Context: an optimization exercise on an open-source flow, tuned for small area. The choices shown serve that exercise and are no tape-out recipe. In this exercise RTL edits were held to simulation tests only and were not proved equivalent to the original. The series may have gaps, and a smaller design here may also do less where the tests do not look. In runs 6 to 11 the design's own scripts or RTL, not TritonCTS, make the clock network. No driver is modelled on the clock port, so clock power and skew are understated where the tree is cut down; a real chip needs a root buffer or a tree.

## design.v

```verilog
`timescale 1ns / 1ps
module XMLDecoder(
    input CLOCK,
    input rst,           
    input inValid,
    input inEop,
    input [7:0] in,
    output reg outValid,
    output reg outEop,
    output reg [7:0] out,
    output isData,
    output isTag,
    output reg isTagName,
    output reg isTagKey,
    output reg isTagValue,
    output reg isComment,
    output reg [3:0] tagDepth,
    output reg depthPush,
    output reg depthPop,
    output [7:0] s0,
    output [7:0] s1,
    output [7:0] s2,
    output [7:0] s3,
    output [7:0] s4,
    output [7:0] s5,
    output [7:0] s6,
    output [7:0] s7
    );
	reg eopn;
	reg eopnn;
	reg eopnnn;
	reg vnnn;
 	reg vnn;
	reg vn;
	reg [7:0] snnn;
	reg [7:0] snn;
	reg [7:0] sn;
	reg [7:0] sp;
	reg [7:0] spp;
	reg isClosingTag;
	reg isSelfClosingTag;
	reg intag;   
	reg [7:0] tagno [0:7];   
	wire onTagStartNext = sn == "<" && !(snn=="!" && snnn=="-");   
	wire onTagClose = (out == ">");		    
	wire onSelfCloseTag = (out =="/" || out == "?") && sn == ">";    
	wire onCloseThenData = onTagClose && sn != "<";
	wire isOpeningTag = intag && !isSelfClosingTag && !isClosingTag;
	wire _isData = outValid && !intag && !isComment;
	wire _isTag  = intag && !isComment;
	assign s0 = tagno[0];
	assign s1 = tagno[1];
	assign s2 = tagno[2];
	assign s3 = tagno[3];
	assign s4 = tagno[4];
	assign s5 = tagno[5];
	assign s6 = tagno[6];
	assign s7 = tagno[7];
	always @(posedge CLOCK) begin
		if (rst) begin
			eopnnn <= 1; eopnn <= 1; eopn <= 1; outEop <= 0;
			vnnn <= 0; vnn <= 0; vn <= 0; outValid <= 0;
			snnn <= 0; snn <= 0; sn <= 0; out <= 0; sp <= 0; spp <= 0;
			intag <= 0; isClosingTag <= 0; isSelfClosingTag <= 0;
			isTagName <= 0; isTagKey <= 0; isTagValue <= 0; isComment <= 0;
			tagDepth <= 0; depthPush <= 0; depthPop <= 0;
			tagno[0] <= 0; tagno[1] <= 0; tagno[2] <= 0; tagno[3] <= 0;
			tagno[4] <= 0; tagno[5] <= 0; tagno[6] <= 0; tagno[7] <= 0;
		end else begin
		eopnnn    <= inEop;
		eopnn     <= eopnnn;
		eopn      <= eopnn;
		outEop    <= eopn;
		if (inValid || eopn || eopnn || eopnnn || inEop) begin
			vnnn      <= inValid;
			vnn       <= vnnn;
			vn        <= vnn;
			outValid  <= vn;
			snnn      <= in;
			snn       <= snnn;
			sn        <= snn;
			out       <= sn;
			sp        <= out;
			spp       <= sp;
		end else begin
			outValid  <= 0;
		end
		if (outEop) begin	 
			tagDepth 		<= 0;
			tagno[0]		<= 0;
			tagno[1]		<= 0;
			tagno[2]		<= 0;
			tagno[3]		<= 0;
			tagno[4]		<= 0;
			tagno[5] 		<= 0;
			tagno[6] 		<= 0;
			intag            <= 0;
			isClosingTag     <= 0;
			isSelfClosingTag <= 0;
			isTagName        <= 0;
			isTagKey         <= 0;
			isTagValue       <= 0;
			isComment        <= 0;
			depthPush        <= 0;
			depthPop         <= 0;
		end else if (vn || eopn || eopnn || eopnnn) begin	 
			isComment <=  (( (sn == "<" && !eopn) && (snn == "!" && !eopnn) && (snnn == "-" && !eopnnn) && (in == "-" && !inEop)) || isComment )
						&& !(out == ">" && sp == "-" && spp == "-");
			if (!isComment) begin
				intag <= (intag || onTagStartNext) && !(onTagClose && !onTagStartNext);
				isTagName <= ((out == "<" && sn != "/") || (out=="/" && sp == "<") || isTagName)
				               && !(sn == " " || sn == ">");
				isTagKey <= (intag && out==" " || isTagKey) && sn!="=";
				isTagValue <= (intag && out=="=" || isTagValue) && !(sn == " " || sn == ">");
				isClosingTag <= (out != ">" && isClosingTag) || (out == "<" && sn == "/");
				isSelfClosingTag <= (isSelfClosingTag || onSelfCloseTag) && !onTagStartNext;
				if (onTagClose && isOpeningTag) begin
					tagDepth <= tagDepth + 8'h1;
				end else if (onTagClose && isClosingTag) begin
					tagDepth <= tagDepth - 8'h1;
				end else begin
					tagDepth <= tagDepth;
				end
				depthPush <= onTagClose && isOpeningTag;
				depthPop  <= onTagClose && isClosingTag;
				if (onTagClose) begin
					if (isClosingTag || isSelfClosingTag) begin
						if (tagDepth < 4'd8)
							tagno[tagDepth[2:0]] <= tagno[tagDepth[2:0]] + 8'h1;
						if (tagDepth < 4'd7)
							tagno[tagDepth[2:0] + 3'd1] <= 0;
					end
				end
			end
		end
		end  
	end
	assign isTag      = _isTag;
	assign isData     = _isData;
endmodule
```

## run.sh

```bash
#!/bin/bash
# synth_recipe.tcl (not shown) runs the flow's synth.tcl, then flattens the netlist and writes it again
# the make line also repeats each setting of config.mk as NAME=value (left out here)
make -C /OpenROAD-flow-scripts/flow DESIGN_CONFIG=/design/flow/config.mk WORK_HOME=/design/flow/orfs CLKGATE_MAP_FILE= SYNTH_SCRIPT=/design/flow/synth_recipe.tcl finish
```

## config.mk

```make
export PLATFORM = sky130hd
export DESIGN_NAME = XMLDecoder
export DESIGN_NICKNAME = XMLDecoder
export VERILOG_FILES = /design/flow/design.v
export SDC_FILE = /design/flow/constraint.sdc
export NUM_CORES = 4
export LEC_CHECK = 0
export CAP_MARGIN = 20
export CORE_MARGIN = 2
export CORE_UTILIZATION = 40
export SLEW_MARGIN = 20
```

## constraint.sdc

```tcl
create_clock -name core_clock -period 5.0 [get_ports {CLOCK}]
set_input_delay 1.0000 -clock core_clock [delete_from_list [all_inputs] [get_ports {CLOCK}]]
set_output_delay 1.0000 -clock core_clock [all_outputs]
set_load 0.01 [all_outputs]
```

==> impl_metrics.env, run 1 <==
export IMPL_outcome="timing/DRC/antenna clean"
export IMPL_clk_latency_ns=0.42
export IMPL_first_pass_iters=5
export IMPL_worstSetupPathType="register to register"
export IMPL_yosys_area_share_simple_pct=27.4
export IMPL_clockBufferDepth=2
export IMPL_ys_flop_type="dfxtp_1"
export IMPL_overflow=0
export IMPL_root_buffer="clkbuf_16"
export IMPL_cts_tree="done"
export IMPL_hp_start="spp[5]"
export IMPL_stdcell_area_sq_um=7770
export IMPL_synth_edf_count=0
export IMPL_slowest_delay_ns=0.69
export IMPL_min_to="spp[5]"
export IMPL_buf_share_pct=13.3
export IMPL_start_kind="register"
export IMPL_drive_gt1_share_pct=9.81
export IMPL_synth_cells=703
export IMPL_cts_resized=0
export IMPL_drv_cap=0
export IMPL_r2r_end="tagno[7][4]"
export IMPL_setup_tns_ns=0
export IMPL_fillers=1428
export IMPL_arrival_ns=3.57
export IMPL_rows=45
export IMPL_ant_nets=0
export IMPL_coreArea_sq_um=15000
export IMPL_ys_ff_latch=136
export IMPL_yosysWarnings=1
export IMPL_seq_area_frac_synth_pct=44.8
export IMPL_synth_xor_area_share_pct=1.54
[run 1: layer usage]
| metal | global-route usage [%] | share of wire, % |
|---|---|---|
| met3 | 4.86 | 6.3 |
| met1 | 33.6 | 45 |
| met4 | 9.18 | 2.2 |
| met2 | 37.4 | 46 |
| met5 | 0 | 0 |
[run 1: cell usage in the layout, fill, tap and decap left out, types with 3 or more instances in the layout]
cell,count
nor2b_1,7
a311oi_1,3
nand4_1,17
ha_1,4
nor3b_1,5
nand3b_1,3
o21ai_0,13
mux4_2,16
nor4_1,12
a22o_1,9
xnor2_1,5
o2bb2ai_1,3
clkbuf_16,17
or2_2,4
nor4b_1,4
a31oi_1,15
clkdlybuf4s50_1,96
and3_1,17
buf_4,9
nand2b_1,4
clkinv_2,5
nor2_1,65
mux2_2,3
or4_1,3
nor3_1,10
o31ai_1,3
inv_1,4
nand2_1,124
dfxtp_1,136
mux2i_1,7
nand4b_1,9
bufinv_16,4
a21oi_1,84
nand3_1,28
or3_1,7
[run 1: cells in the mapped netlist (8+ instances only)]
library cell,instances
nand3_1,28
and3_1,17
a31oi_1,15
buf_2,8
nor3_1,10
nand4_1,17
nand2_1,124
nor2_1,66
nor2b_1,8
mux4_2,16
nand4b_1,9
o21ai_0,13
a21oi_1,84
a22o_1,9
nor4_1,13
dfxtp_1,136
clkbuf_1,33
[run 1: worst max path at each step]
stage	startpoint	to	slack, ns	cells after the start
5_1_grt	out[5]	tagDepth[3]	1.52	9
3_3_place_gp	rst	tagno[2][4]	1.60	6
4_1_cts	register	tagno[7][4]	1.75	8
6_report	register	tagno[7][4]	1.74	8
2_1_floorplan	rst	tagno[0][1]	2.07	8
3_5_place_dp	rst	tagno[2][4]	1.54	6
[run 1: through the flow]
step	util, %	cells	setup slack, ns
2_1_floorplan	-	703	2.07
3_3_place_gp	47.5	951	1.60
3_5_place_dp	47.5	951	1.54
4_1_cts	51.7	983	1.75
5_1_grt	51.7	983	1.52
6_report	51.7	983	1.74
run_1/util_map.png
13 x 13 tiles, from white (low) to dark blue (high), 0 to 100% covered.
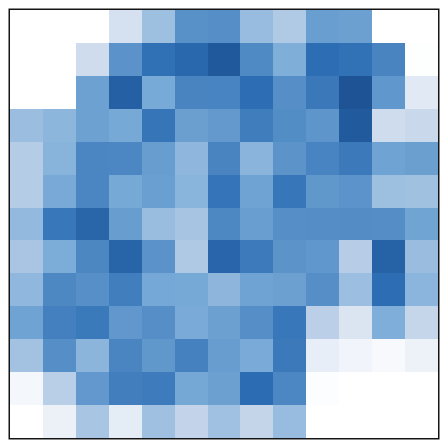
tiles over 75% full: 7.7%
nearly empty tiles: 11%
densest ninth of the die: top middle
mean over tiles: 47%
emptiest ninth of the die: bottom right

run_1/chip.png
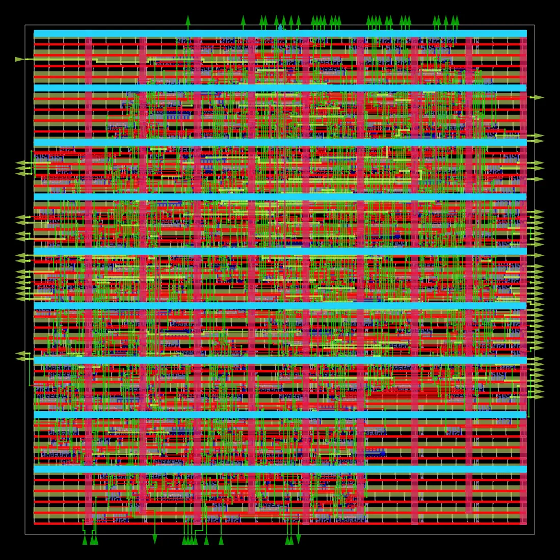
Die Span Y: 127 microns
Finished Core Util: 51.7%
Routed WL: 19.0 mm
IO Count: 98

run_1/m3.png
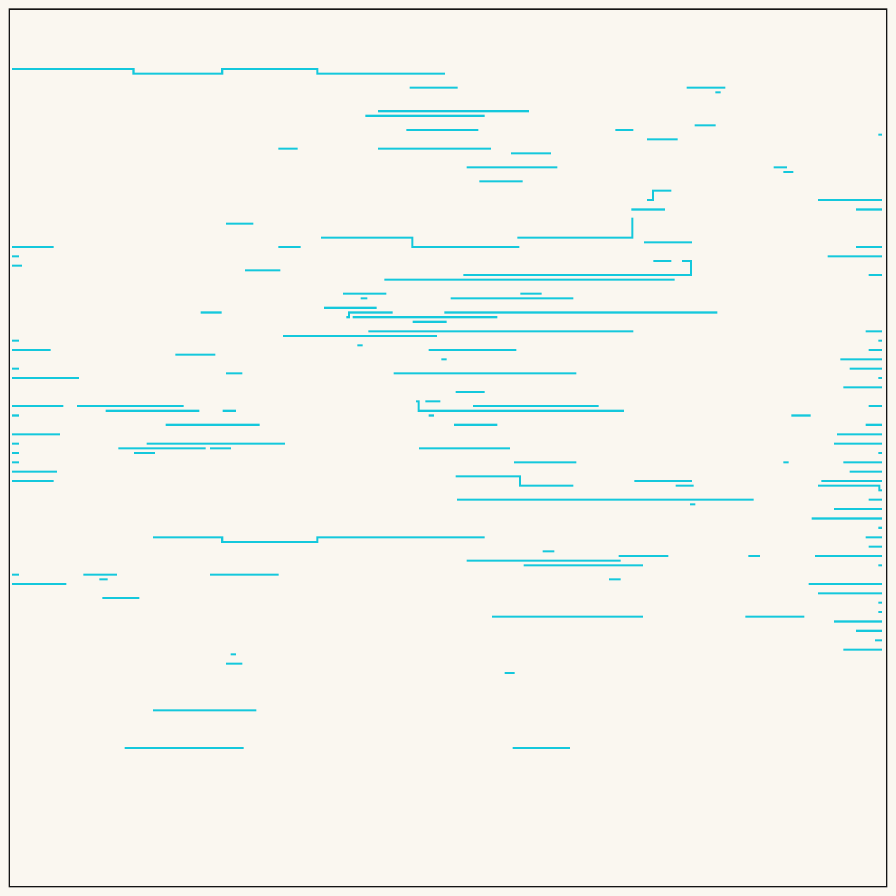
nets with wire on the layer: 115
main direction: horizontal
wire length on this layer: 1200 microns
longest straight run: 42.8 microns
share of all routed wire: 6.3%

==> run 2: changes to the inputs <==
==> design.v (replaced) <==
`timescale 1ns / 1ps
module XMLDecoder(
    input CLOCK,
    input rst,           
    input inValid,
    input inEop,
    input [7:0] in,
    output reg outValid,
    output reg outEop,
    output reg [7:0] out,
    output isData,
    output isTag,
    output reg isTagName,
    output reg isTagKey,
    output reg isTagValue,
    output reg isComment,
    output reg [3:0] tagDepth,
    output reg depthPush,
    output reg depthPop,
    output [7:0] s0,
    output [7:0] s1,
    output [7:0] s2,
    output [7:0] s3,
    output [7:0] s4,
    output [7:0] s5,
    output [7:0] s6,
    output [7:0] s7
    );
	reg eopn, eopnn, eopnnn;
	reg vnnn, vnn, vn;
	reg [7:0] snnn, snn, sn;
	reg spLt, spDash, spDash2;
	reg isClosingTag;
	reg isSelfClosingTag;
	reg intag;
	reg [7:0] tagno [0:7];
	wire outLt   = out == "<";
	wire outGt   = out == ">";
	wire outDash = out == "-";
	wire outSl   = out == "/";
	wire snLt    = sn == "<";
	wire snGt    = sn == ">";
	wire snSp    = sn == " ";
	wire onTagStartNext = snLt && !(snn == "!" && snnn == "-");
	wire onSelfCloseTag = (outSl || out == "?") && snGt;
	wire isOpeningTag   = intag && !isSelfClosingTag && !isClosingTag;
	wire eopAny = eopn || eopnn || eopnnn;
	wire shift  = inValid || inEop || eopAny;
	wire step   = !outEop && (vn || eopAny) && !isComment;
	wire bump   = step && outGt && (isClosingTag || isSelfClosingTag);
	assign s0 = tagno[0];
	assign s1 = tagno[1];
	assign s2 = tagno[2];
	assign s3 = tagno[3];
	assign s4 = tagno[4];
	assign s5 = tagno[5];
	assign s6 = tagno[6];
	assign s7 = tagno[7];
	assign isTag  = intag && !isComment;
	assign isData = outValid && !intag && !isComment;
	always @(posedge CLOCK) begin
		if (rst) begin
			eopnnn <= 1; eopnn <= 1; eopn <= 1; outEop <= 0;
		end else begin
			eopnnn <= inEop;
			eopnn  <= eopnnn;
			eopn   <= eopnn;
			outEop <= eopn;
		end
	end
	always @(posedge CLOCK) begin
		if (rst) begin
			vnnn <= 0; vnn <= 0; vn <= 0; outValid <= 0;
			snnn <= 0; snn <= 0; sn <= 0; out <= 0;
			spLt <= 0; spDash <= 0; spDash2 <= 0;
		end else if (shift) begin
			vnnn <= inValid; vnn <= vnnn; vn <= vnn; outValid <= vn;
			snnn <= in; snn <= snnn; sn <= snn; out <= sn;
			spLt <= outLt; spDash <= outDash; spDash2 <= outDash && spDash;
		end else begin
			outValid <= 0;
		end
	end
	always @(posedge CLOCK) begin
		if (rst || outEop) begin
			isComment <= 0;
		end else if (vn || eopAny) begin
			isComment <= ((snLt && !eopn) && (snn == "!" && !eopnn) && (snnn == "-" && !eopnnn) && (in == "-" && !inEop) || isComment)
			             && !(outGt && spDash2);
		end
	end
	always @(posedge CLOCK) begin
		if (rst || outEop) begin
			intag <= 0; isClosingTag <= 0; isSelfClosingTag <= 0;
			isTagName <= 0; isTagKey <= 0; isTagValue <= 0;
			tagDepth <= 0; depthPush <= 0; depthPop <= 0;
		end else if (step) begin
			intag <= (intag || onTagStartNext) && !(outGt && !onTagStartNext);
			isTagName <= ((outLt && sn != "/") || (outSl && spLt) || isTagName) && !(snSp || snGt);
			isTagKey <= (intag && out == " " || isTagKey) && sn != "=";
			isTagValue <= (intag && out == "=" || isTagValue) && !(snSp || snGt);
			isClosingTag <= (!outGt && isClosingTag) || (outLt && sn == "/");
			isSelfClosingTag <= (isSelfClosingTag || onSelfCloseTag) && !onTagStartNext;
			if (outGt && isOpeningTag)
				tagDepth <= tagDepth + 4'd1;
			else if (outGt && isClosingTag)
				tagDepth <= tagDepth - 4'd1;
			depthPush <= outGt && isOpeningTag;
			depthPop  <= outGt && isClosingTag;
		end
	end
	wire [7:0] cur = tagno[tagDepth[2:0]];
	wire [7:0] nxt = cur + 8'd1;
	wire live = !rst && !outEop;
	wire [7:0] busEven = (live && !tagDepth[0]) ? nxt : 8'd0;
	wire [7:0] busOdd  = (live &&  tagDepth[0]) ? nxt : 8'd0;
	genvar i;
	generate for (i = 0; i < 8; i = i + 1) begin : g_tag
		wire load = rst || (outEop && i != 7) || (bump && (tagDepth == i || (i != 0 && tagDepth == i - 1)));
		always @(posedge CLOCK)
			if (load) tagno[i] <= (i % 2) ? busOdd : busEven;
	end endgenerate
endmodule
==> run 2 against run 1 <==
Flip-flop and latch count decreased by 16. Fmax decreased by 4.2%. Sequential share of layout area increased by 9.6 points. Critical endpoint is now tagno[6][6]. Largest cell class is now flip-flops and latches. Highest routed layer unchanged.
==> impl_metrics.env, run 2 <==
export IMPL_io_pins=98
export IMPL_yosysWarnings=2
export IMPL_synth_edf_count=64
export IMPL_ys_ff_latch=120
export IMPL_outcome="timing/DRC/antenna clean"
export IMPL_setup_worst_path_start="tagDepth[0]"
export IMPL_arrival_ns=3.53
export IMPL_first_pass_iters=5
export IMPL_cts_tree="done"
export IMPL_min_to="spLt"
export IMPL_root_buffer="clkbuf_16"
export IMPL_clk_latency_ns=0.41
export IMPL_seq_area_frac_synth_pct=59.8
export IMPL_clockBufferDepth=2
export IMPL_synthMostInstantiatedCell="nand2_1"
export IMPL_placed_cells=729
export IMPL_r2r_end="tagno[6][6]"
export IMPL_worstSetupPathType="register to register"
export IMPL_drv_cap=0
export IMPL_synth_top_cells_by_count="nand2_1, edfxtp_1, dfxtp_1, a21oi_1, nor2_1"
export IMPL_ys_flop_type="edfxtp_1"
export IMPL_fillers=1180
export IMPL_hp_start="spLt"
export IMPL_final_common_cell="clkdlybuf4s50_1"
export IMPL_overflow=0
export IMPL_mostFrequentLayoutCells="clkdlybuf4s50_1, nand2_1, edfxtp_1"
export IMPL_cts_resized=0
export IMPL_ant_nets=0
export IMPL_coreArea_sq_um=12500
run 2: cell types whose count changed after synthesis, moves of 23 or more:
cell	previous run	this run
a21oi_1	84	45
nor2_1	66	35
nand2_1	124	88
edfxtp_1	0	64
nand3_1	28	5
dfxtp_1	136	56
run 2: logic make-up after synthesis:
group                    after synthesis  share of synthesized area [%]
flip-flops                           120                           59.8
AO/OA/AOI/OAI                        108                           14.1
multiplexers                           6                           1.30
AND/OR/NAND/NOR                      194                           18.3
buffers and inverters                 34                           3.42
adder cells (fa/ha/maj)                8                           1.97
XOR/XNOR                               7                           1.20
run 2: final cells by class:
class | instances | share of cell area, %
inverter | 8 | 0.441
clock buffer | 23 | 7.63
timing repair buffer | 106 | 15.3
sequential | 120 | 44.7
multi-input combinational | 323 | 27.6
clock inverter | 9 | 1.25
tap | 172 | 3.16
run 2: layer usage:
layer | vias up | global-route usage (%) | part of all wire (%)
li1 | 1942 | - | -
met1 | 1963 | 26.6 | 43
met2 | 136 | 36.6 | 51
met3 | 27 | 5.05 | 4.9
met4 | 0 | 6.90 | 1.9
met5 | - | 0 | 0
run 2: metrics by stage:
step | setup slack [ns] | utilization [%]
after floorplan | 1.85 | -
after global placement | 1.77 | 49.6
after detailed placement | 1.65 | 49.6
after CTS | 1.63 | 54.4
after global routing | 1.36 | 54.4
final | 1.60 | 54.4
run 2: how the worst max path moves through the flow:
stage,endpoint,depth (start not counted),slack (ns)
final,tagno[6][6],10,1.60
after global routing,tagno[1][6],10,1.36
after CTS,tagno[0][4],10,1.63
after detailed placement,tagno[4][4],10,1.65
after global placement,tagno[0][4],10,1.77
after floorplan,tagno[1][6],13,1.85
run 2: critical path: cells and delay by family (launching register included):
family / cells / cell delay (ns)
DFF: 1 / 0.44
buffers and inverters: 1 / 0.17
xor gates and xnor gates: 1 / 0.22
AOI/OAI and AO/OA: 3 / 0.90
adders and majority gates: 2 / 0.70
and+or+nand+nor: 3 / 0.67
run_2/util_map.png
12 x 12 tiles, from white (low) to dark blue (high), 0 to 100% covered.
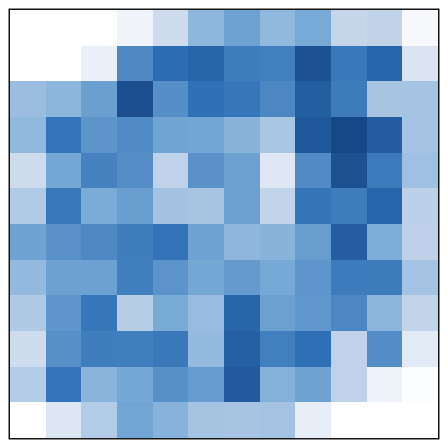
emptiest ninth of the die: bottom right
mean over tiles: 48%
fullest tile: 91%
nearly empty tiles: 6.9%
tiles over 75% full: 10%

run_2/class_map.png
Fill, decap, tap and diode cells in gray.
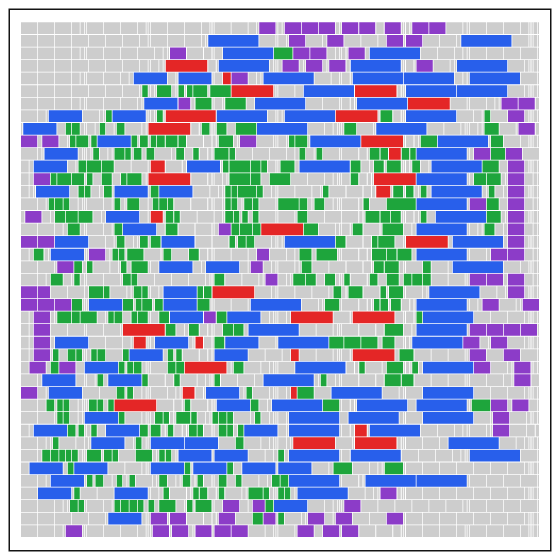
| class | color | cells |
|---|---|---|
| remaining logic cells | green | 331 |
| remaining buffers and delay cells | purple | 106 |
| clock drivers and dummy loads | red | 32 |
| sequential cells | blue | 120 |

run_2/m3.png
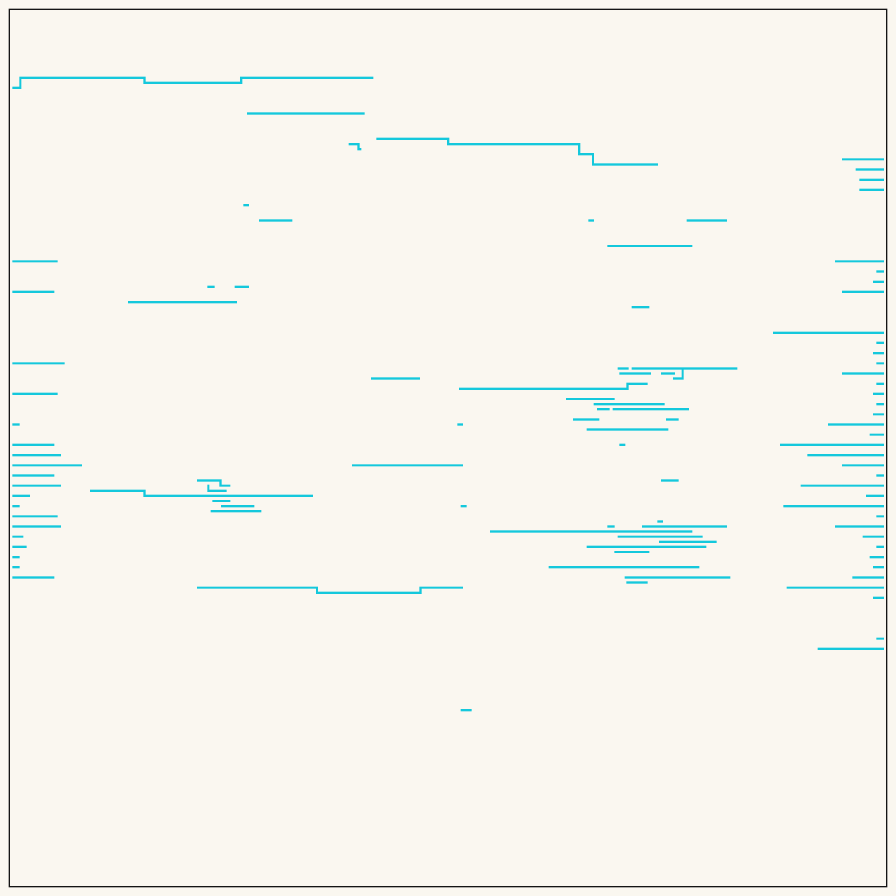
longest straight run: 26.7 microns
nets with wire on the layer: 86
share of all routed wire: 4.9%
main direction: horizontal
wire length on this layer: 702 microns
Routed WL: 14.2 mm
met3 Usage GRT: 5.05%
detailed-route via count: 4068

run_2/chip.png
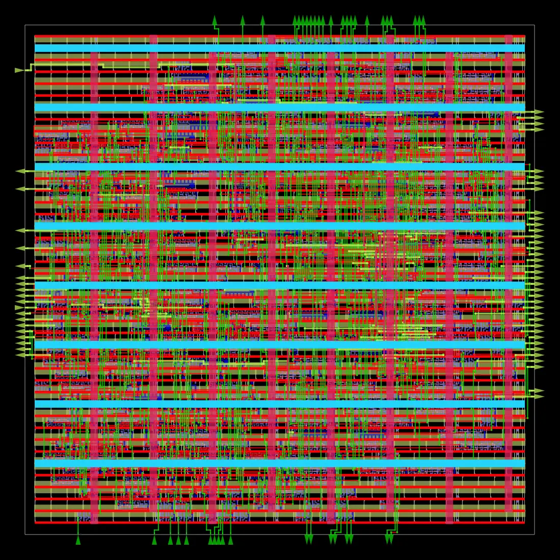
final instance area: 6810 sq um
Die W: 117 microns
Finished Core Util: 54.4%
Die Span Y: 117 microns
fin cells: 761

==> run 3: changes to the inputs <==
==> flow/run.sh (new file) <==
#!/bin/bash
# Own layout flow: the standard ORFS flow (standard.sh) with
#  - an area-oriented abc script in synthesis (flow/synth.tcl, flow/area.abc),
#  - the smallest buffer (buf_1) on every input and output port,
#  - CTS without dummy load cells, using small clock buffers.
# The full make output goes to run.log in the work folder; each ORFS tool's log
# is under orfs/logs/.
set -euo pipefail
WORK=$(pwd)
export FLOW_SYNTH_TCL=$WORK/synth_recipe.tcl
export AREA_ABC_SCRIPT=$WORK/flow/area.abc
bash standard.sh \
  "SYNTH_SCRIPT=$WORK/flow/synth.tcl" \
  "BUFFER_PORTS_ARGS=-buffer_cell sky130_fd_sc_hd__buf_1" \
  "CTS_ARGS=-sink_clustering_enable -repair_clock_nets -dont_use_dummy_load -buf_list sky130_fd_sc_hd__clkbuf_4" \
  finish > "$WORK/run.log" 2>&1
==> flow/area.abc (new file) <==
&get -n
&st
&dc2
&dch
&nf -R 1000 -p -a -C 32
&put
==> flow/synth.tcl (new file) <==
# The standard synthesis (synth_recipe.tcl) with one change: the combinational
# mapping step (abc) runs an area-oriented script, flow/area.abc, in place of the
# ORFS speed script. Flip-flop mapping and register names are untouched.
proc abc {args} {
  set i [lsearch -exact $args -script]
  if { $i >= 0 } { lset args [expr {$i + 1}] $::env(AREA_ABC_SCRIPT) }
  yosys abc {*}$args
}
source $::env(FLOW_SYNTH_TCL)
==> standard.sh (new file) <==
#!/bin/bash
# synth_recipe.tcl (not shown) runs the flow's synth.tcl, then flattens the netlist and writes it again
# the make line also repeats each setting of config.mk as NAME=value (left out here)
make -C /OpenROAD-flow-scripts/flow DESIGN_CONFIG=/design/flow/config.mk WORK_HOME=/design/flow/orfs CLKGATE_MAP_FILE= SYNTH_SCRIPT=/design/flow/synth_recipe.tcl "${@:-finish}"
--- a/config.mk
+++ b/config.mk
@@ -7,5 +7,5 @@
 export LEC_CHECK = 0
 export CAP_MARGIN = 20
 export CORE_MARGIN = 2
-export CORE_UTILIZATION = 40
+export CORE_UTILIZATION = 30
 export SLEW_MARGIN = 20
removed: run.sh
run_3/class_map.png
Fill, decap, tap and diode cells in gray.
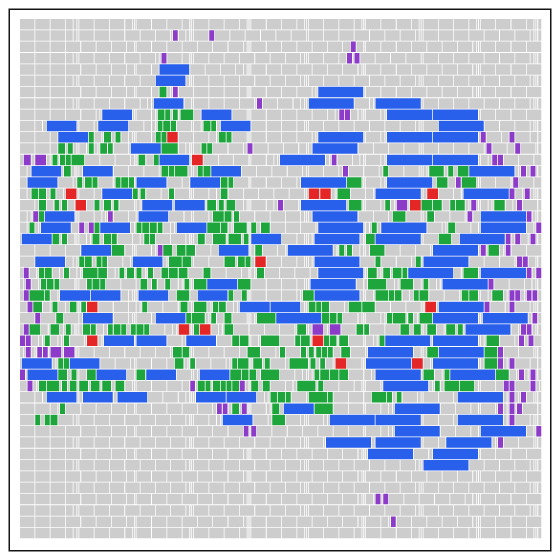
| class | color | cells |
|---|---|---|
| sequential cells | blue | 120 |
| remaining logic cells | green | 312 |
| clock-net drivers | red | 17 |
| remaining buffers and delay cells | purple | 103 |

run_3/util_map.png
13 x 13 tiles, from white (low) to dark blue (high), 0 to 100% covered.
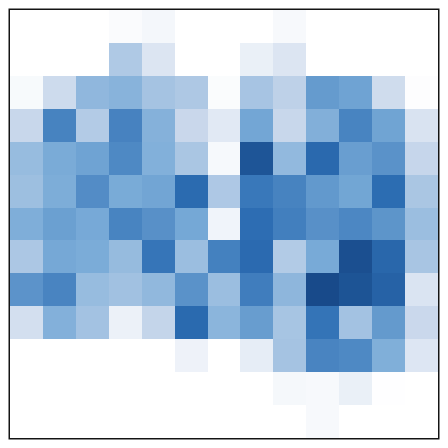
fullest tile: 89%
mean over tiles: 31%
nearly empty tiles: 28%
tiles over 75% full: 7.1%
densest ninth of the die: right middle
emptiest ninth of the die: bottom left

==> run 3 against run 2 <==
Still clean. Clock-buffer cell count fell by 6. Register-to-register slack got worse by 0.26 ns. Flip-flop and latch count did not move. Final cell count rose by 0.92%. Die area rose by 24%. Sequential share of layout area rose by 10 points. Critical path type unchanged. Highest routed layer unchanged.
==> impl_metrics.env, run 3 <==
export IMPL_mostFrequentLayoutCells="nor2_1, buf_1, edfxtp_1"
export IMPL_met2_usage_pct=26.6
export IMPL_drv_cap=0
export IMPL_place_congestion=0.892
export IMPL_ys_ff_latch=120
export IMPL_synth_cells=432
export IMPL_synth_top_cells_by_count="nor2_1, edfxtp_1, dfxtp_1, nor3_1, nand2_1"
export IMPL_io_pins=98
export IMPL_seq_area_frac_synth_pct=64.0
export IMPL_setup_slack_ns=1.35
export IMPL_synthMostInstantiatedCell="nor2_1"
export IMPL_coreArea_sq_um=15700
export IMPL_arrival_ns=3.88
export IMPL_root_buffer="clkbuf_4"
export IMPL_synth_edf_count=64
export IMPL_cts_tree="done"
export IMPL_wl_per_cell_microns=17.2
export IMPL_overflow=0
export IMPL_fillers=1622
export IMPL_die_h_microns=130
export IMPL_rows=46
export IMPL_dp_worst_setup_slack_ns=1.39
export IMPL_met1_usage_pct=20.2
export IMPL_slowest_delay_ns=0.52
export IMPL_setup_tns_ns=0
export IMPL_clockBufferDepth=2
export IMPL_first_pass_iters=9
export IMPL_hold_violations=0
export IMPL_num_vias=3962
export IMPL_drive_gt1_share_pct=4.53
export IMPL_gr_usage_met3_pct=4.51
export IMPL_ys_flop_type="edfxtp_1"
export IMPL_final_common_cell="nor2_1"
export IMPL_rr_worst_depth=10
export IMPL_ant_nets=0
export IMPL_top_usage_layer="met2"
export IMPL_start_kind="register"
export IMPL_clk_latency_ns=0.52
export IMPL_outcome="timing/DRC/antenna clean"
run_3/layers.png
Scale bar: 50 microns.
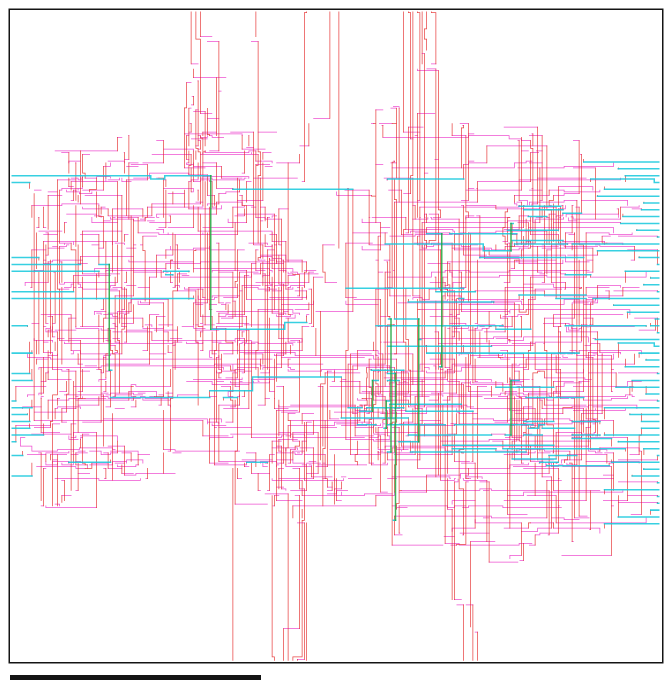
| layer | color | wire length |
|---|---|---|
| M3 | cyan | 1210 microns |
| M1 | magenta | 5510 microns |
| M2 | red | 6340 microns |
| M4 | green | 186 microns |

run_3/chip.png
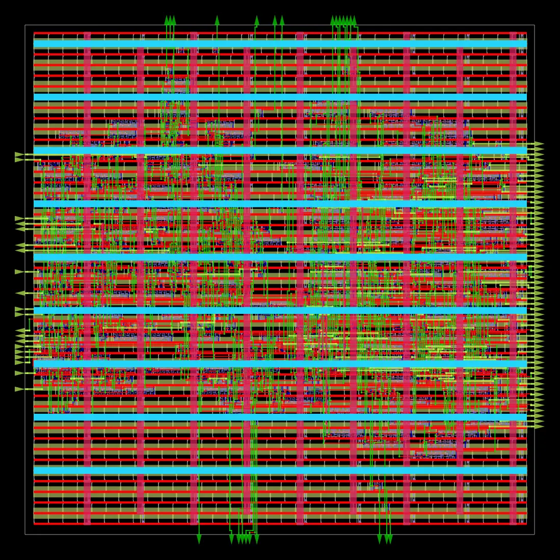
fin cells: 768
final instance area: 5570 sq um
Routed WL: 13.2 mm

## run 3: cell count changes after synthesis, moves of 5 or more
cell | previous run | this run
nor2_1 | 35 | 103
a22o_2 | 5 | 0
a222oi_1 | 1 | 8
a21oi_1 | 45 | 14
mux2_2 | 5 | 0
clkbuf_1 | 19 | 0
nor3b_1 | 9 | 3
or2_2 | 5 | 0
inv_1 | 7 | 0
nand2_1 | 88 | 25
nor3_1 | 14 | 42
## run 3: path summary, 6_finish.rpt
| check | startpoint | to |
|---|---|---|
| max | tagDepth[0] | tagno[2][7] |
| min | depthPop | depthPop |
| max reg2reg | tagDepth[0] | tagno[2][7] |
| min reg2reg | depthPop | depthPop |
## run 3: logic make-up after synthesis
group / synth area share [%]
flip-flops: 64.0
AND/OR/NAND/NOR: 23.1
AO/OA/AOI/OAI: 9.02
adder cells (fa/ha/maj): 2.10
buffers and inverters: 0.316
XOR/XNOR: 1.47
## run 3: stage by stage
step / utilization, % / area (sq um) / instances
floorplan: - / 4760 / 432
global placement: 34.6 / 5430 / 750
detailed placement: 34.6 / 5430 / 750
CTS: 35.4 / 5560 / 767
global route: 35.4 / 5570 / 768
finish: 35.4 / 5570 / 768
## run 3: cell type report
class,instances,area share (%)
clock buffers,17,2.29
multi-input cells,308,30.5
flip-flops and latches,120,54.7
repair buffers,103,7.37
inverters,4,0.270
well taps,216,4.86
## run 3: critical path, delay by kind of cell, from the launching register on
family,cells,cell delay (ns)
flops,1,0.52
simple gates,6,1.69
compound gates,1,0.41
buf+inv,1,0.24
xor+xnor,1,0.24
fa+ha+maj,1,0.28
## run 3: routing by layer
layer	wire (microns)	part of all wire, %	up-vias
met2	6340	48	223
met3	1210	9.1	21
met4	186	1.4	0
li1	-	-	1862
met1	5510	42	1856
met5	0	0	-
==> run 4: changes to the inputs <==
--- a/design.v
+++ b/design.v
@@ -109,7 +109,10 @@
 			depthPop  <= outGt && isClosingTag;
 		end
 	end
-	wire [7:0] cur = tagno[tagDepth[2:0]];
+	wire [7:0] cur = ({8{tagDepth[2:0]==3'd0}} & tagno[0]) | ({8{tagDepth[2:0]==3'd1}} & tagno[1])
+	                | ({8{tagDepth[2:0]==3'd2}} & tagno[2]) | ({8{tagDepth[2:0]==3'd3}} & tagno[3])
+	                | ({8{tagDepth[2:0]==3'd4}} & tagno[4]) | ({8{tagDepth[2:0]==3'd5}} & tagno[5])
+	                | ({8{tagDepth[2:0]==3'd6}} & tagno[6]) | ({8{tagDepth[2:0]==3'd7}} & tagno[7]);
 	wire [7:0] nxt = cur + 8'd1;
 	wire live = !rst && !outEop;
 	wire [7:0] busEven = (live && !tagDepth[0]) ? nxt : 8'd0;
==> flow/area.abc (replaced) <==
&get -n
&st
&deepsyn -T 60
&dch
&nf -R 1000 -p -a -C 32
&put
==> flow/synth.tcl (replaced) <==
# The standard synthesis (synth_recipe.tcl) with one change: the combinational
# mapping step (abc) runs an area-oriented script, flow/area.abc (a 60 s
# &deepsyn restructuring, then area-recovering &nf mapping), in place of the
# ORFS speed script. Flip-flop mapping and register names are untouched.
proc abc {args} {
  set i [lsearch -exact $args -script]
  if { $i >= 0 } { lset args [expr {$i + 1}] $::env(AREA_ABC_SCRIPT) }
  yosys abc {*}$args
}
source $::env(FLOW_SYNTH_TCL)
run_4/util_map.png
13 x 13 tiles, from white (low) to dark blue (high), 0 to 100% covered.
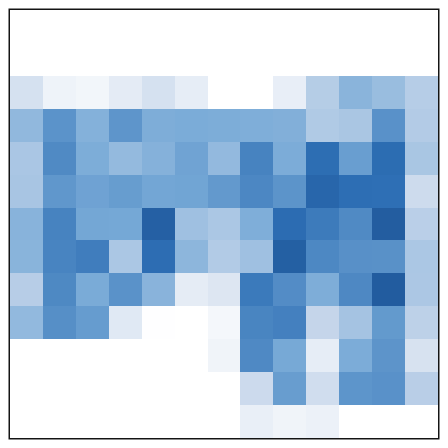
mean over tiles: 32%
emptiest ninth of the die: bottom left
densest ninth of the die: right middle
tiles over 75% full: 5.3%

run_4/class_map.png
Fill, decap, tap and diode cells in gray.
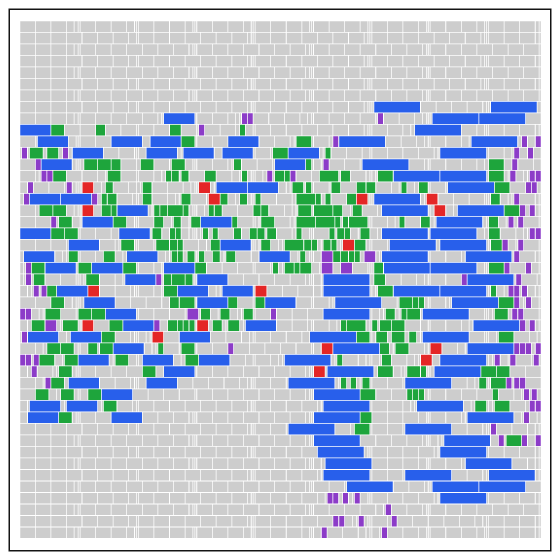
| class | color | cells |
|---|---|---|
| clock-net drivers | red | 17 |
| remaining logic cells | green | 229 |
| sequential cells | blue | 120 |
| remaining buffers and delay cells | purple | 103 |
fraction of area in registers: 56.7%
final instance area: 5370 sq um
std cell rows: 45
Finished Core Util: 35.6%
Core Area: 15100 sq um

==> run 4 against run 3 <==
Clock-buffer cell count is the same. Non-clock buffer count is the same. Global-route usage shrank 0.28 points. Clock skew is essentially flat. Setup slack gained 0.24 ns. Via count shrank 8.3%. Routed wire length shrank 3.4%. First-iteration DRC count shrank 26%.
==> impl_metrics.env, run 4 <==
export IMPL_ys_ff_latch=120
export IMPL_yosys_area_share_adder_pct=2.18
export IMPL_mostFrequentLayoutCells="buf_1, edfxtp_1, dfxtp_1"
export IMPL_outcome="timing/DRC/antenna clean"
export IMPL_seq_area_frac_synth_pct=66.3
export IMPL_drv_cap=0
export IMPL_root_buffer="clkbuf_4"
export IMPL_setup_tns_ns=0
export IMPL_synth_top_cells_by_count="edfxtp_1, dfxtp_1, a22o_1, nor2_1, nand2_1"
export IMPL_yosys_area_share_simple_pct=14.4
export IMPL_start_kind="register"
export IMPL_yosysWarnings=2
export IMPL_fillers=1523
export IMPL_final_common_cell="buf_1"
export IMPL_clk_latency_ns=0.52
export IMPL_synth_compound_area_share_pct=15.0
export IMPL_io_pins=98
export IMPL_synthMuxAreaShare_pct=0.436
export IMPL_cts_resized=0
export IMPL_synth_edf_count=64
export IMPL_arrival_ns=3.55
export IMPL_cts_tree="done"
export IMPL_place_congestion=0.870
export IMPL_worstSetupPathType="register to register"
run_4/chip.png
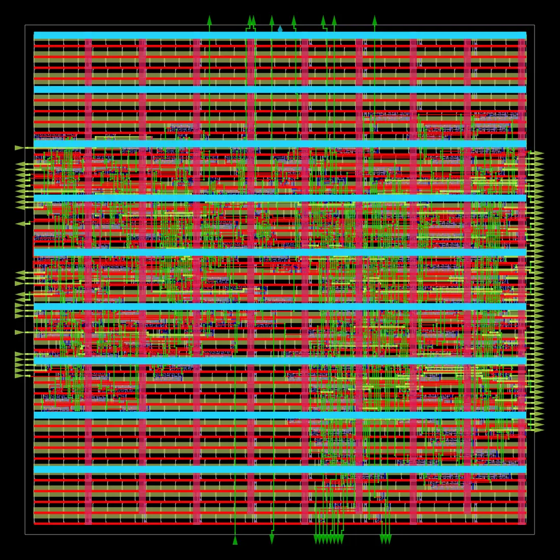
Die Span Y: 128 microns
full die area: 16300 sq um
Routed WL: 12.8 mm
fin cells: 657

run_4/m3.png
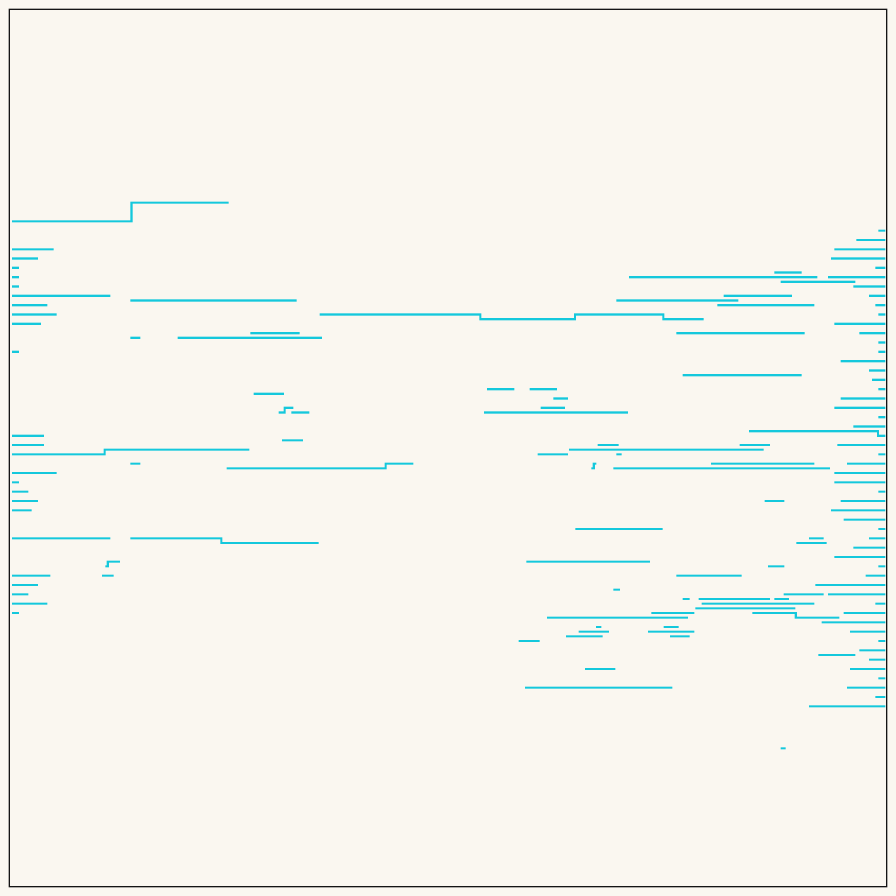
wire length on this layer: 1010 microns
nets with wire on the layer: 119
longest straight run: 31.3 microns
main direction: horizontal
share of all routed wire: 7.9%
met3 Usage GRT: 4.59%
detailed-route via count: 3635

## run 4: cell count changes after synthesis, moves of 4 or more
cell and delta:
a22o_1 +31, nor2_1 -71, nor3_1 -34, nor4_1 -4, a21oi_1 -7, nand2_1 -6
a222oi_1 +8, nand3_1 -4
## run 4: final timing paths
path / from / end / slack (ns)
max: out[5] / tagno[1][7] / 1.58
min: eopnn / eopn / 0.45
max reg2reg: out[5] / tagno[1][7] / 1.58
min reg2reg: eopnn / eopn / 0.45
## run 4: layout make-up
cell class                      instances  area share (%)
Tap cell                              188            4.38
Timing Repair Buffer                  103            7.62
Sequential cell                       120            56.7
Inverter                                6           0.419
Multi-Input combinational cell        223            28.5
Clock buffer                           17            2.38
## run 4: routing by layer
metal / up-vias / global-route usage [%] / part of all wire (%)
met5: - / 0 / 0
met3: 17 / 4.59 / 7.9
met1: 1780 / 20.3 / 43
met2: 201 / 25.2 / 47
met4: 0 / 5.88 / 1.4
li1: 1637 / - / -
## run 4: cells by family after synthesis
logic type | Yosys count
xor+xnor | 6
flops | 120
compound gates | 85
simple gates | 122
buf+inv | 6
mux | 2
fa+ha+maj | 8
## run 4: through the flow
stage / cells / hold WS, ns / area [sq um]
2_1_floorplan: 349 / 0.419 / 4590
3_3_place_gp: 638 / 0.438 / 5230
3_5_place_dp: 640 / 0.443 / 5240
4_1_cts: 657 / 0.455 / 5370
5_1_grt: 657 / 0.483 / 5370
6_report: 657 / 0.454 / 5370
## run 4: critical path: stages, from the launching register on
cell and delay (ns):
dfxtp_1 0.36, nor3b_1 0.33, nor2b_1 0.30, nand4_1 0.24
nor2_1 0.19, nand2_1 0.08, nor3_1 0.56, nand2_1 0.13
nand2_1 0.42, a21o_1 0.45
==> run 5: changes to the inputs <==
--- a/design.v
+++ b/design.v
@@ -114,13 +114,12 @@
 	                | ({8{tagDepth[2:0]==3'd4}} & tagno[4]) | ({8{tagDepth[2:0]==3'd5}} & tagno[5])
 	                | ({8{tagDepth[2:0]==3'd6}} & tagno[6]) | ({8{tagDepth[2:0]==3'd7}} & tagno[7]);
 	wire [7:0] nxt = cur + 8'd1;
-	wire live = !rst && !outEop;
-	wire [7:0] busEven = (live && !tagDepth[0]) ? nxt : 8'd0;
-	wire [7:0] busOdd  = (live &&  tagDepth[0]) ? nxt : 8'd0;
 	genvar i;
 	generate for (i = 0; i < 8; i = i + 1) begin : g_tag
-		wire load = rst || (outEop && i != 7) || (bump && (tagDepth == i || (i != 0 && tagDepth == i - 1)));
+		wire clr  = rst || (outEop && i != 7);
+		wire inc  = !rst && bump && tagDepth == i;
+		wire keep = !clr && !(bump && (tagDepth == i || (i != 0 && tagDepth == i - 1)));
 		always @(posedge CLOCK)
-			if (load) tagno[i] <= (i % 2) ? busOdd : busEven;
+			tagno[i] <= ({8{inc}} & nxt) | ({8{keep}} & tagno[i]);
 	end endgenerate
 endmodule
run_5/m3.png
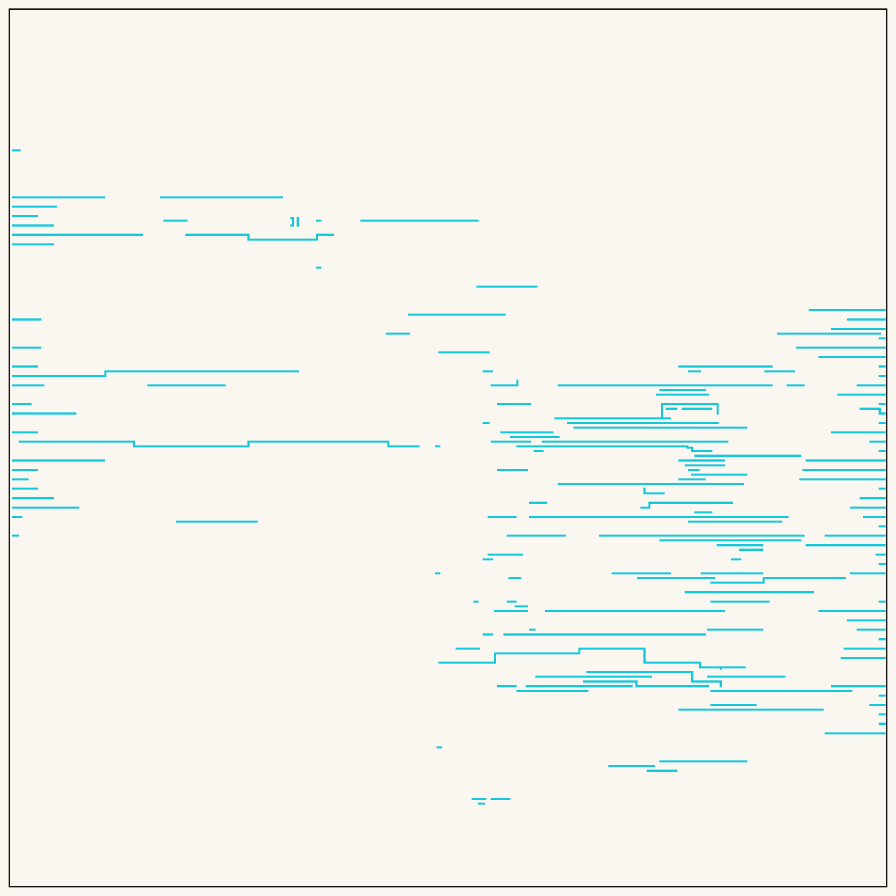
longest straight run: 37.3 microns
wire length on this layer: 1390 microns
main direction: horizontal
share of all routed wire: 9.7%
met3 Usage GRT: 6.41%
Routed WL: 14.3 mm

run_5/util_map.png
13 x 13 tiles, from white (low) to dark blue (high), 0 to 100% covered.
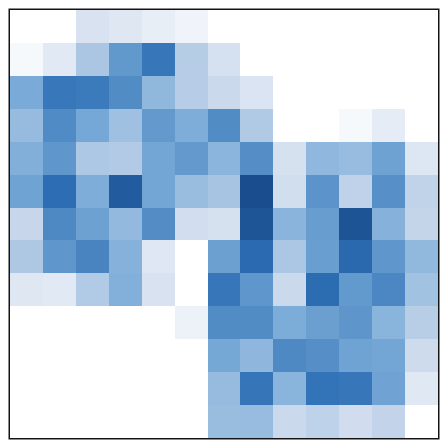
nearly empty tiles: 29%
fullest tile: 88%
mean over tiles: 31%
tiles over 75% full: 4.7%
emptiest ninth of the die: bottom left
Core Area: 14600 sq um
Finished Core Util: 36.0%
initial core utilization: 30.8%

run_5/layers.png
Scale bar: 50 microns.
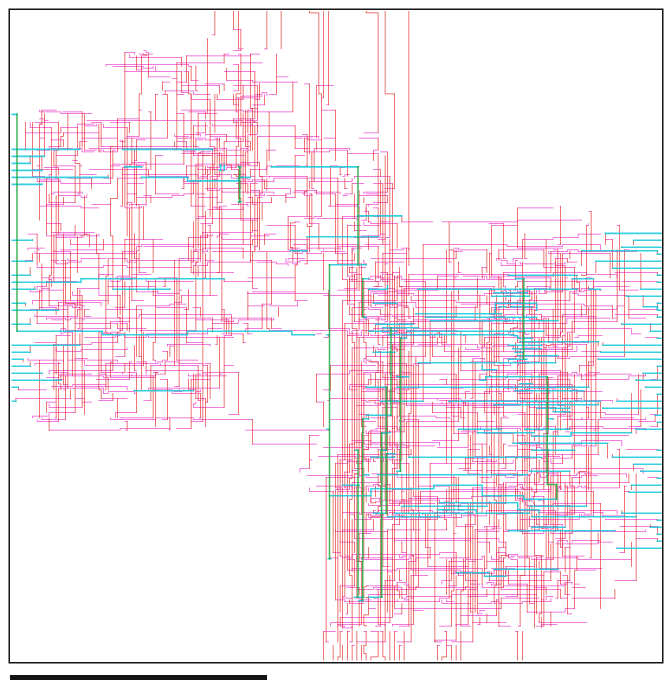
| layer | color | wire length |
|---|---|---|
| M1 | magenta | 6020 microns |
| M3 | cyan | 1390 microns |
| M4 | green | 336 microns |
| M2 | red | 6600 microns |

run_5/chip.png
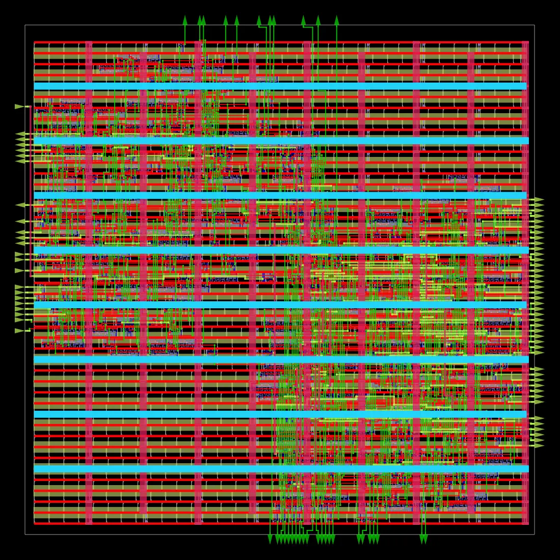
Die W: 127 microns
fin cells: 747
full die area: 16100 sq um
final instance area: 5270 sq um
std cell rows: 44

==> run 5 against run 4 <==
Worst hold slack lost 0.0033 ns. Flip-flop and latch count is the same. Register-to-register slack lost 0.58 ns. Via count grew 18%.
==> impl_metrics.env, run 5 <==
export IMPL_wl_per_cell_microns=19.2
export IMPL_mostFrequentLayoutCells="dfxtp_1, buf_1, a22o_1"
export IMPL_place_congestion=0.925
export IMPL_clk_latency_ns=0.53
export IMPL_synth_compound_area_share_pct=25.5
export IMPL_fillers=1540
export IMPL_num_vias=4275
export IMPL_regToRegSetupSlack_ns=1.00
export IMPL_worstSetupPathType="register to register"
export IMPL_worst_hold_slack_ns=0.451
export IMPL_arrival_ns=4.43
export IMPL_start_kind="register"
export IMPL_first_pass_iters=5
export IMPL_ys_flop_type="dfxtp_1"
export IMPL_setup_tns_ns=0
export IMPL_outcome="timing/DRC/antenna clean"
export IMPL_overflow=0
export IMPL_drv_cap=0
export IMPL_synthMostInstantiatedCell="dfxtp_1"
export IMPL_yosys_area_share_simple_pct=16.6
export IMPL_setup_slack_ns=1.00
export IMPL_yosys_area_share_adder_pct=2.22
export IMPL_synth_top_family_by_area="compound AO/OA/AOI/OAI gates"
export IMPL_placed_cells=729
export IMPL_ys_ff_latch=120
export IMPL_seq_area_frac_synth_pct=53.2
export IMPL_synth_top_cells_by_count="dfxtp_1, a22o_1, nand2_1, o21ai_0, nor2_1"
export IMPL_place_area_sq_um=5130
export IMPL_yosysWarnings=2
==> run 5: changes by cell type after synthesis, moves of 6 or more <==
cell	change
edfxtp_1	-64
nor2_1	-9
a21oi_1	+6
o21ai_0	+28
nand2_1	+32
nor3_1	+6
a22o_1	+35
dfxtp_1	+64
==> run 5: logic make-up (layout without fill, tap and decap cells) <==
| logic type | Yosys count | in the layout |
|---|---|---|
| simple gates | 148 | 148 |
| xor+xnor | 9 | 9 |
| fa+ha+maj | 8 | 8 |
| flops | 120 | 120 |
| other cells | 0 | 1 |
| buf+inv | 9 | 125 |
| compound gates | 152 | 152 |
==> run 5: layout make-up <==
cell class	count	area [sq um]	area share (%)
Sequential cell	120	2400	45.6
Multi-Input combinational cell	317	2090	39.7
Timing Repair Buffer	99	379	7.19
Tap cell	184	230	4.37
Clock buffer	17	128	2.42
Inverter	9	33.8	0.641
Antenna cell	1	2.50	0.0475
==> run 5: worst max-delay path by stage <==
stage	cells after the start	slack [ns]	endpoint	start
2_1_floorplan	3	1.12	spLt	inEop
5_1_grt	12	0.57	tagno[1][4]	tagDepth[0]
4_1_cts	12	1.09	tagno[1][4]	tagDepth[0]
3_3_place_gp	12	1.40	tagno[0][4]	tagDepth[0]
6_report	11	1.00	tagno[1][4]	tagDepth[2]
3_5_place_dp	12	1.09	tagno[7][4]	tagDepth[0]
==> run 5: layer usage <==
metal | GRT usage [%] | wire length, microns | part of all wire [%] | vias up
met5 | 0 | 0 | 0 | -
met4 | 6.66 | 336 | 2.3 | 0
met3 | 6.41 | 1390 | 9.7 | 34
met2 | 29.3 | 6600 | 46 | 250
met1 | 22.3 | 6020 | 42 | 2027
li1 | - | - | - | 1964
==> run 5: worst max-delay path: stages (launching register included) <==
cell      delay (ns)
dfxtp_1         0.53
clkinv_1        0.29
ha_1            0.44
a222oi_1        0.32
nand2_1         0.10
a211oi_1        0.51
clkinv_1        0.32
ha_1            0.33
nor3b_1         0.17
xnor2_1         0.50
clkinv_1        0.23
o21ai_0         0.21
==> run 6: changes to the inputs <==
==> flow/run.sh (replaced) <==
#!/bin/bash
# Own layout flow: the standard ORFS flow (standard.sh) with
#  - an area-oriented abc script in synthesis (flow/synth.tcl, flow/area.abc),
#  - the smallest buffer (buf_1) on every input and output port,
#  - a hand-built two-level clock tree in place of TritonCTS (flow/cts_hook.tcl,
#    flow/manual_cts.tcl): CLOCK -> clkinv_8 -> 10 clkinv_4 -> flip-flops.
# The full make output goes to run.log in the work folder; each ORFS tool's log
# is under orfs/logs/.
set -euo pipefail
WORK=$(pwd)
export FLOW_SYNTH_TCL=$WORK/synth_recipe.tcl
export AREA_ABC_SCRIPT=$WORK/flow/area.abc
export MCTS_ROOT=sky130_fd_sc_hd__clkinv_8
export MCTS_LEAF=sky130_fd_sc_hd__clkinv_4
export MCTS_NLEAF=10
bash standard.sh \
  "SYNTH_SCRIPT=$WORK/flow/synth.tcl" \
  "BUFFER_PORTS_ARGS=-buffer_cell sky130_fd_sc_hd__buf_1" \
  "PRE_CTS_TCL=$WORK/flow/cts_hook.tcl" \
  finish > "$WORK/run.log" 2>&1
==> flow/cts_hook.tcl (new file) <==
# PRE_CTS_TCL hook: ORFS's cts.tcl calls clock_tree_synthesis right after this
# file is sourced; this replaces that call with the two-level clock tree of
# manual_cts.tcl (inverter root, inverter leaves). Everything else in cts.tcl
# (placement legalisation, timing repair) runs as usual.
source [file join [file dirname [info script]] manual_cts.tcl]
proc clock_tree_synthesis {args} {
  manual_clock_tree $::env(MCTS_ROOT) $::env(MCTS_LEAF) $::env(MCTS_NLEAF)
  set_propagated_clock [all_clocks]
}
==> flow/manual_cts.tcl (new file) <==
# Two-level clock tree built by hand: CLOCK -> one root cell -> NLEAF leaf cells
# -> flip-flops. Sinks are split into NLEAF clusters of (nearly) equal size by
# a capacity-limited k-means on their placed locations; each leaf sits at its
# cluster's centroid and the root at the centroid of the leaves. Root and leaf
# cells are both buffers or both inverters, so the flip-flops see CLOCK's own
# polarity.
proc mcts_out_iterm {inst} {
  foreach it [$inst getITerms] {
    if {[$it isOutputSignal]} { return $it }
  }
  error "no output on [$inst getName]"
}
proc mcts_in_iterm {inst} {
  foreach it [$inst getITerms] {
    if {[$it isInputSignal]} { return $it }
  }
  error "no input on [$inst getName]"
}
proc manual_clock_tree {root_cell leaf_cell nleaf} {
  set db [ord::get_db]
  set block [ord::get_db_block]
  set clknet [$block findNet CLOCK]
  set sinks {}
  set pts {}
  foreach it [$clknet getITerms] {
    lappend sinks $it
    set bb [[$it getInst] getBBox]
    lappend pts [list [expr {([$bb xMin] + [$bb xMax]) / 2.0}] [expr {([$bb yMin] + [$bb yMax]) / 2.0}]]
  }
  set n [llength $sinks]
  set cap [expr {int(ceil(double($n) / $nleaf))}]
  # initial centres: spread along x then y
  set order [lsort -real -index 0 $pts]
  set cents {}
  for {set k 0} {$k < $nleaf} {incr k} {
    lappend cents [lindex $order [expr {int(($k + 0.5) * $n / $nleaf)}]]
  }
  for {set iter 0} {$iter < 40} {incr iter} {
    # all (distance, sink, centre) pairs, nearest first; fill each centre up to cap
    set pairs {}
    for {set s 0} {$s < $n} {incr s} {
      set p [lindex $pts $s]
      for {set k 0} {$k < $nleaf} {incr k} {
        set c [lindex $cents $k]
        lappend pairs [list [expr {abs([lindex $p 0] - [lindex $c 0]) + abs([lindex $p 1] - [lindex $c 1])}] $s $k]
      }
    }
    set pairs [lsort -real -index 0 $pairs]
    set assign [lrepeat $n -1]
    set fill [lrepeat $nleaf 0]
    foreach pr $pairs {
      lassign $pr d s k
      if {[lindex $assign $s] >= 0 || [lindex $fill $k] >= $cap} continue
      lset assign $s $k
      lset fill $k [expr {[lindex $fill $k] + 1}]
    }
    set newc {}
    for {set k 0} {$k < $nleaf} {incr k} {
      set sx 0.0; set sy 0.0; set cnt 0
      foreach p $pts a $assign {
        if {$a == $k} { set sx [expr {$sx + [lindex $p 0]}]; set sy [expr {$sy + [lindex $p 1]}]; incr cnt }
      }
      if {$cnt > 0} { lappend newc [list [expr {$sx / $cnt}] [expr {$sy / $cnt}]] } else { lappend newc [lindex $cents $k] }
    }
    set cents $newc
  }
  set sx 0.0; set sy 0.0
  foreach c $cents { set sx [expr {$sx + [lindex $c 0]}]; set sy [expr {$sy + [lindex $c 1]}] }
  foreach it $sinks { $it disconnect }
  set root [odb::dbInst_create $block [$db findMaster $root_cell] clkroot_CLOCK]
  $root setLocation [expr {int($sx / $nleaf)}] [expr {int($sy / $nleaf)}]
  $root setPlacementStatus PLACED
  set rnet [odb::dbNet_create $block clknet_root_CLOCK]
  $rnet setSigType CLOCK
  [mcts_in_iterm $root] connect $clknet
  [mcts_out_iterm $root] connect $rnet
  set leafm [$db findMaster $leaf_cell]
  for {set k 0} {$k < $nleaf} {incr k} {
    set c [lindex $cents $k]
    set leaf [odb::dbInst_create $block $leafm clkleaf_${k}_CLOCK]
    $leaf setLocation [expr {int([lindex $c 0])}] [expr {int([lindex $c 1])}]
    $leaf setPlacementStatus PLACED
    set lnet [odb::dbNet_create $block clknet_leaf_${k}_CLOCK]
    $lnet setSigType CLOCK
    [mcts_in_iterm $leaf] connect $rnet
    [mcts_out_iterm $leaf] connect $lnet
    foreach it $sinks a $assign { if {$a == $k} { $it connect $lnet } }
  }
  global_connect
}
run_6/class_map.png
Fill, decap, tap and diode cells in gray.
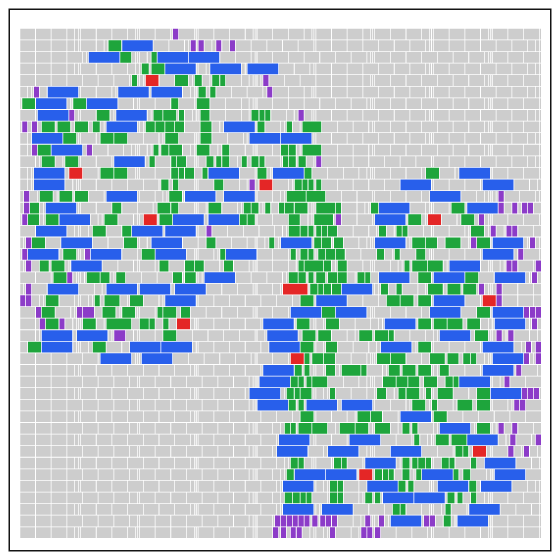
| class | color | cells |
|---|---|---|
| remaining logic cells | green | 326 |
| remaining buffers and delay cells | purple | 99 |
| clock-net drivers | red | 11 |
| sequential cells | blue | 120 |

run_6/chip.png
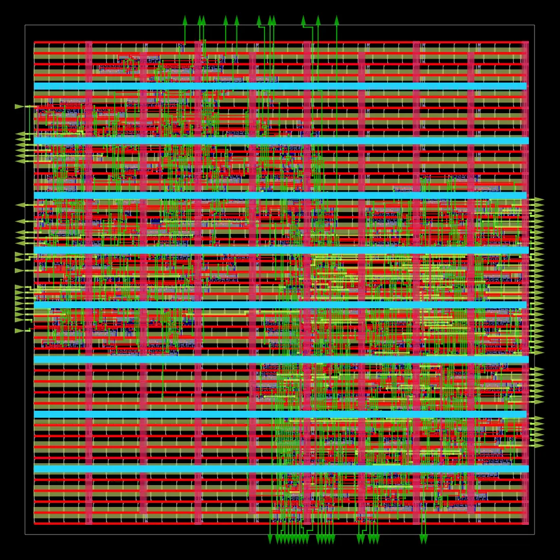
Die Span Y: 127 microns
fin cells: 740
Routed WL: 14.4 mm
final instance area: 5240 sq um
Finished Core Util: 35.8%

run_6/m3.png
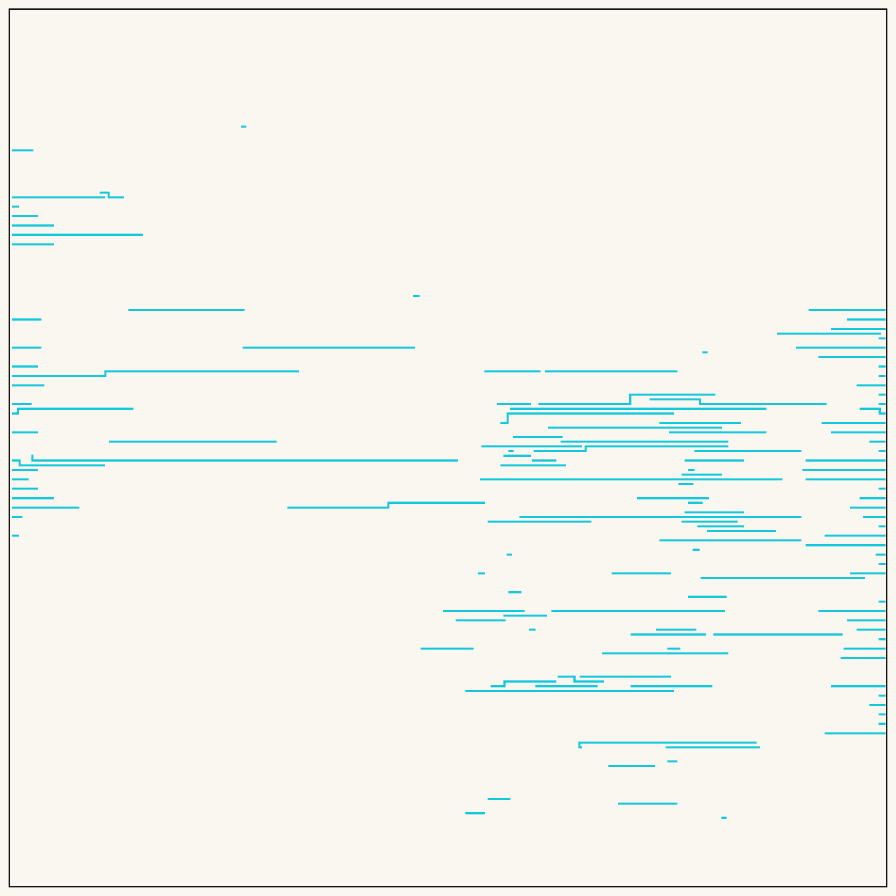
wire length on this layer: 1320 microns
share of all routed wire: 9.2%
longest straight run: 61.4 microns

run_6/layers.png
Scale bar: 50 microns.
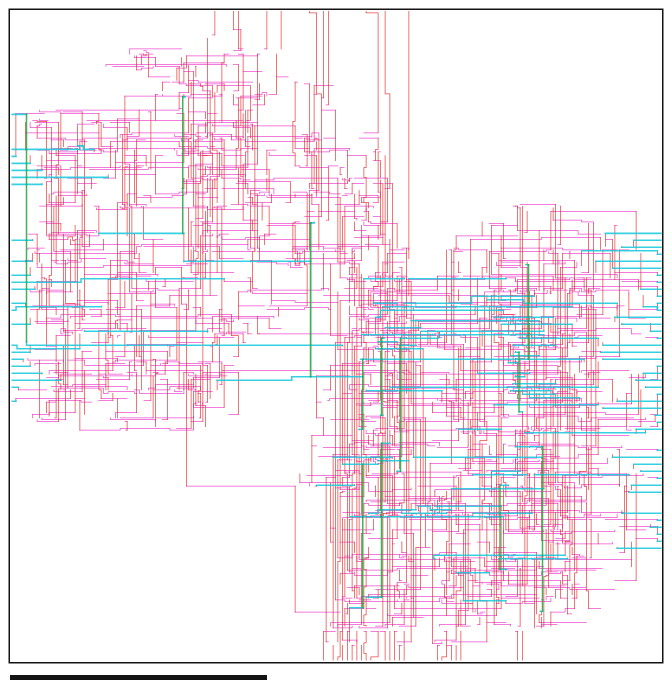
| layer | color | wire length |
|---|---|---|
| M3 | cyan | 1320 microns |
| M1 | magenta | 6120 microns |
| M2 | red | 6670 microns |
| M4 | green | 291 microns |

==> run 6 against run 5 <==
Core utilization decreased by 0.18 points. Via count decreased by 1.5%. Die area unchanged. Worst hold slack improved by 0.014 ns. Critical path type unchanged. Largest cell class unchanged.
==> impl_metrics.env, run 6 <==
export IMPL_cts_resized=0
export IMPL_cpMaxStageDelayCell="dfxtp_1"
export IMPL_via_per_inst=5.69
export IMPL_hpwl_mm=10.3
export IMPL_overflow=0
export IMPL_mostFrequentLayoutCells="dfxtp_1, buf_1, a22o_1"
export IMPL_skew_ns=0.0216
export IMPL_synthMostInstantiatedCell="dfxtp_1"
export IMPL_crit_top_cell="clkinv_1"
export IMPL_arrival_ns=4.24
export IMPL_ys_types=33
export IMPL_worst_pin_slew_ns=1.07
export IMPL_start_util_pct=30.8
export IMPL_synth_cell_area_sq_um=4520
export IMPL_crit_chain="clkinv_1, ha_1, a222oi_1, nand2_1, a211oi_1, clkinv_1, ha_1, nor3b_1, xnor2_1, clkinv_1, o21ai_0"
export IMPL_die_w_microns=127
export IMPL_slowest_delay_ns=0.54
export IMPL_critPathTopFamily="compound AO/OA/AOI/OAI gates"
export IMPL_antenna_cells=0
export IMPL_drv_cap=0
export IMPL_synth_area_top_cells="dfxtp_1, a22o_1, nand2_1"
export IMPL_wl_per_cell_microns=19.5
export IMPL_num_vias=4211
export IMPL_synth_cells=446
export IMPL_synth_edf_count=0
export IMPL_ys_ff_latch=120
export IMPL_dp_worst_setup_slack_ns=1.09
export IMPL_outcome="timing/DRC/antenna clean"
export IMPL_setup_viol=0
export IMPL_hold_violations=0
export IMPL_slew_headroom_pct=28.3
export IMPL_clk_latency_ns=0.27
export IMPL_yosysWarnings=2
export IMPL_ant_nets=0
export IMPL_setup_slack_ns=0.938
export IMPL_die_area_sq_um=16100
export IMPL_grt_max_degree=22
export IMPL_place_area_sq_um=5130
export IMPL_drc=0
export IMPL_ys_flop_type="dfxtp_1"
export IMPL_io_pins=98
export IMPL_largest_reg_flops=64
export IMPL_seq_area_frac_synth_pct=53.2
export IMPL_hold_path_class="register to register"
export IMPL_synthesis_nets=466
export IMPL_first_pass_iters=9
export IMPL_path_clk_slew_ns=0.09
export IMPL_final_common_cell="dfxtp_1"
export IMPL_worstSetupPathType="register to register"
export IMPL_coreArea_sq_um=14600
export IMPL_start_kind="register"
export IMPL_path_buf_inv=3
export IMPL_place_congestion=0.925
export IMPL_setup_tns_ns=0
export IMPL_rows=44
export IMPL_drive_gt1_share_pct=2.70
export IMPL_synth_top_cells_by_count="dfxtp_1, a22o_1, nand2_1, o21ai_0, nor2_1"
export IMPL_worst_hold_slack_ns=0.465
run 6: cell count changes in the layout (fill, tap and decap cells not counted):
cell	delta
diode_2	-1
clkbuf_4	-17
clkinv_8	+1
clkinv_4	+10
run 6: area by class of cell:
type	count	area, sq um
fillers	1538	9400
inverters	20	138
repair buffers	99	379
flip-flops and latches	120	2400
multi-input cells	317	2090
well taps	184	230
run 6: worst reg2reg max path, delay by kind of cell, from the launching register on:
family | cells | cell delay (ns)
AOI/OAI and AO/OA | 3 | 1.05
xor gates and xnor gates | 1 | 0.51
adders and majority gates | 2 | 0.77
buffers and inverters | 3 | 0.84
DFF | 1 | 0.54
and+or+nand+nor | 2 | 0.26
run 6: per-layer routing:
| layer | wire length, microns | vias up | global-route usage [%] | share of wire, % |
|---|---|---|---|---|
| met5 | 0 | - | 0 | 0 |
| met4 | 291 | 0 | 3.75 | 2.0 |
| met3 | 1320 | 26 | 3.54 | 9.2 |
| met2 | 6670 | 214 | 29.5 | 46 |
| met1 | 6120 | 2021 | 22.6 | 42 |
| li1 | - | 1950 | - | - |
run 6: worst paths after layout:
check,startpoint,to,slack (ns),depth (start not counted)
worst min register to register,spDash,spDash,0.46,1
worst min-delay path,spDash,spDash,0.46,1
worst max register to register,tagDepth[2],tagno[1][4],0.94,11
worst max-delay path,tagDepth[2],tagno[1][4],0.94,11
run 6: kinds of logic after synthesis:
kind of cell             synth area share, %
AO/OA/AOI/OAI                           25.5
adder cells (fa/ha/maj)                 2.22
buffers and inverters                  0.748
AND/OR/NAND/NOR                         16.6
XOR/XNOR                                1.75
flip-flops                              53.2
run 6: per-stage QoR:
| stage | instances | util [%] |
|---|---|---|
| after floorplan | 446 | - |
| after global placement | 729 | 35.1 |
| after detailed placement | 729 | 35.1 |
| after CTS | 740 | 35.8 |
| after global routing | 740 | 35.8 |
| final | 740 | 35.8 |
==> run 7: changes to the inputs <==
--- a/flow/run.sh
+++ b/flow/run.sh
@@ -1,6 +1,7 @@
 #!/bin/bash
 # Own layout flow: the standard ORFS flow (standard.sh) with
 #  - an area-oriented abc script in synthesis (flow/synth.tcl, flow/area.abc),
+#    run with four &deepsyn seeds, keeping the smallest netlist,
 #  - the smallest buffer (buf_1) on every input and output port,
 #  - a hand-built two-level clock tree in place of TritonCTS (flow/cts_hook.tcl,
 #    flow/manual_cts.tcl): CLOCK -> clkinv_8 -> 10 clkinv_4 -> flip-flops.
@@ -13,6 +14,7 @@
 export MCTS_ROOT=sky130_fd_sc_hd__clkinv_8
 export MCTS_LEAF=sky130_fd_sc_hd__clkinv_4
 export MCTS_NLEAF=10
+export AREA_ABC_SEEDS="1 2 3 4"
 bash standard.sh \
   "SYNTH_SCRIPT=$WORK/flow/synth.tcl" \
   "BUFFER_PORTS_ARGS=-buffer_cell sky130_fd_sc_hd__buf_1" \
==> flow/area.abc (replaced) <==
&get -n
&st
&deepsyn -T 40 -S @SEED@
&dch
&nf -R 1000 -p -a -C 32
&put
==> flow/synth.tcl (replaced) <==
# The standard synthesis (synth_recipe.tcl) with one change: the combinational
# mapping step (abc) runs an area-oriented script in place of the ORFS speed
# script: a time-limited &deepsyn restructuring then area-recovering &nf
# mapping. It is run with several deepsyn seeds and the smallest result kept.
# Flip-flop mapping and register names are untouched.
proc abc {args} {
  set i [lsearch -exact $args -script]
  if { $i < 0 } { yosys abc {*}$args; return }
  set libs {}
  foreach lib $::env(LIB_FILES) { lappend libs -liberty $lib }
  yosys design -save pre_abc
  set best_area 1e30
  set best_seed -1
  foreach seed $::env(AREA_ABC_SEEDS) {
    yosys design -load pre_abc
    set script $::env(OBJECTS_DIR)/area_abc_$seed.script
    set f [open $script w]
    puts $f [string map [list @SEED@ $seed] [read [set g [open $::env(AREA_ABC_SCRIPT)]]]]
    close $g
    close $f
    lset args [expr {$i + 1}] $script
    yosys abc {*}$args
    yosys tee -q -o $::env(OBJECTS_DIR)/area_abc_$seed.stat stat {*}$libs
    set fh [open $::env(OBJECTS_DIR)/area_abc_$seed.stat]
    set txt [read $fh]
    close $fh
    regexp {Chip area for module[^:]*:\s*([0-9.]+)} $txt -> area
    puts "area_abc seed $seed: chip area $area"
    if { $area < $best_area } {
      set best_area $area
      set best_seed $seed
      yosys design -save abc_best
    }
  }
  puts "area_abc: keeping seed $best_seed, chip area $best_area"
  yosys design -load abc_best
}
source $::env(FLOW_SYNTH_TCL)
run_7/chip.png
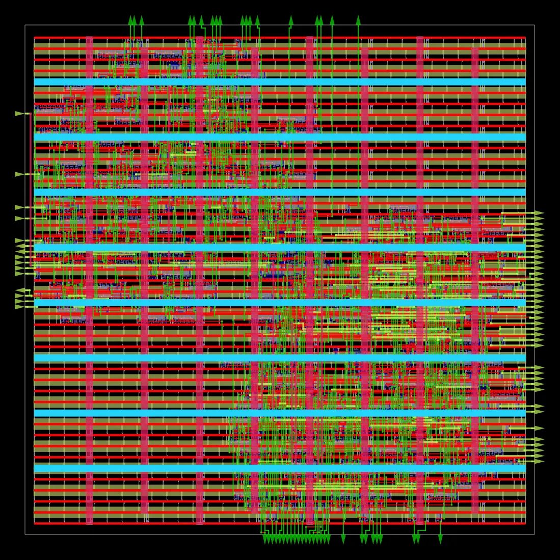
Die W: 126 microns
Routed WL: 13.7 mm

run_7/m3.png
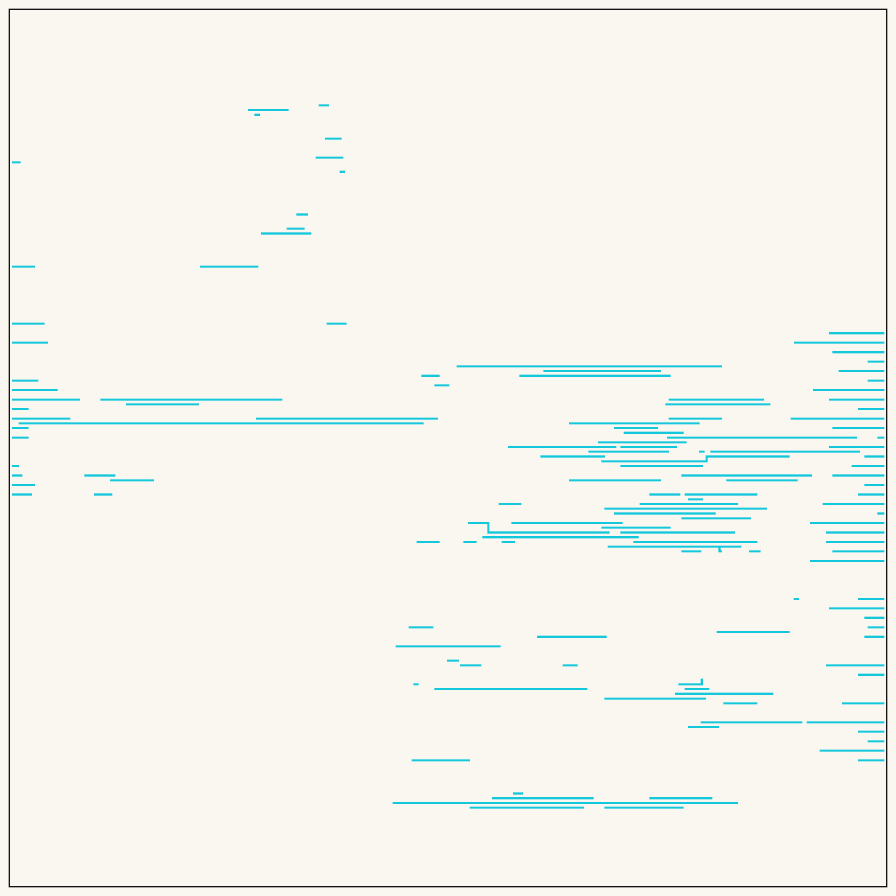
share of all routed wire: 8.9%
nets with wire on the layer: 110

==> run 7 against run 6 <==
Still clean on timing, DRC and antenna. Synthesized area is 1.9% lower. Worst hold slack worse by 0.0027 ns. Flip-flop and latch count stayed put. Global-route usage is 1.0 points lower. Clock skew is 0.0037 ns lower.
==> impl_metrics.env, run 7 <==
export IMPL_drive_gt1_share_pct=2.97
export IMPL_outcome="timing/DRC/antenna clean"
export IMPL_mostFrequentLayoutCells="dfxtp_1, buf_1, nand2_1"
export IMPL_setup_slack_ns=1.40
export IMPL_cpMaxStageDelayCell="a21oi_1"
export IMPL_placed_cells=745
export IMPL_io_pins=98
export IMPL_worst_pin_slew_ns=0.928
export IMPL_path_clk_slew_ns=0.10
export IMPL_overflow=0
export IMPL_num_vias=4239
export IMPL_slowest_delay_ns=0.74
export IMPL_start_kind="input pin"
export IMPL_drc=0
export IMPL_skew_ns=0.0179
export IMPL_hold_path_class="register to register"
export IMPL_hold_violations=0
export IMPL_worstSetupPathType="input pin to register"
export IMPL_wl_per_cell_microns=18.1
export IMPL_crit_chain="buf_1, or2_0, nor4_1, buf_4, a21oi_1, and2_0, nand2_1, o21ai_0"
export IMPL_drv_cap=0
export IMPL_synthMostInstantiatedCell="dfxtp_1"
export IMPL_ys_flop_type="dfxtp_1"
export IMPL_synthesis_nets=480
export IMPL_first_pass_iters=6
export IMPL_ant_nets=0
export IMPL_synth_cells=460
export IMPL_stdcell_area_sq_um=5170
export IMPL_die_area_sq_um=15800
export IMPL_via_per_inst=5.61
export IMPL_cts_resized=0
export IMPL_ys_types=40
export IMPL_synth_cell_area_sq_um=4430
export IMPL_fin_cells=756
export IMPL_synth_edf_count=0
export IMPL_place_congestion=0.939
export IMPL_synth_area_top_cells="dfxtp_1, o21ai_0, a22o_1"
export IMPL_clk_latency_ns=0.27
export IMPL_slew_headroom_pct=38.1
export IMPL_synth_top_cells_by_count="dfxtp_1, nand2_1, o21ai_0, a22o_1"
export IMPL_grt_max_degree=38
export IMPL_antenna_cells=0
export IMPL_arrival_ns=3.79
export IMPL_regToRegSetupSlack_ns=1.62
run_7/util_map.png
13 x 13 tiles, from white (low) to dark blue (high), 0 to 100% covered.
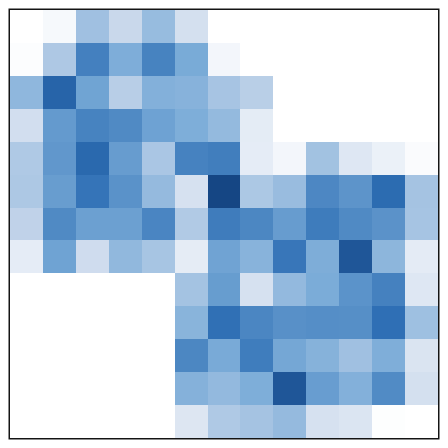
fullest tile: 91%
mean over tiles: 31%
tiles over 75% full: 3.6%
nearly empty tiles: 31%
Core Area: 14500 sq um
Finished Core Util: 35.7%
initial core utilization: 30.6%

run_7/layers.png
Scale bar: 50 microns.
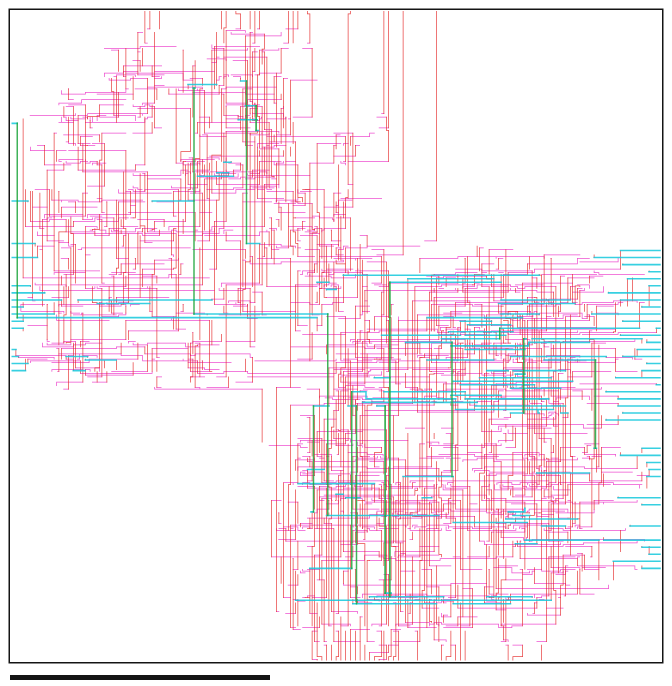
| layer | color | wire length |
|---|---|---|
| M2 | red | 6400 microns |
| M1 | magenta | 5690 microns |
| M4 | green | 404 microns |
| M3 | cyan | 1220 microns |

==> run 7: cell count changes after synthesis, moves of 4 or more <==
cell and change:
a22o_1 -34, nand2_1 +32, o21ai_0 +32, nor3_1 -9, nor2_1 -7, nand3_1 +4
==> run 7: cells by family (layout without fill, tap and decap cells) <==
| family | count (synthesis) | after routing | synth area share, % |
|---|---|---|---|
| compound gates | 148 | 148 | 22.7 |
| xor+xnor | 6 | 6 | 1.19 |
| fa+ha+maj | 8 | 8 | 2.26 |
| buf+inv | 6 | 118 | 0.508 |
| flops | 120 | 120 | 54.2 |
| simple gates | 172 | 172 | 19.1 |
==> run 7: layout make-up <==
class,instances,area (sq um)
inverters,17,126
repair buffers,101,394
well taps,184,230
fillers,1538,9310
multi-input cells,334,2010
flip-flops and latches,120,2400
==> run 7: metal layers <==
metal  vias up  wire [microns]  share of wire [%]  track usage, %
met5         -               0                  0               0
met4         0             403                2.9            5.16
met3        30            1220                8.9            2.18
met2       210            6400                 47            26.9
met1      2026            5690                 41            22.0
li1       1973               -                  -               -
==> run 7: path summary, 6_finish.rpt <==
path / to / from / depth (start not counted)
setup / recovery: tagno[1][6] / rst / 8
hold reg to reg: depthPop / depthPop / 2
hold / removal: depthPop / depthPop / 2
setup reg to reg: tagno[3][6] / tagDepth[0] / 10
==> run 7: critical path: cells and delay by family <==
kind	cells	cell delay, ns
buf+inv	2	0.54
compound gates	2	0.82
simple gates	4	1.42
==> run 8: changes to the inputs <==
--- a/flow/run.sh
+++ b/flow/run.sh
@@ -1,7 +1,7 @@
 #!/bin/bash
 # Own layout flow: the standard ORFS flow (standard.sh) with
 #  - an area-oriented abc script in synthesis (flow/synth.tcl, flow/area.abc),
-#    run with four &deepsyn seeds, keeping the smallest netlist,
+#    run with eight &deepsyn seeds, keeping the smallest netlist,
 #  - the smallest buffer (buf_1) on every input and output port,
 #  - a hand-built two-level clock tree in place of TritonCTS (flow/cts_hook.tcl,
 #    flow/manual_cts.tcl): CLOCK -> clkinv_8 -> 10 clkinv_4 -> flip-flops.
@@ -14,7 +14,7 @@
 export MCTS_ROOT=sky130_fd_sc_hd__clkinv_8
 export MCTS_LEAF=sky130_fd_sc_hd__clkinv_4
 export MCTS_NLEAF=10
-export AREA_ABC_SEEDS="1 2 3 4"
+export AREA_ABC_SEEDS="1 2 3 4 5 6 7 8"
 bash standard.sh \
   "SYNTH_SCRIPT=$WORK/flow/synth.tcl" \
   "BUFFER_PORTS_ARGS=-buffer_cell sky130_fd_sc_hd__buf_1" \
==> flow/area.abc (replaced) <==
&get -n
&st
&deepsyn -T 30 -S @SEED@
&dch
&nf -R 1000 -p -a -C 32
&put
run_8/class_map.png
Fill, decap, tap and diode cells in gray.
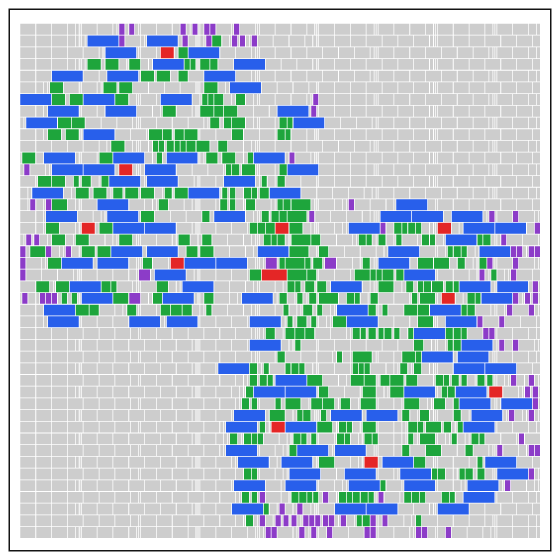
| class | color | cells |
|---|---|---|
| remaining buffers and delay cells | purple | 101 |
| sequential cells | blue | 120 |
| clock-net drivers | red | 11 |
| remaining logic cells | green | 340 |
final instance area: 5170 sq um
fraction of area in registers: 46.5%

==> run 8 against run 7 <==
Final area did not move. Core utilization did not move. Setup slack did not move. Synthesized cell count did not move. Synthesized area did not move. Flip-flop and latch count did not move. Final cell count did not move. Still clean on timing, DRC and antenna. Register-to-register slack barely moved. First-iteration DRC count did not move. Highest routed layer unchanged. Clock skew did not move.
==> impl_metrics.env, run 8 <==
export IMPL_hpwl_mm=9.78
export IMPL_synth_cells=460
export IMPL_cts_resized=0
export IMPL_start_kind="input pin"
export IMPL_synthesis_nets=480
export IMPL_drive_gt1_share_pct=2.97
export IMPL_die_h_microns=126
export IMPL_synth_edf_count=0
export IMPL_gr_usage_met3_pct=2.18
export IMPL_die_w_microns=126
export IMPL_path_clk_slew_ns=0.10
export IMPL_drc=0
export IMPL_die_area_sq_um=15800
export IMPL_num_vias=4239
export IMPL_top_usage_layer="met2"
export IMPL_seqCellArea_sq_um=2400
export IMPL_yosysWarnings=2
export IMPL_ys_flop_type="dfxtp_1"
export IMPL_ant_nets=0
export IMPL_first_pass_iters=6
export IMPL_slew_headroom_pct=38.1
export IMPL_multiInputGateArea_sq_um=2010
export IMPL_synth_cell_area_sq_um=4430
export IMPL_clk_latency_ns=0.27
export IMPL_routed_wl_mm=13.7
export IMPL_final_common_cell="dfxtp_1"
export IMPL_wl_per_cell_microns=18.1
export IMPL_outcome="timing/DRC/antenna clean"
export IMPL_synth_top_cells_by_count="dfxtp_1, nand2_1, o21ai_0, a22o_1"
export IMPL_seq_area_frac_synth_pct=54.2
export IMPL_worstSetupPathType="input pin to register"
export IMPL_hold_violations=0
export IMPL_grt_max_degree=38
export IMPL_place_congestion=0.939
export IMPL_worst_hold_slack_ns=0.462
export IMPL_antenna_cells=0
export IMPL_synthMostInstantiatedCell="dfxtp_1"
export IMPL_overflow=0
export IMPL_synth_area_top_cells="dfxtp_1, o21ai_0, a22o_1"
export IMPL_drv_cap=0
export IMPL_via_per_inst=5.61
export IMPL_hold_path_class="register to register"
export IMPL_ys_types=40
export IMPL_worst_pin_slew_ns=0.928
export IMPL_met2_usage_pct=26.9
export IMPL_setup_tns_ns=0
==> run 8: cell counts in the layout (fill, tap and decap cells not counted) <==
No cell type changed its count.
==> run 8: kinds of logic (layout without fill, tap and decap cells) <==
group | count (synthesis) | after routing | synth area share [%]
XOR/XNOR | 6 | 6 | 1.19
adder cells (fa/ha/maj) | 8 | 8 | 2.26
AND/OR/NAND/NOR | 172 | 172 | 19.1
AO/OA/AOI/OAI | 148 | 148 | 22.7
buffers and inverters | 6 | 118 | 0.508
flip-flops | 120 | 120 | 54.2
==> run 8: stage by stage <==
step	instances	worst slack, ns	area [sq um]	utilization [%]
after detailed placement	745	1.15	5060	35.0
final	756	1.40	5170	35.7
after global routing	756	1.19	5170	35.7
after global placement	745	1.17	5060	35.0
after CTS	756	1.44	5170	35.7
after floorplan	460	1.12	4430	-
==> run 8: cell type report <==
type                    count  area share (%)
inverters                  17            2.45
multi-input cells         334            39.0
flip-flops and latches    120            46.5
well taps                 184            4.46
repair buffers            101            7.63
==> run 8: worst paths after layout <==
check / slack (ns) / endpoint / start / cells past startpoint
max: 1.40 / tagno[1][6] / rst / 8
min: 0.46 / depthPop / depthPop / 2
max reg2reg: 1.62 / tagno[3][6] / tagDepth[0] / 10
min reg2reg: 0.46 / depthPop / depthPop / 2
==> run 8: metal layers <==
layer | up-vias | routed length [microns]
met2 | 210 | 6400
met5 | - | 0
met4 | 0 | 403
li1 | 1973 | -
met3 | 30 | 1220
met1 | 2026 | 5690
==> run 8: critical path, stage by stage <==
cell and delay [ns]:
buf_1 0.34, or2_0 0.57, nor4_1 0.15, buf_4 0.20, a21oi_1 0.74, and2_0 0.58, nand2_1 0.12, o21ai_0 0.08
==> run 9: changes to the inputs <==
--- a/flow/run.sh
+++ b/flow/run.sh
@@ -1,7 +1,8 @@
 #!/bin/bash
 # Own layout flow: the standard ORFS flow (standard.sh) with
 #  - an area-oriented abc script in synthesis (flow/synth.tcl, flow/area.abc),
-#    run with eight &deepsyn seeds, keeping the smallest netlist,
+#    run with eight &deepsyn seeds, keeping the smallest netlist, and with
+#    no adder extraction (ADDER_MAP_FILE empty), so abc maps the adders too,
 #  - the smallest buffer (buf_1) on every input and output port,
 #  - a hand-built two-level clock tree in place of TritonCTS (flow/cts_hook.tcl,
 #    flow/manual_cts.tcl): CLOCK -> clkinv_8 -> 10 clkinv_4 -> flip-flops.
@@ -17,6 +18,7 @@
 export AREA_ABC_SEEDS="1 2 3 4 5 6 7 8"
 bash standard.sh \
   "SYNTH_SCRIPT=$WORK/flow/synth.tcl" \
+  "ADDER_MAP_FILE=" \
   "BUFFER_PORTS_ARGS=-buffer_cell sky130_fd_sc_hd__buf_1" \
   "PRE_CTS_TCL=$WORK/flow/cts_hook.tcl" \
   finish > "$WORK/run.log" 2>&1
run_9/class_map.png
Fill, decap, tap and diode cells in gray.
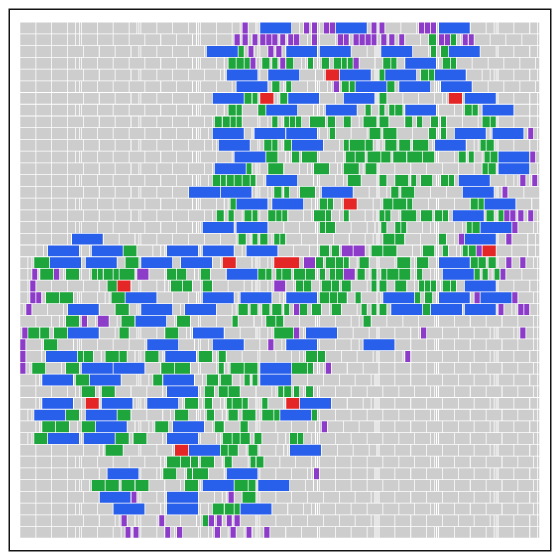
| class | color | cells |
|---|---|---|
| clock-net drivers | red | 11 |
| remaining buffers and delay cells | purple | 104 |
| remaining logic cells | green | 347 |
| sequential cells | blue | 120 |
Core Area: 14400 sq um
final instance area: 5170 sq um
fraction of area in registers: 46.4%

run_9/layers.png
Scale bar: 50 microns.
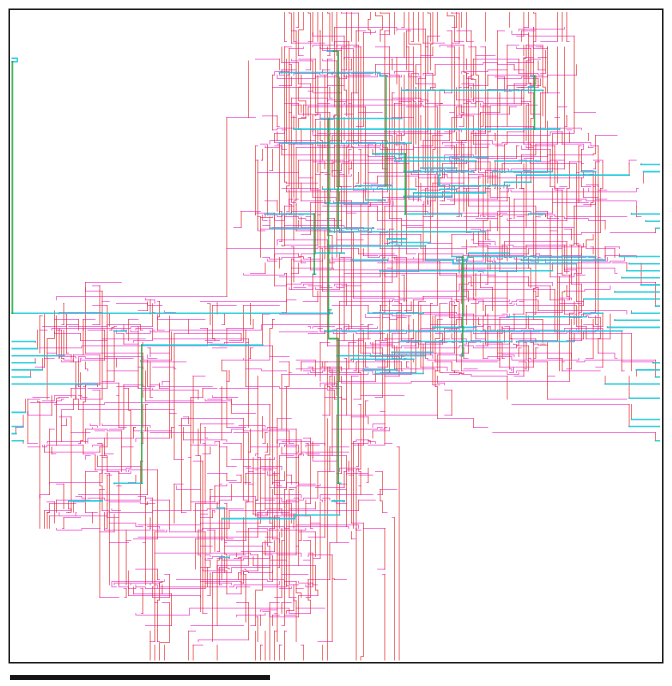
| layer | color | wire length |
|---|---|---|
| M2 | red | 6390 microns |
| M3 | cyan | 1060 microns |
| M4 | green | 255 microns |
| M1 | magenta | 5820 microns |

==> run 9 against run 8 <==
Final area increased by 0.12%. Die area decreased by 0.49%. Register-to-register slack got worse by 0.05 ns. Still clean.
==> impl_metrics.env, run 9 <==
export IMPL_dp_worst_setup_slack_ns=1.63
export IMPL_synth_compound_area_share_pct=23.6
export IMPL_die_h_microns=125
export IMPL_yosys_area_share_simple_pct=20.3
export IMPL_first_pass_iters=7
export IMPL_setup_slack_ns=1.57
export IMPL_yosysWarnings=2
export IMPL_synth_area_top_cells="dfxtp_1, o21ai_0, nand2_1"
export IMPL_setup_tns_ns=0
export IMPL_rows=44
export IMPL_slew_headroom_pct=35.0
export IMPL_grt_max_degree=36
export IMPL_worst_pin_slew_ns=0.970
export IMPL_hold_violations=0
export IMPL_ys_types=38
export IMPL_synth_edf_count=0
export IMPL_num_vias=4197
export IMPL_multiInputGateArea_sq_um=2010
export IMPL_synthesis_nets=479
export IMPL_place_area_sq_um=5060
export IMPL_ant_nets=0
export IMPL_worstSetupPathType="register to register"
export IMPL_synth_cells=467
export IMPL_seqCellArea_sq_um=2400
export IMPL_die_w_microns=125
export IMPL_routed_wl_mm=13.5
export IMPL_via_per_inst=5.48
export IMPL_yosys_area_share_adder_pct=0
export IMPL_hold_path_class="register to register"
export IMPL_antenna_cells=0
export IMPL_synth_top_family_by_area="compound AO/OA/AOI/OAI gates"
export IMPL_skew_ns=0.0344
export IMPL_mostFrequentLayoutCells="dfxtp_1, buf_1, nand2_1"
export IMPL_synthMuxAreaShare_pct=0.227
export IMPL_slowest_delay_ns=0.50
export IMPL_start_kind="register"
export IMPL_holdPathStages=2
export IMPL_fillers=1547
export IMPL_largest_reg_flops=64
export IMPL_cts_resized=0
export IMPL_drive_gt1_share_pct=3.61
export IMPL_drc=0
export IMPL_outcome="timing/DRC/antenna clean"
export IMPL_synth_top_cells_by_count="dfxtp_1, nand2_1, o21ai_0, a22o_1"
export IMPL_rr_worst_depth=12
export IMPL_synth_cell_area_sq_um=4410
export IMPL_wl_per_cell_microns=17.6
run_9/chip.png
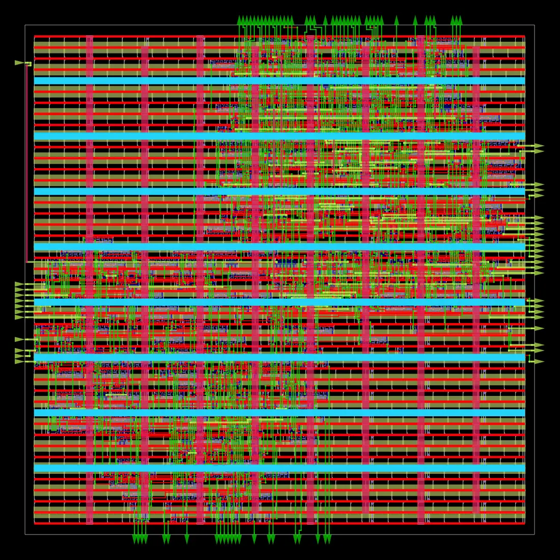
full die area: 15700 sq um
fin cells: 766

run_9/util_map.png
13 x 13 tiles, from white (low) to dark blue (high), 0 to 100% covered.
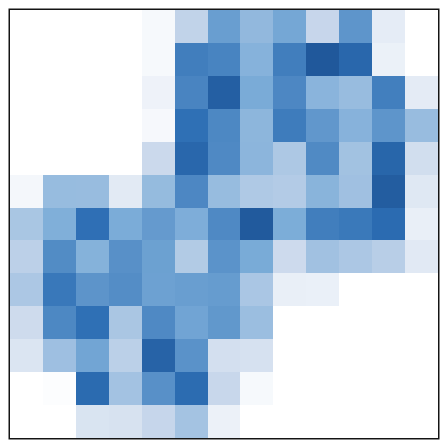
nearly empty tiles: 30%
mean over tiles: 32%
tiles over 75% full: 6.5%
Finished Core Util: 35.9%
initial core utilization: 30.6%

==> run 9: cell types whose count changed after synthesis, moves of 5 or more <==
| cell | before | now |
|---|---|---|
| a22oi_1 | 7 | 17 |
| ha_1 | 8 | 0 |
| nand2_1 | 83 | 90 |
| nor3_1 | 5 | 12 |
| a222oi_1 | 16 | 10 |
| and3_1 | 11 | 6 |
| or2_0 | 4 | 9 |
==> run 9: logic make-up (layout without fill, tap and decap cells) <==
kind of cell / after synthesis / after routing
AO/OA/AOI/OAI: 155 / 155
XOR/XNOR: 6 / 6
buffers and inverters: 3 / 118
flip-flops: 120 / 120
multiplexers: 1 / 1
AND/OR/NAND/NOR: 182 / 182
==> run 9: path summary, 6_finish.rpt <==
path                      end  slack, ns
hold reg to reg     depthPush       0.46
setup / recovery  tagno[2][7]       1.57
hold / removal      depthPush       0.46
setup reg to reg  tagno[2][7]       1.57
==> run 9: area by class of cell <==
cell class              instances  area share (%)
inverters                      14            2.23
multi-input cells             344            38.8
flip-flops and latches        120            46.4
well taps                     184            4.45
repair buffers                104            8.06
==> run 9: per-layer routing <==
layer	vias to the layer above	share of wire, %	track usage, %
li1	2008	-	-
met1	2000	43	23.1
met2	169	47	27.0
met3	20	7.8	2.52
met4	0	1.9	3.27
met5	-	0	0
==> run 9: worst max-delay path, delay by kind of cell, from the launching register on <==
kind	cells	cell delay, ns
buf+inv	2	0.43
xor+xnor	1	0.47
compound gates	2	0.25
flops	1	0.50
simple gates	7	1.63
==> run 9: through the flow <==
stage / std cells / hold slack [ns] / util (%)
finish: 766 / 0.461 / 35.9
global route: 766 / 0.481 / 35.9
CTS: 766 / 0.467 / 35.8
detailed placement: 755 / 0.452 / 35.1
global placement: 755 / 0.445 / 35.1
floorplan: 467 / 0.430 / -
==> run 10: changes to the inputs <==
--- a/flow/run.sh
+++ b/flow/run.sh
@@ -5,7 +5,7 @@
 #    no adder extraction (ADDER_MAP_FILE empty), so abc maps the adders too,
 #  - the smallest buffer (buf_1) on every input and output port,
 #  - a hand-built two-level clock tree in place of TritonCTS (flow/cts_hook.tcl,
-#    flow/manual_cts.tcl): CLOCK -> clkinv_8 -> 10 clkinv_4 -> flip-flops.
+#    flow/manual_cts.tcl): CLOCK -> clkinv_8 -> 9 clkinv_4 -> flip-flops.
 # The full make output goes to run.log in the work folder; each ORFS tool's log
 # is under orfs/logs/.
 set -euo pipefail
@@ -14,7 +14,7 @@
 export AREA_ABC_SCRIPT=$WORK/flow/area.abc
 export MCTS_ROOT=sky130_fd_sc_hd__clkinv_8
 export MCTS_LEAF=sky130_fd_sc_hd__clkinv_4
-export MCTS_NLEAF=10
+export MCTS_NLEAF=9
 export AREA_ABC_SEEDS="1 2 3 4 5 6 7 8"
 bash standard.sh \
   "SYNTH_SCRIPT=$WORK/flow/synth.tcl" \
run_10/layers.png
Scale bar: 50 microns.
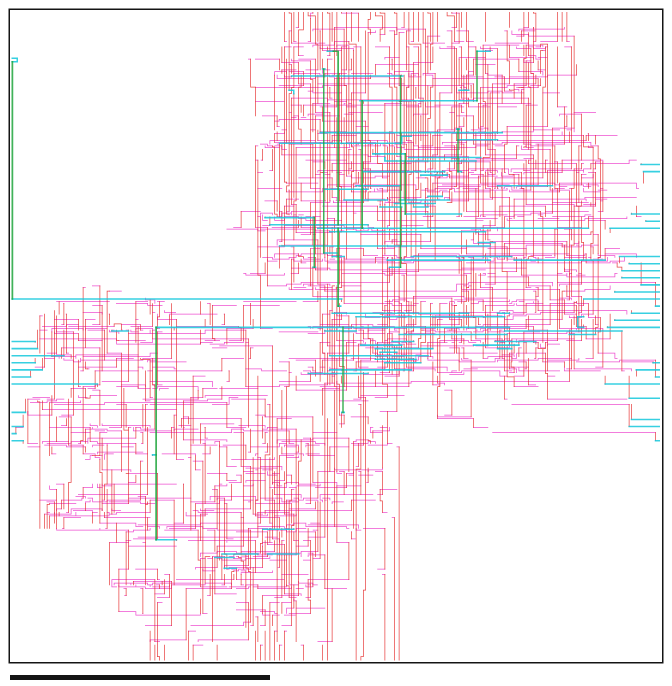
| layer | color | wire length |
|---|---|---|
| M1 | magenta | 5780 microns |
| M2 | red | 6320 microns |
| M4 | green | 287 microns |
| M3 | cyan | 1050 microns |

run_10/chip.png
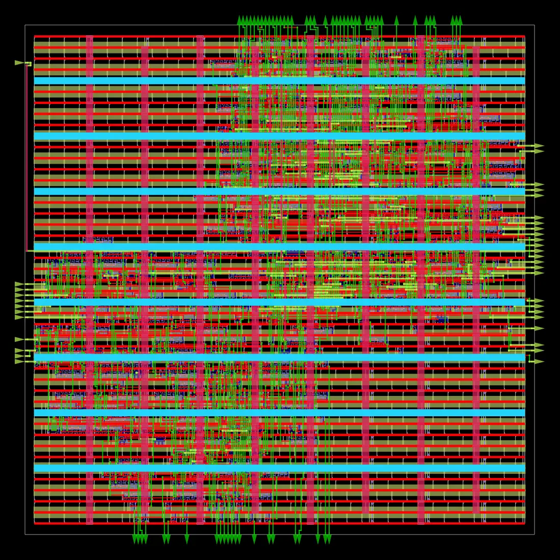
Routed WL: 13.4 mm
fin cells: 765
Die Span Y: 125 microns

run_10/m3.png
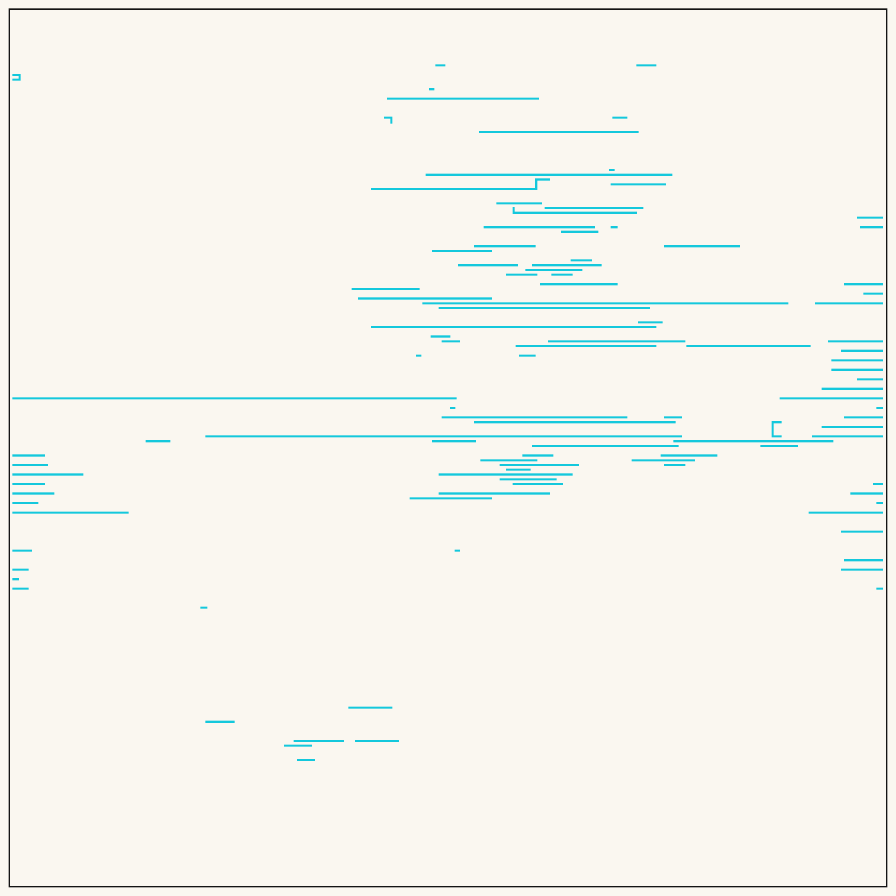
main direction: horizontal
longest straight run: 67.9 microns
met3 Usage GRT: 2.48%
detailed-route via count: 4209

run_10/util_map.png
13 x 13 tiles, from white (low) to dark blue (high), 0 to 100% covered.
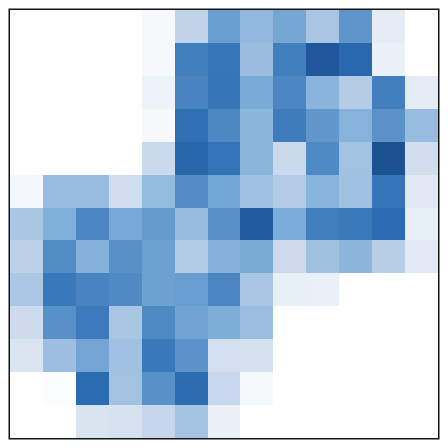
nearly empty tiles: 30%
mean over tiles: 32%
fullest tile: 87%
emptiest ninth of the die: bottom right
tiles over 75% full: 4.7%

==> run 10 against run 9 <==
Flip-flop and latch count is the same. Core utilization down 0.061 points. Final area decreased by 0.17%. Setup slack got worse by 0.035 ns. Highest routed layer unchanged. Largest cell class unchanged. Synthesized area did not move. Global-route usage down 0.22 points. First-iteration DRC count grew 13%. Critical endpoint unchanged. Critical path depth is 2 lower.
==> impl_metrics.env, run 10 <==
export IMPL_outcome="timing/DRC/antenna clean"
export IMPL_slowest_delay_ns=0.54
export IMPL_hpwl_mm=9.95
export IMPL_mostFrequentLayoutCells="dfxtp_1, buf_1, nand2_1"
export IMPL_coreArea_sq_um=14400
export IMPL_yosysWarnings=2
export IMPL_drive_gt1_share_pct=3.44
export IMPL_setup_tns_ns=0
export IMPL_via_per_inst=5.50
export IMPL_yosys_area_share_adder_pct=0
export IMPL_cpMaxStageDelayCell="dfxtp_1"
export IMPL_seq_area_frac_synth_pct=54.5
export IMPL_crit_chain="and3_1, a22oi_1, and4_1, or2_0, nor3_1, nand2b_1, or2_0, nand2b_1, xor2_1, o21ai_0"
export IMPL_synthesis_nets=479
export IMPL_synth_area_top_cells="dfxtp_1, o21ai_0, nand2_1"
export IMPL_hold_path_class="register to register"
export IMPL_final_common_cell="dfxtp_1"
export IMPL_place_congestion=0.905
export IMPL_hold_violations=0
export IMPL_grt_max_degree=36
export IMPL_slew_headroom_pct=35.8
export IMPL_r2r_start="tagDepth[0]"
export IMPL_setup_slack_ns=1.53
export IMPL_ys_ff_latch=120
export IMPL_io_pins=98
export IMPL_regToRegSetupSlack_ns=1.53
export IMPL_first_pass_iters=6
export IMPL_synthMostInstantiatedCell="dfxtp_1"
run 10: cell counts after synthesis:
Identical to the previous run, type by type.
run 10: layout make-up:
| class | count | area share, % |
|---|---|---|
| flip-flops and latches | 120 | 46.5 |
| well taps | 184 | 4.46 |
| multi-input cells | 344 | 38.9 |
| inverters | 13 | 2.06 |
| repair buffers | 104 | 8.07 |
run 10: routing by layer:
layer / track usage, % / part of all wire (%) / vias up
li1: - / - / 2001
met1: 22.8 / 43 / 2008
met2: 26.6 / 47 / 173
met3: 2.48 / 7.8 / 27
met4: 3.33 / 2.1 / 0
met5: 0 / 0 / -
run 10: worst min-delay path by stage:
stage | start | to | slack, ns | cells after the start
after floorplan | eopnnn | eopnn | 0.43 | 1
after global placement | vnnn | vnn | 0.45 | 1
after detailed placement | vnn | vn | 0.45 | 1
after CTS | depthPush | depthPush | 0.47 | 2
after global routing | depthPush | depthPush | 0.48 | 2
final | depthPush | depthPush | 0.46 | 2
run 10: cell families after synthesis:
| group | count (synthesis) |
|---|---|
| buffers and inverters | 3 |
| muxes | 1 |
| xor gates and xnor gates | 6 |
| DFF | 120 |
| AOI/OAI and AO/OA | 155 |
| and+or+nand+nor | 182 |
run 10: per-stage QoR:
stage	instances	util [%]	hold WS, ns
3_5_place_dp	755	35.1	0.452
3_3_place_gp	755	35.1	0.445
4_1_cts	765	35.8	0.467
6_report	765	35.8	0.460
5_1_grt	765	35.8	0.481
2_1_floorplan	467	-	0.430
run 10: critical path: cells and delay by family (launching register included):
| family | cells | cell delay (ns) |
|---|---|---|
| XOR/XNOR | 1 | 0.49 |
| AO/OA/AOI/OAI | 2 | 0.31 |
| AND/OR/NAND/NOR | 7 | 1.98 |
| flip-flops | 1 | 0.54 |
==> run 11: changes to the inputs <==
--- a/flow/run.sh
+++ b/flow/run.sh
@@ -1,8 +1,7 @@
 #!/bin/bash
 # Own layout flow: the standard ORFS flow (standard.sh) with
 #  - an area-oriented abc script in synthesis (flow/synth.tcl, flow/area.abc),
-#    run with eight &deepsyn seeds, keeping the smallest netlist, and with
-#    no adder extraction (ADDER_MAP_FILE empty), so abc maps the adders too,
+#    run with eight &deepsyn seeds, keeping the smallest netlist,
 #  - the smallest buffer (buf_1) on every input and output port,
 #  - a hand-built two-level clock tree in place of TritonCTS (flow/cts_hook.tcl,
 #    flow/manual_cts.tcl): CLOCK -> clkinv_8 -> 9 clkinv_4 -> flip-flops.
@@ -18,7 +17,6 @@
 export AREA_ABC_SEEDS="1 2 3 4 5 6 7 8"
 bash standard.sh \
   "SYNTH_SCRIPT=$WORK/flow/synth.tcl" \
-  "ADDER_MAP_FILE=" \
   "BUFFER_PORTS_ARGS=-buffer_cell sky130_fd_sc_hd__buf_1" \
   "PRE_CTS_TCL=$WORK/flow/cts_hook.tcl" \
   finish > "$WORK/run.log" 2>&1
run_11/layers.png
Scale bar: 50 microns.
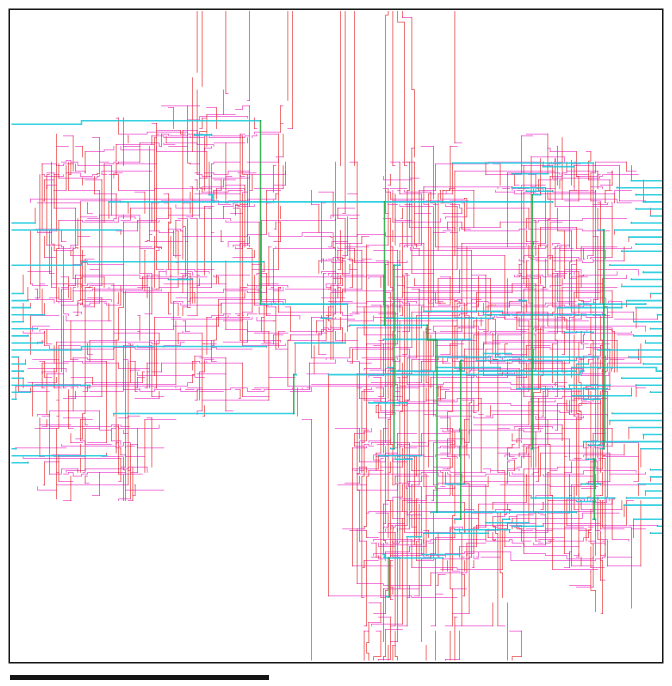
| layer | color | wire length |
|---|---|---|
| M1 | magenta | 5850 microns |
| M4 | green | 281 microns |
| M3 | cyan | 1180 microns |
| M2 | red | 6570 microns |

run_11/util_map.png
13 x 13 tiles, from white (low) to dark blue (high), 0 to 100% covered.
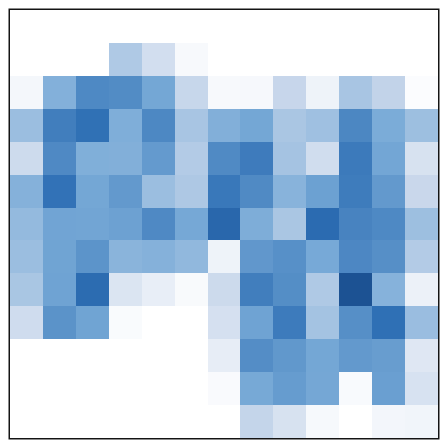
fullest tile: 86%
tiles over 75% full: 2.4%
nearly empty tiles: 27%
Core Area: 14500 sq um
Finished Core Util: 35.7%
initial core utilization: 30.6%

run_11/class_map.png
Fill, decap, tap and diode cells in gray.
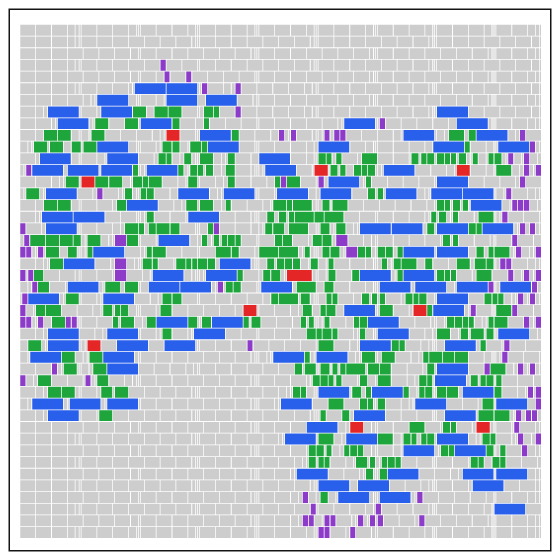
| class | color | cells |
|---|---|---|
| remaining buffers and delay cells | purple | 102 |
| remaining logic cells | green | 346 |
| sequential cells | blue | 120 |
| clock-net drivers | red | 10 |

run_11/m3.png
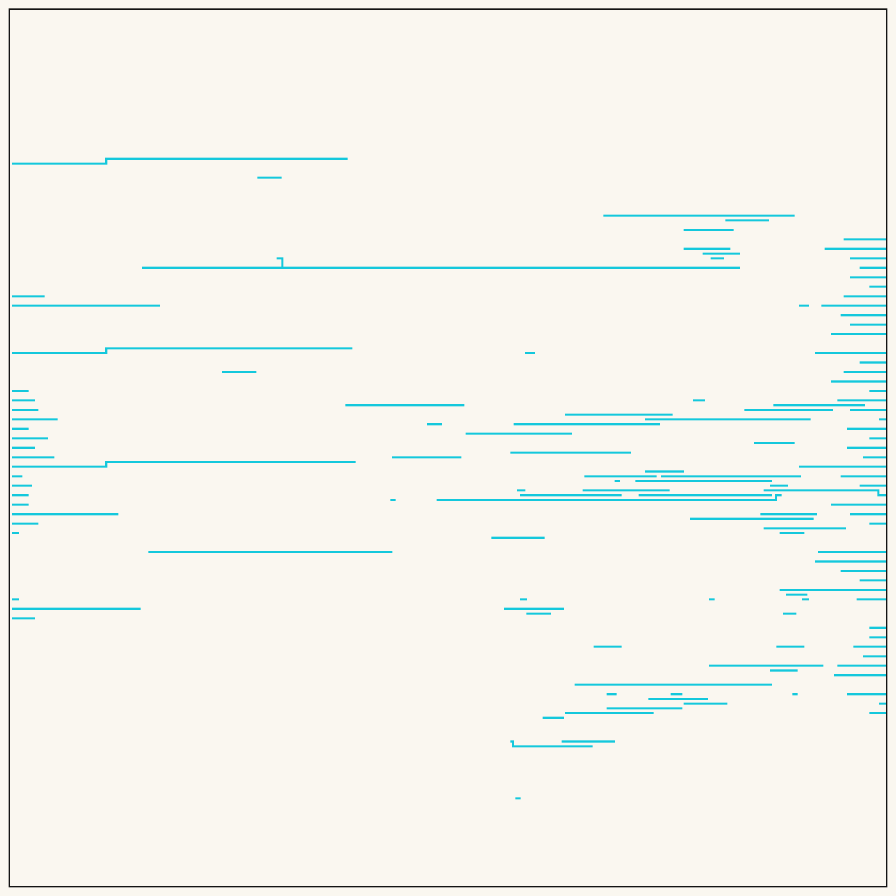
share of all routed wire: 8.5%
main direction: horizontal

==> run 11 against run 10 <==
Synthesized area rose by 0.88%. Still clean. Register-to-register slack got worse by 0.50 ns. Final cell count fell by 0.39%. Highest routed layer unchanged. Flip-flop and latch count did not move. Clock skew rose by 0.019 ns.
==> impl_metrics.env, run 11 <==
export IMPL_fillers=1527
export IMPL_slew_headroom_pct=36.8
export IMPL_cts_resized=0
export IMPL_setup_slack_ns=1.04
export IMPL_grt_use_total_pct=16.5
export IMPL_overflow=0
export IMPL_worst_pin_slew_ns=0.945
export IMPL_seqCellArea_sq_um=2400
export IMPL_outcome="timing/DRC/antenna clean"
export IMPL_num_vias=4154
export IMPL_required_ns=5.11
export IMPL_via_per_inst=5.45
export IMPL_first_pass_iters=7
export IMPL_multiInputGateArea_sq_um=2030
export IMPL_drc=0
export IMPL_drive_gt1_share_pct=3.29
export IMPL_synth_top_cells_by_count="dfxtp_1, nand2_1, o21ai_0, a22o_1"
export IMPL_worstSetupPathType="register to register"
export IMPL_synth_cells=466
export IMPL_dp_worst_setup_slack_ns=0.935
export IMPL_path_clk_slew_ns=0.12
export IMPL_die_w_microns=126
export IMPL_ant_nets=0
export IMPL_place_congestion=0.899
export IMPL_ys_types=36
export IMPL_wl_per_cell_microns=18.2
export IMPL_hold_violations=0
export IMPL_synth_cell_area_sq_um=4450
export IMPL_regToRegSetupSlack_ns=1.04
export IMPL_rows=44
export IMPL_largest_reg_flops=64
export IMPL_setup_tns_ns=0
export IMPL_grt_max_degree=22
export IMPL_synth_edf_count=0
export IMPL_start_kind="register"
export IMPL_yosysWarnings=2
export IMPL_seq_area_frac_synth_pct=54.0
export IMPL_synthesis_nets=486
export IMPL_routed_wl_mm=13.9
export IMPL_die_area_sq_um=15800
export IMPL_io_pins=98
export IMPL_setup_viol=0
export IMPL_synthMostInstantiatedCell="dfxtp_1"
export IMPL_die_h_microns=126
export IMPL_hold_path_class="register to register"
export IMPL_final_common_cell="dfxtp_1"
export IMPL_clk_latency_ns=0.27
export IMPL_skew_ns=0.0398
export IMPL_mostFrequentLayoutCells="dfxtp_1, buf_1, nand2_1"
export IMPL_drv_cap=0
export IMPL_arrival_ns=4.08
==> run 11: cell types whose count changed in the layout (fill, tap and decap cells not counted), sizes merged, moves of 4 or more <==
cell	delta
nand3	+7
clkinv	+5
or2	-4
and4	-4
a22oi	-12
ha	+8
and2	+6
nand2	-6
a222oi	+6
==> run 11: logic make-up (layout without fill, tap and decap cells) <==
| group | Yosys count | count (layout) | share of synthesized area [%] |
|---|---|---|---|
| xor gates and xnor gates | 7 | 7 | 1.38 |
| AOI/OAI and AO/OA | 151 | 151 | 23.1 |
| DFF | 120 | 120 | 54.0 |
| buffers and inverters | 8 | 120 | 0.675 |
| adders and majority gates | 8 | 8 | 2.25 |
| and+or+nand+nor | 172 | 172 | 18.6 |
==> run 11: cell type report <==
class	instances	area share (%)
multi-input combinational	338	39.1
tap	184	4.43
sequential	120	46.3
timing repair buffer	102	7.74
inverter	18	2.41
==> run 11: final timing paths <==
kind	from	end	cells past startpoint
setup / recovery	tagDepth[2]	tagno[6][6]	9
hold / removal	spDash	spDash2	1
setup reg to reg	tagDepth[2]	tagno[6][6]	9
hold reg to reg	spDash	spDash2	1
==> run 11: routing by layer <==
metal | vias up | share of wire (%) | track usage [%] | wire length [microns]
li1 | 1963 | - | - | -
met1 | 1983 | 42 | 21.2 | 5850
met2 | 187 | 47 | 28.2 | 6570
met3 | 21 | 8.5 | 3.74 | 1180
met4 | 0 | 2.0 | 4.33 | 280
met5 | - | 0 | 0 | 0
==> run 11: critical path, stage by stage, from the launching register on <==
cell and delay, ns:
dfxtp_1 0.63, clkinv_1 0.21, ha_1 0.41, a222oi_1 0.53, nand3_1 0.48, ha_1 0.39, nor3b_1 0.17, nor3b_1 0.18
xor2_1 0.57, o21ai_0 0.21
==> run 11: through the flow <==
step           utilization [%]  std cells  hold slack, ns  instance area [sq um]
4_1_cts                   35.7        762           0.457                   5190
3_5_place_dp              35.0        752           0.442                   5090
6_report                  35.7        762           0.459                   5190
5_1_grt                   35.7        762           0.459                   5190
3_3_place_gp              35.0        752           0.436                   5090
2_1_floorplan                -        466           0.415                   4450

[afterwards: timing with drivers on the ports]
The flow's constraints put no driver on any port. The routed layouts listed below were extracted and timed again, unchanged, in two steps. Step 1 assumes that a clkbuf_16 drives the clock port and a buf_2 every other input. Step 2 moves the port delays by t, midway between the first and last clock arrival at a register: inputs arrive t later, outputs are due t later. That takes back most of the time a late clock gives input paths. a / b / c = ideal ports / drivers / drivers and shift; a / b = the first two.
run	t (ns)	setup WS [ns]	hold WS [ns]	worst setup path after step 2	latest minus earliest clock arrival (ns)
run 1	0.461	1.745 / 1.745 / 1.454	0.455 / 0.455 / 0.455	input to register	0.006 / 0.007
run 2	0.445	1.604 / 1.604 / 1.604	0.456 / 0.456 / 0.456	register to register	0.009 / 0.008
run 3	0.525	1.346 / 1.346 / 1.346	0.457 / 0.457 / 0.457	register to register	0.048 / 0.048
run 4	0.525	1.583 / 1.583 / 1.583	0.454 / 0.454 / 0.454	register to register	0.048 / 0.048
run 5	0.545	1.001 / 1.001 / 1.001	0.451 / 0.451 / 0.451	register to register	0.044 / 0.044
run 6	0.317	0.938 / 0.938 / 0.938	0.465 / 0.465 / 0.465	register to register	0.022 / 0.022
run 7	0.315	1.403 / 1.429 / 1.114	0.462 / 0.462 / 0.462	input to register	0.018 / 0.018
run 8	0.315	1.403 / 1.429 / 1.114	0.462 / 0.462 / 0.462	input to register	0.018 / 0.018
run 9	0.323	1.568 / 1.568 / 1.568	0.461 / 0.461 / 0.461	register to register	0.034 / 0.035
run 10	0.302	1.534 / 1.534 / 1.534	0.460 / 0.460 / 0.460	register to register	0.021 / 0.021
run 11	0.307	1.036 / 1.036 / 0.891	0.459 / 0.459 / 0.459	input to register	0.039 / 0.040
After both steps setup and hold are still met in every run listed. The setup slack of run 1, which loses most, moves by 0.000 ns with the drivers and by -0.291 ns with both steps.
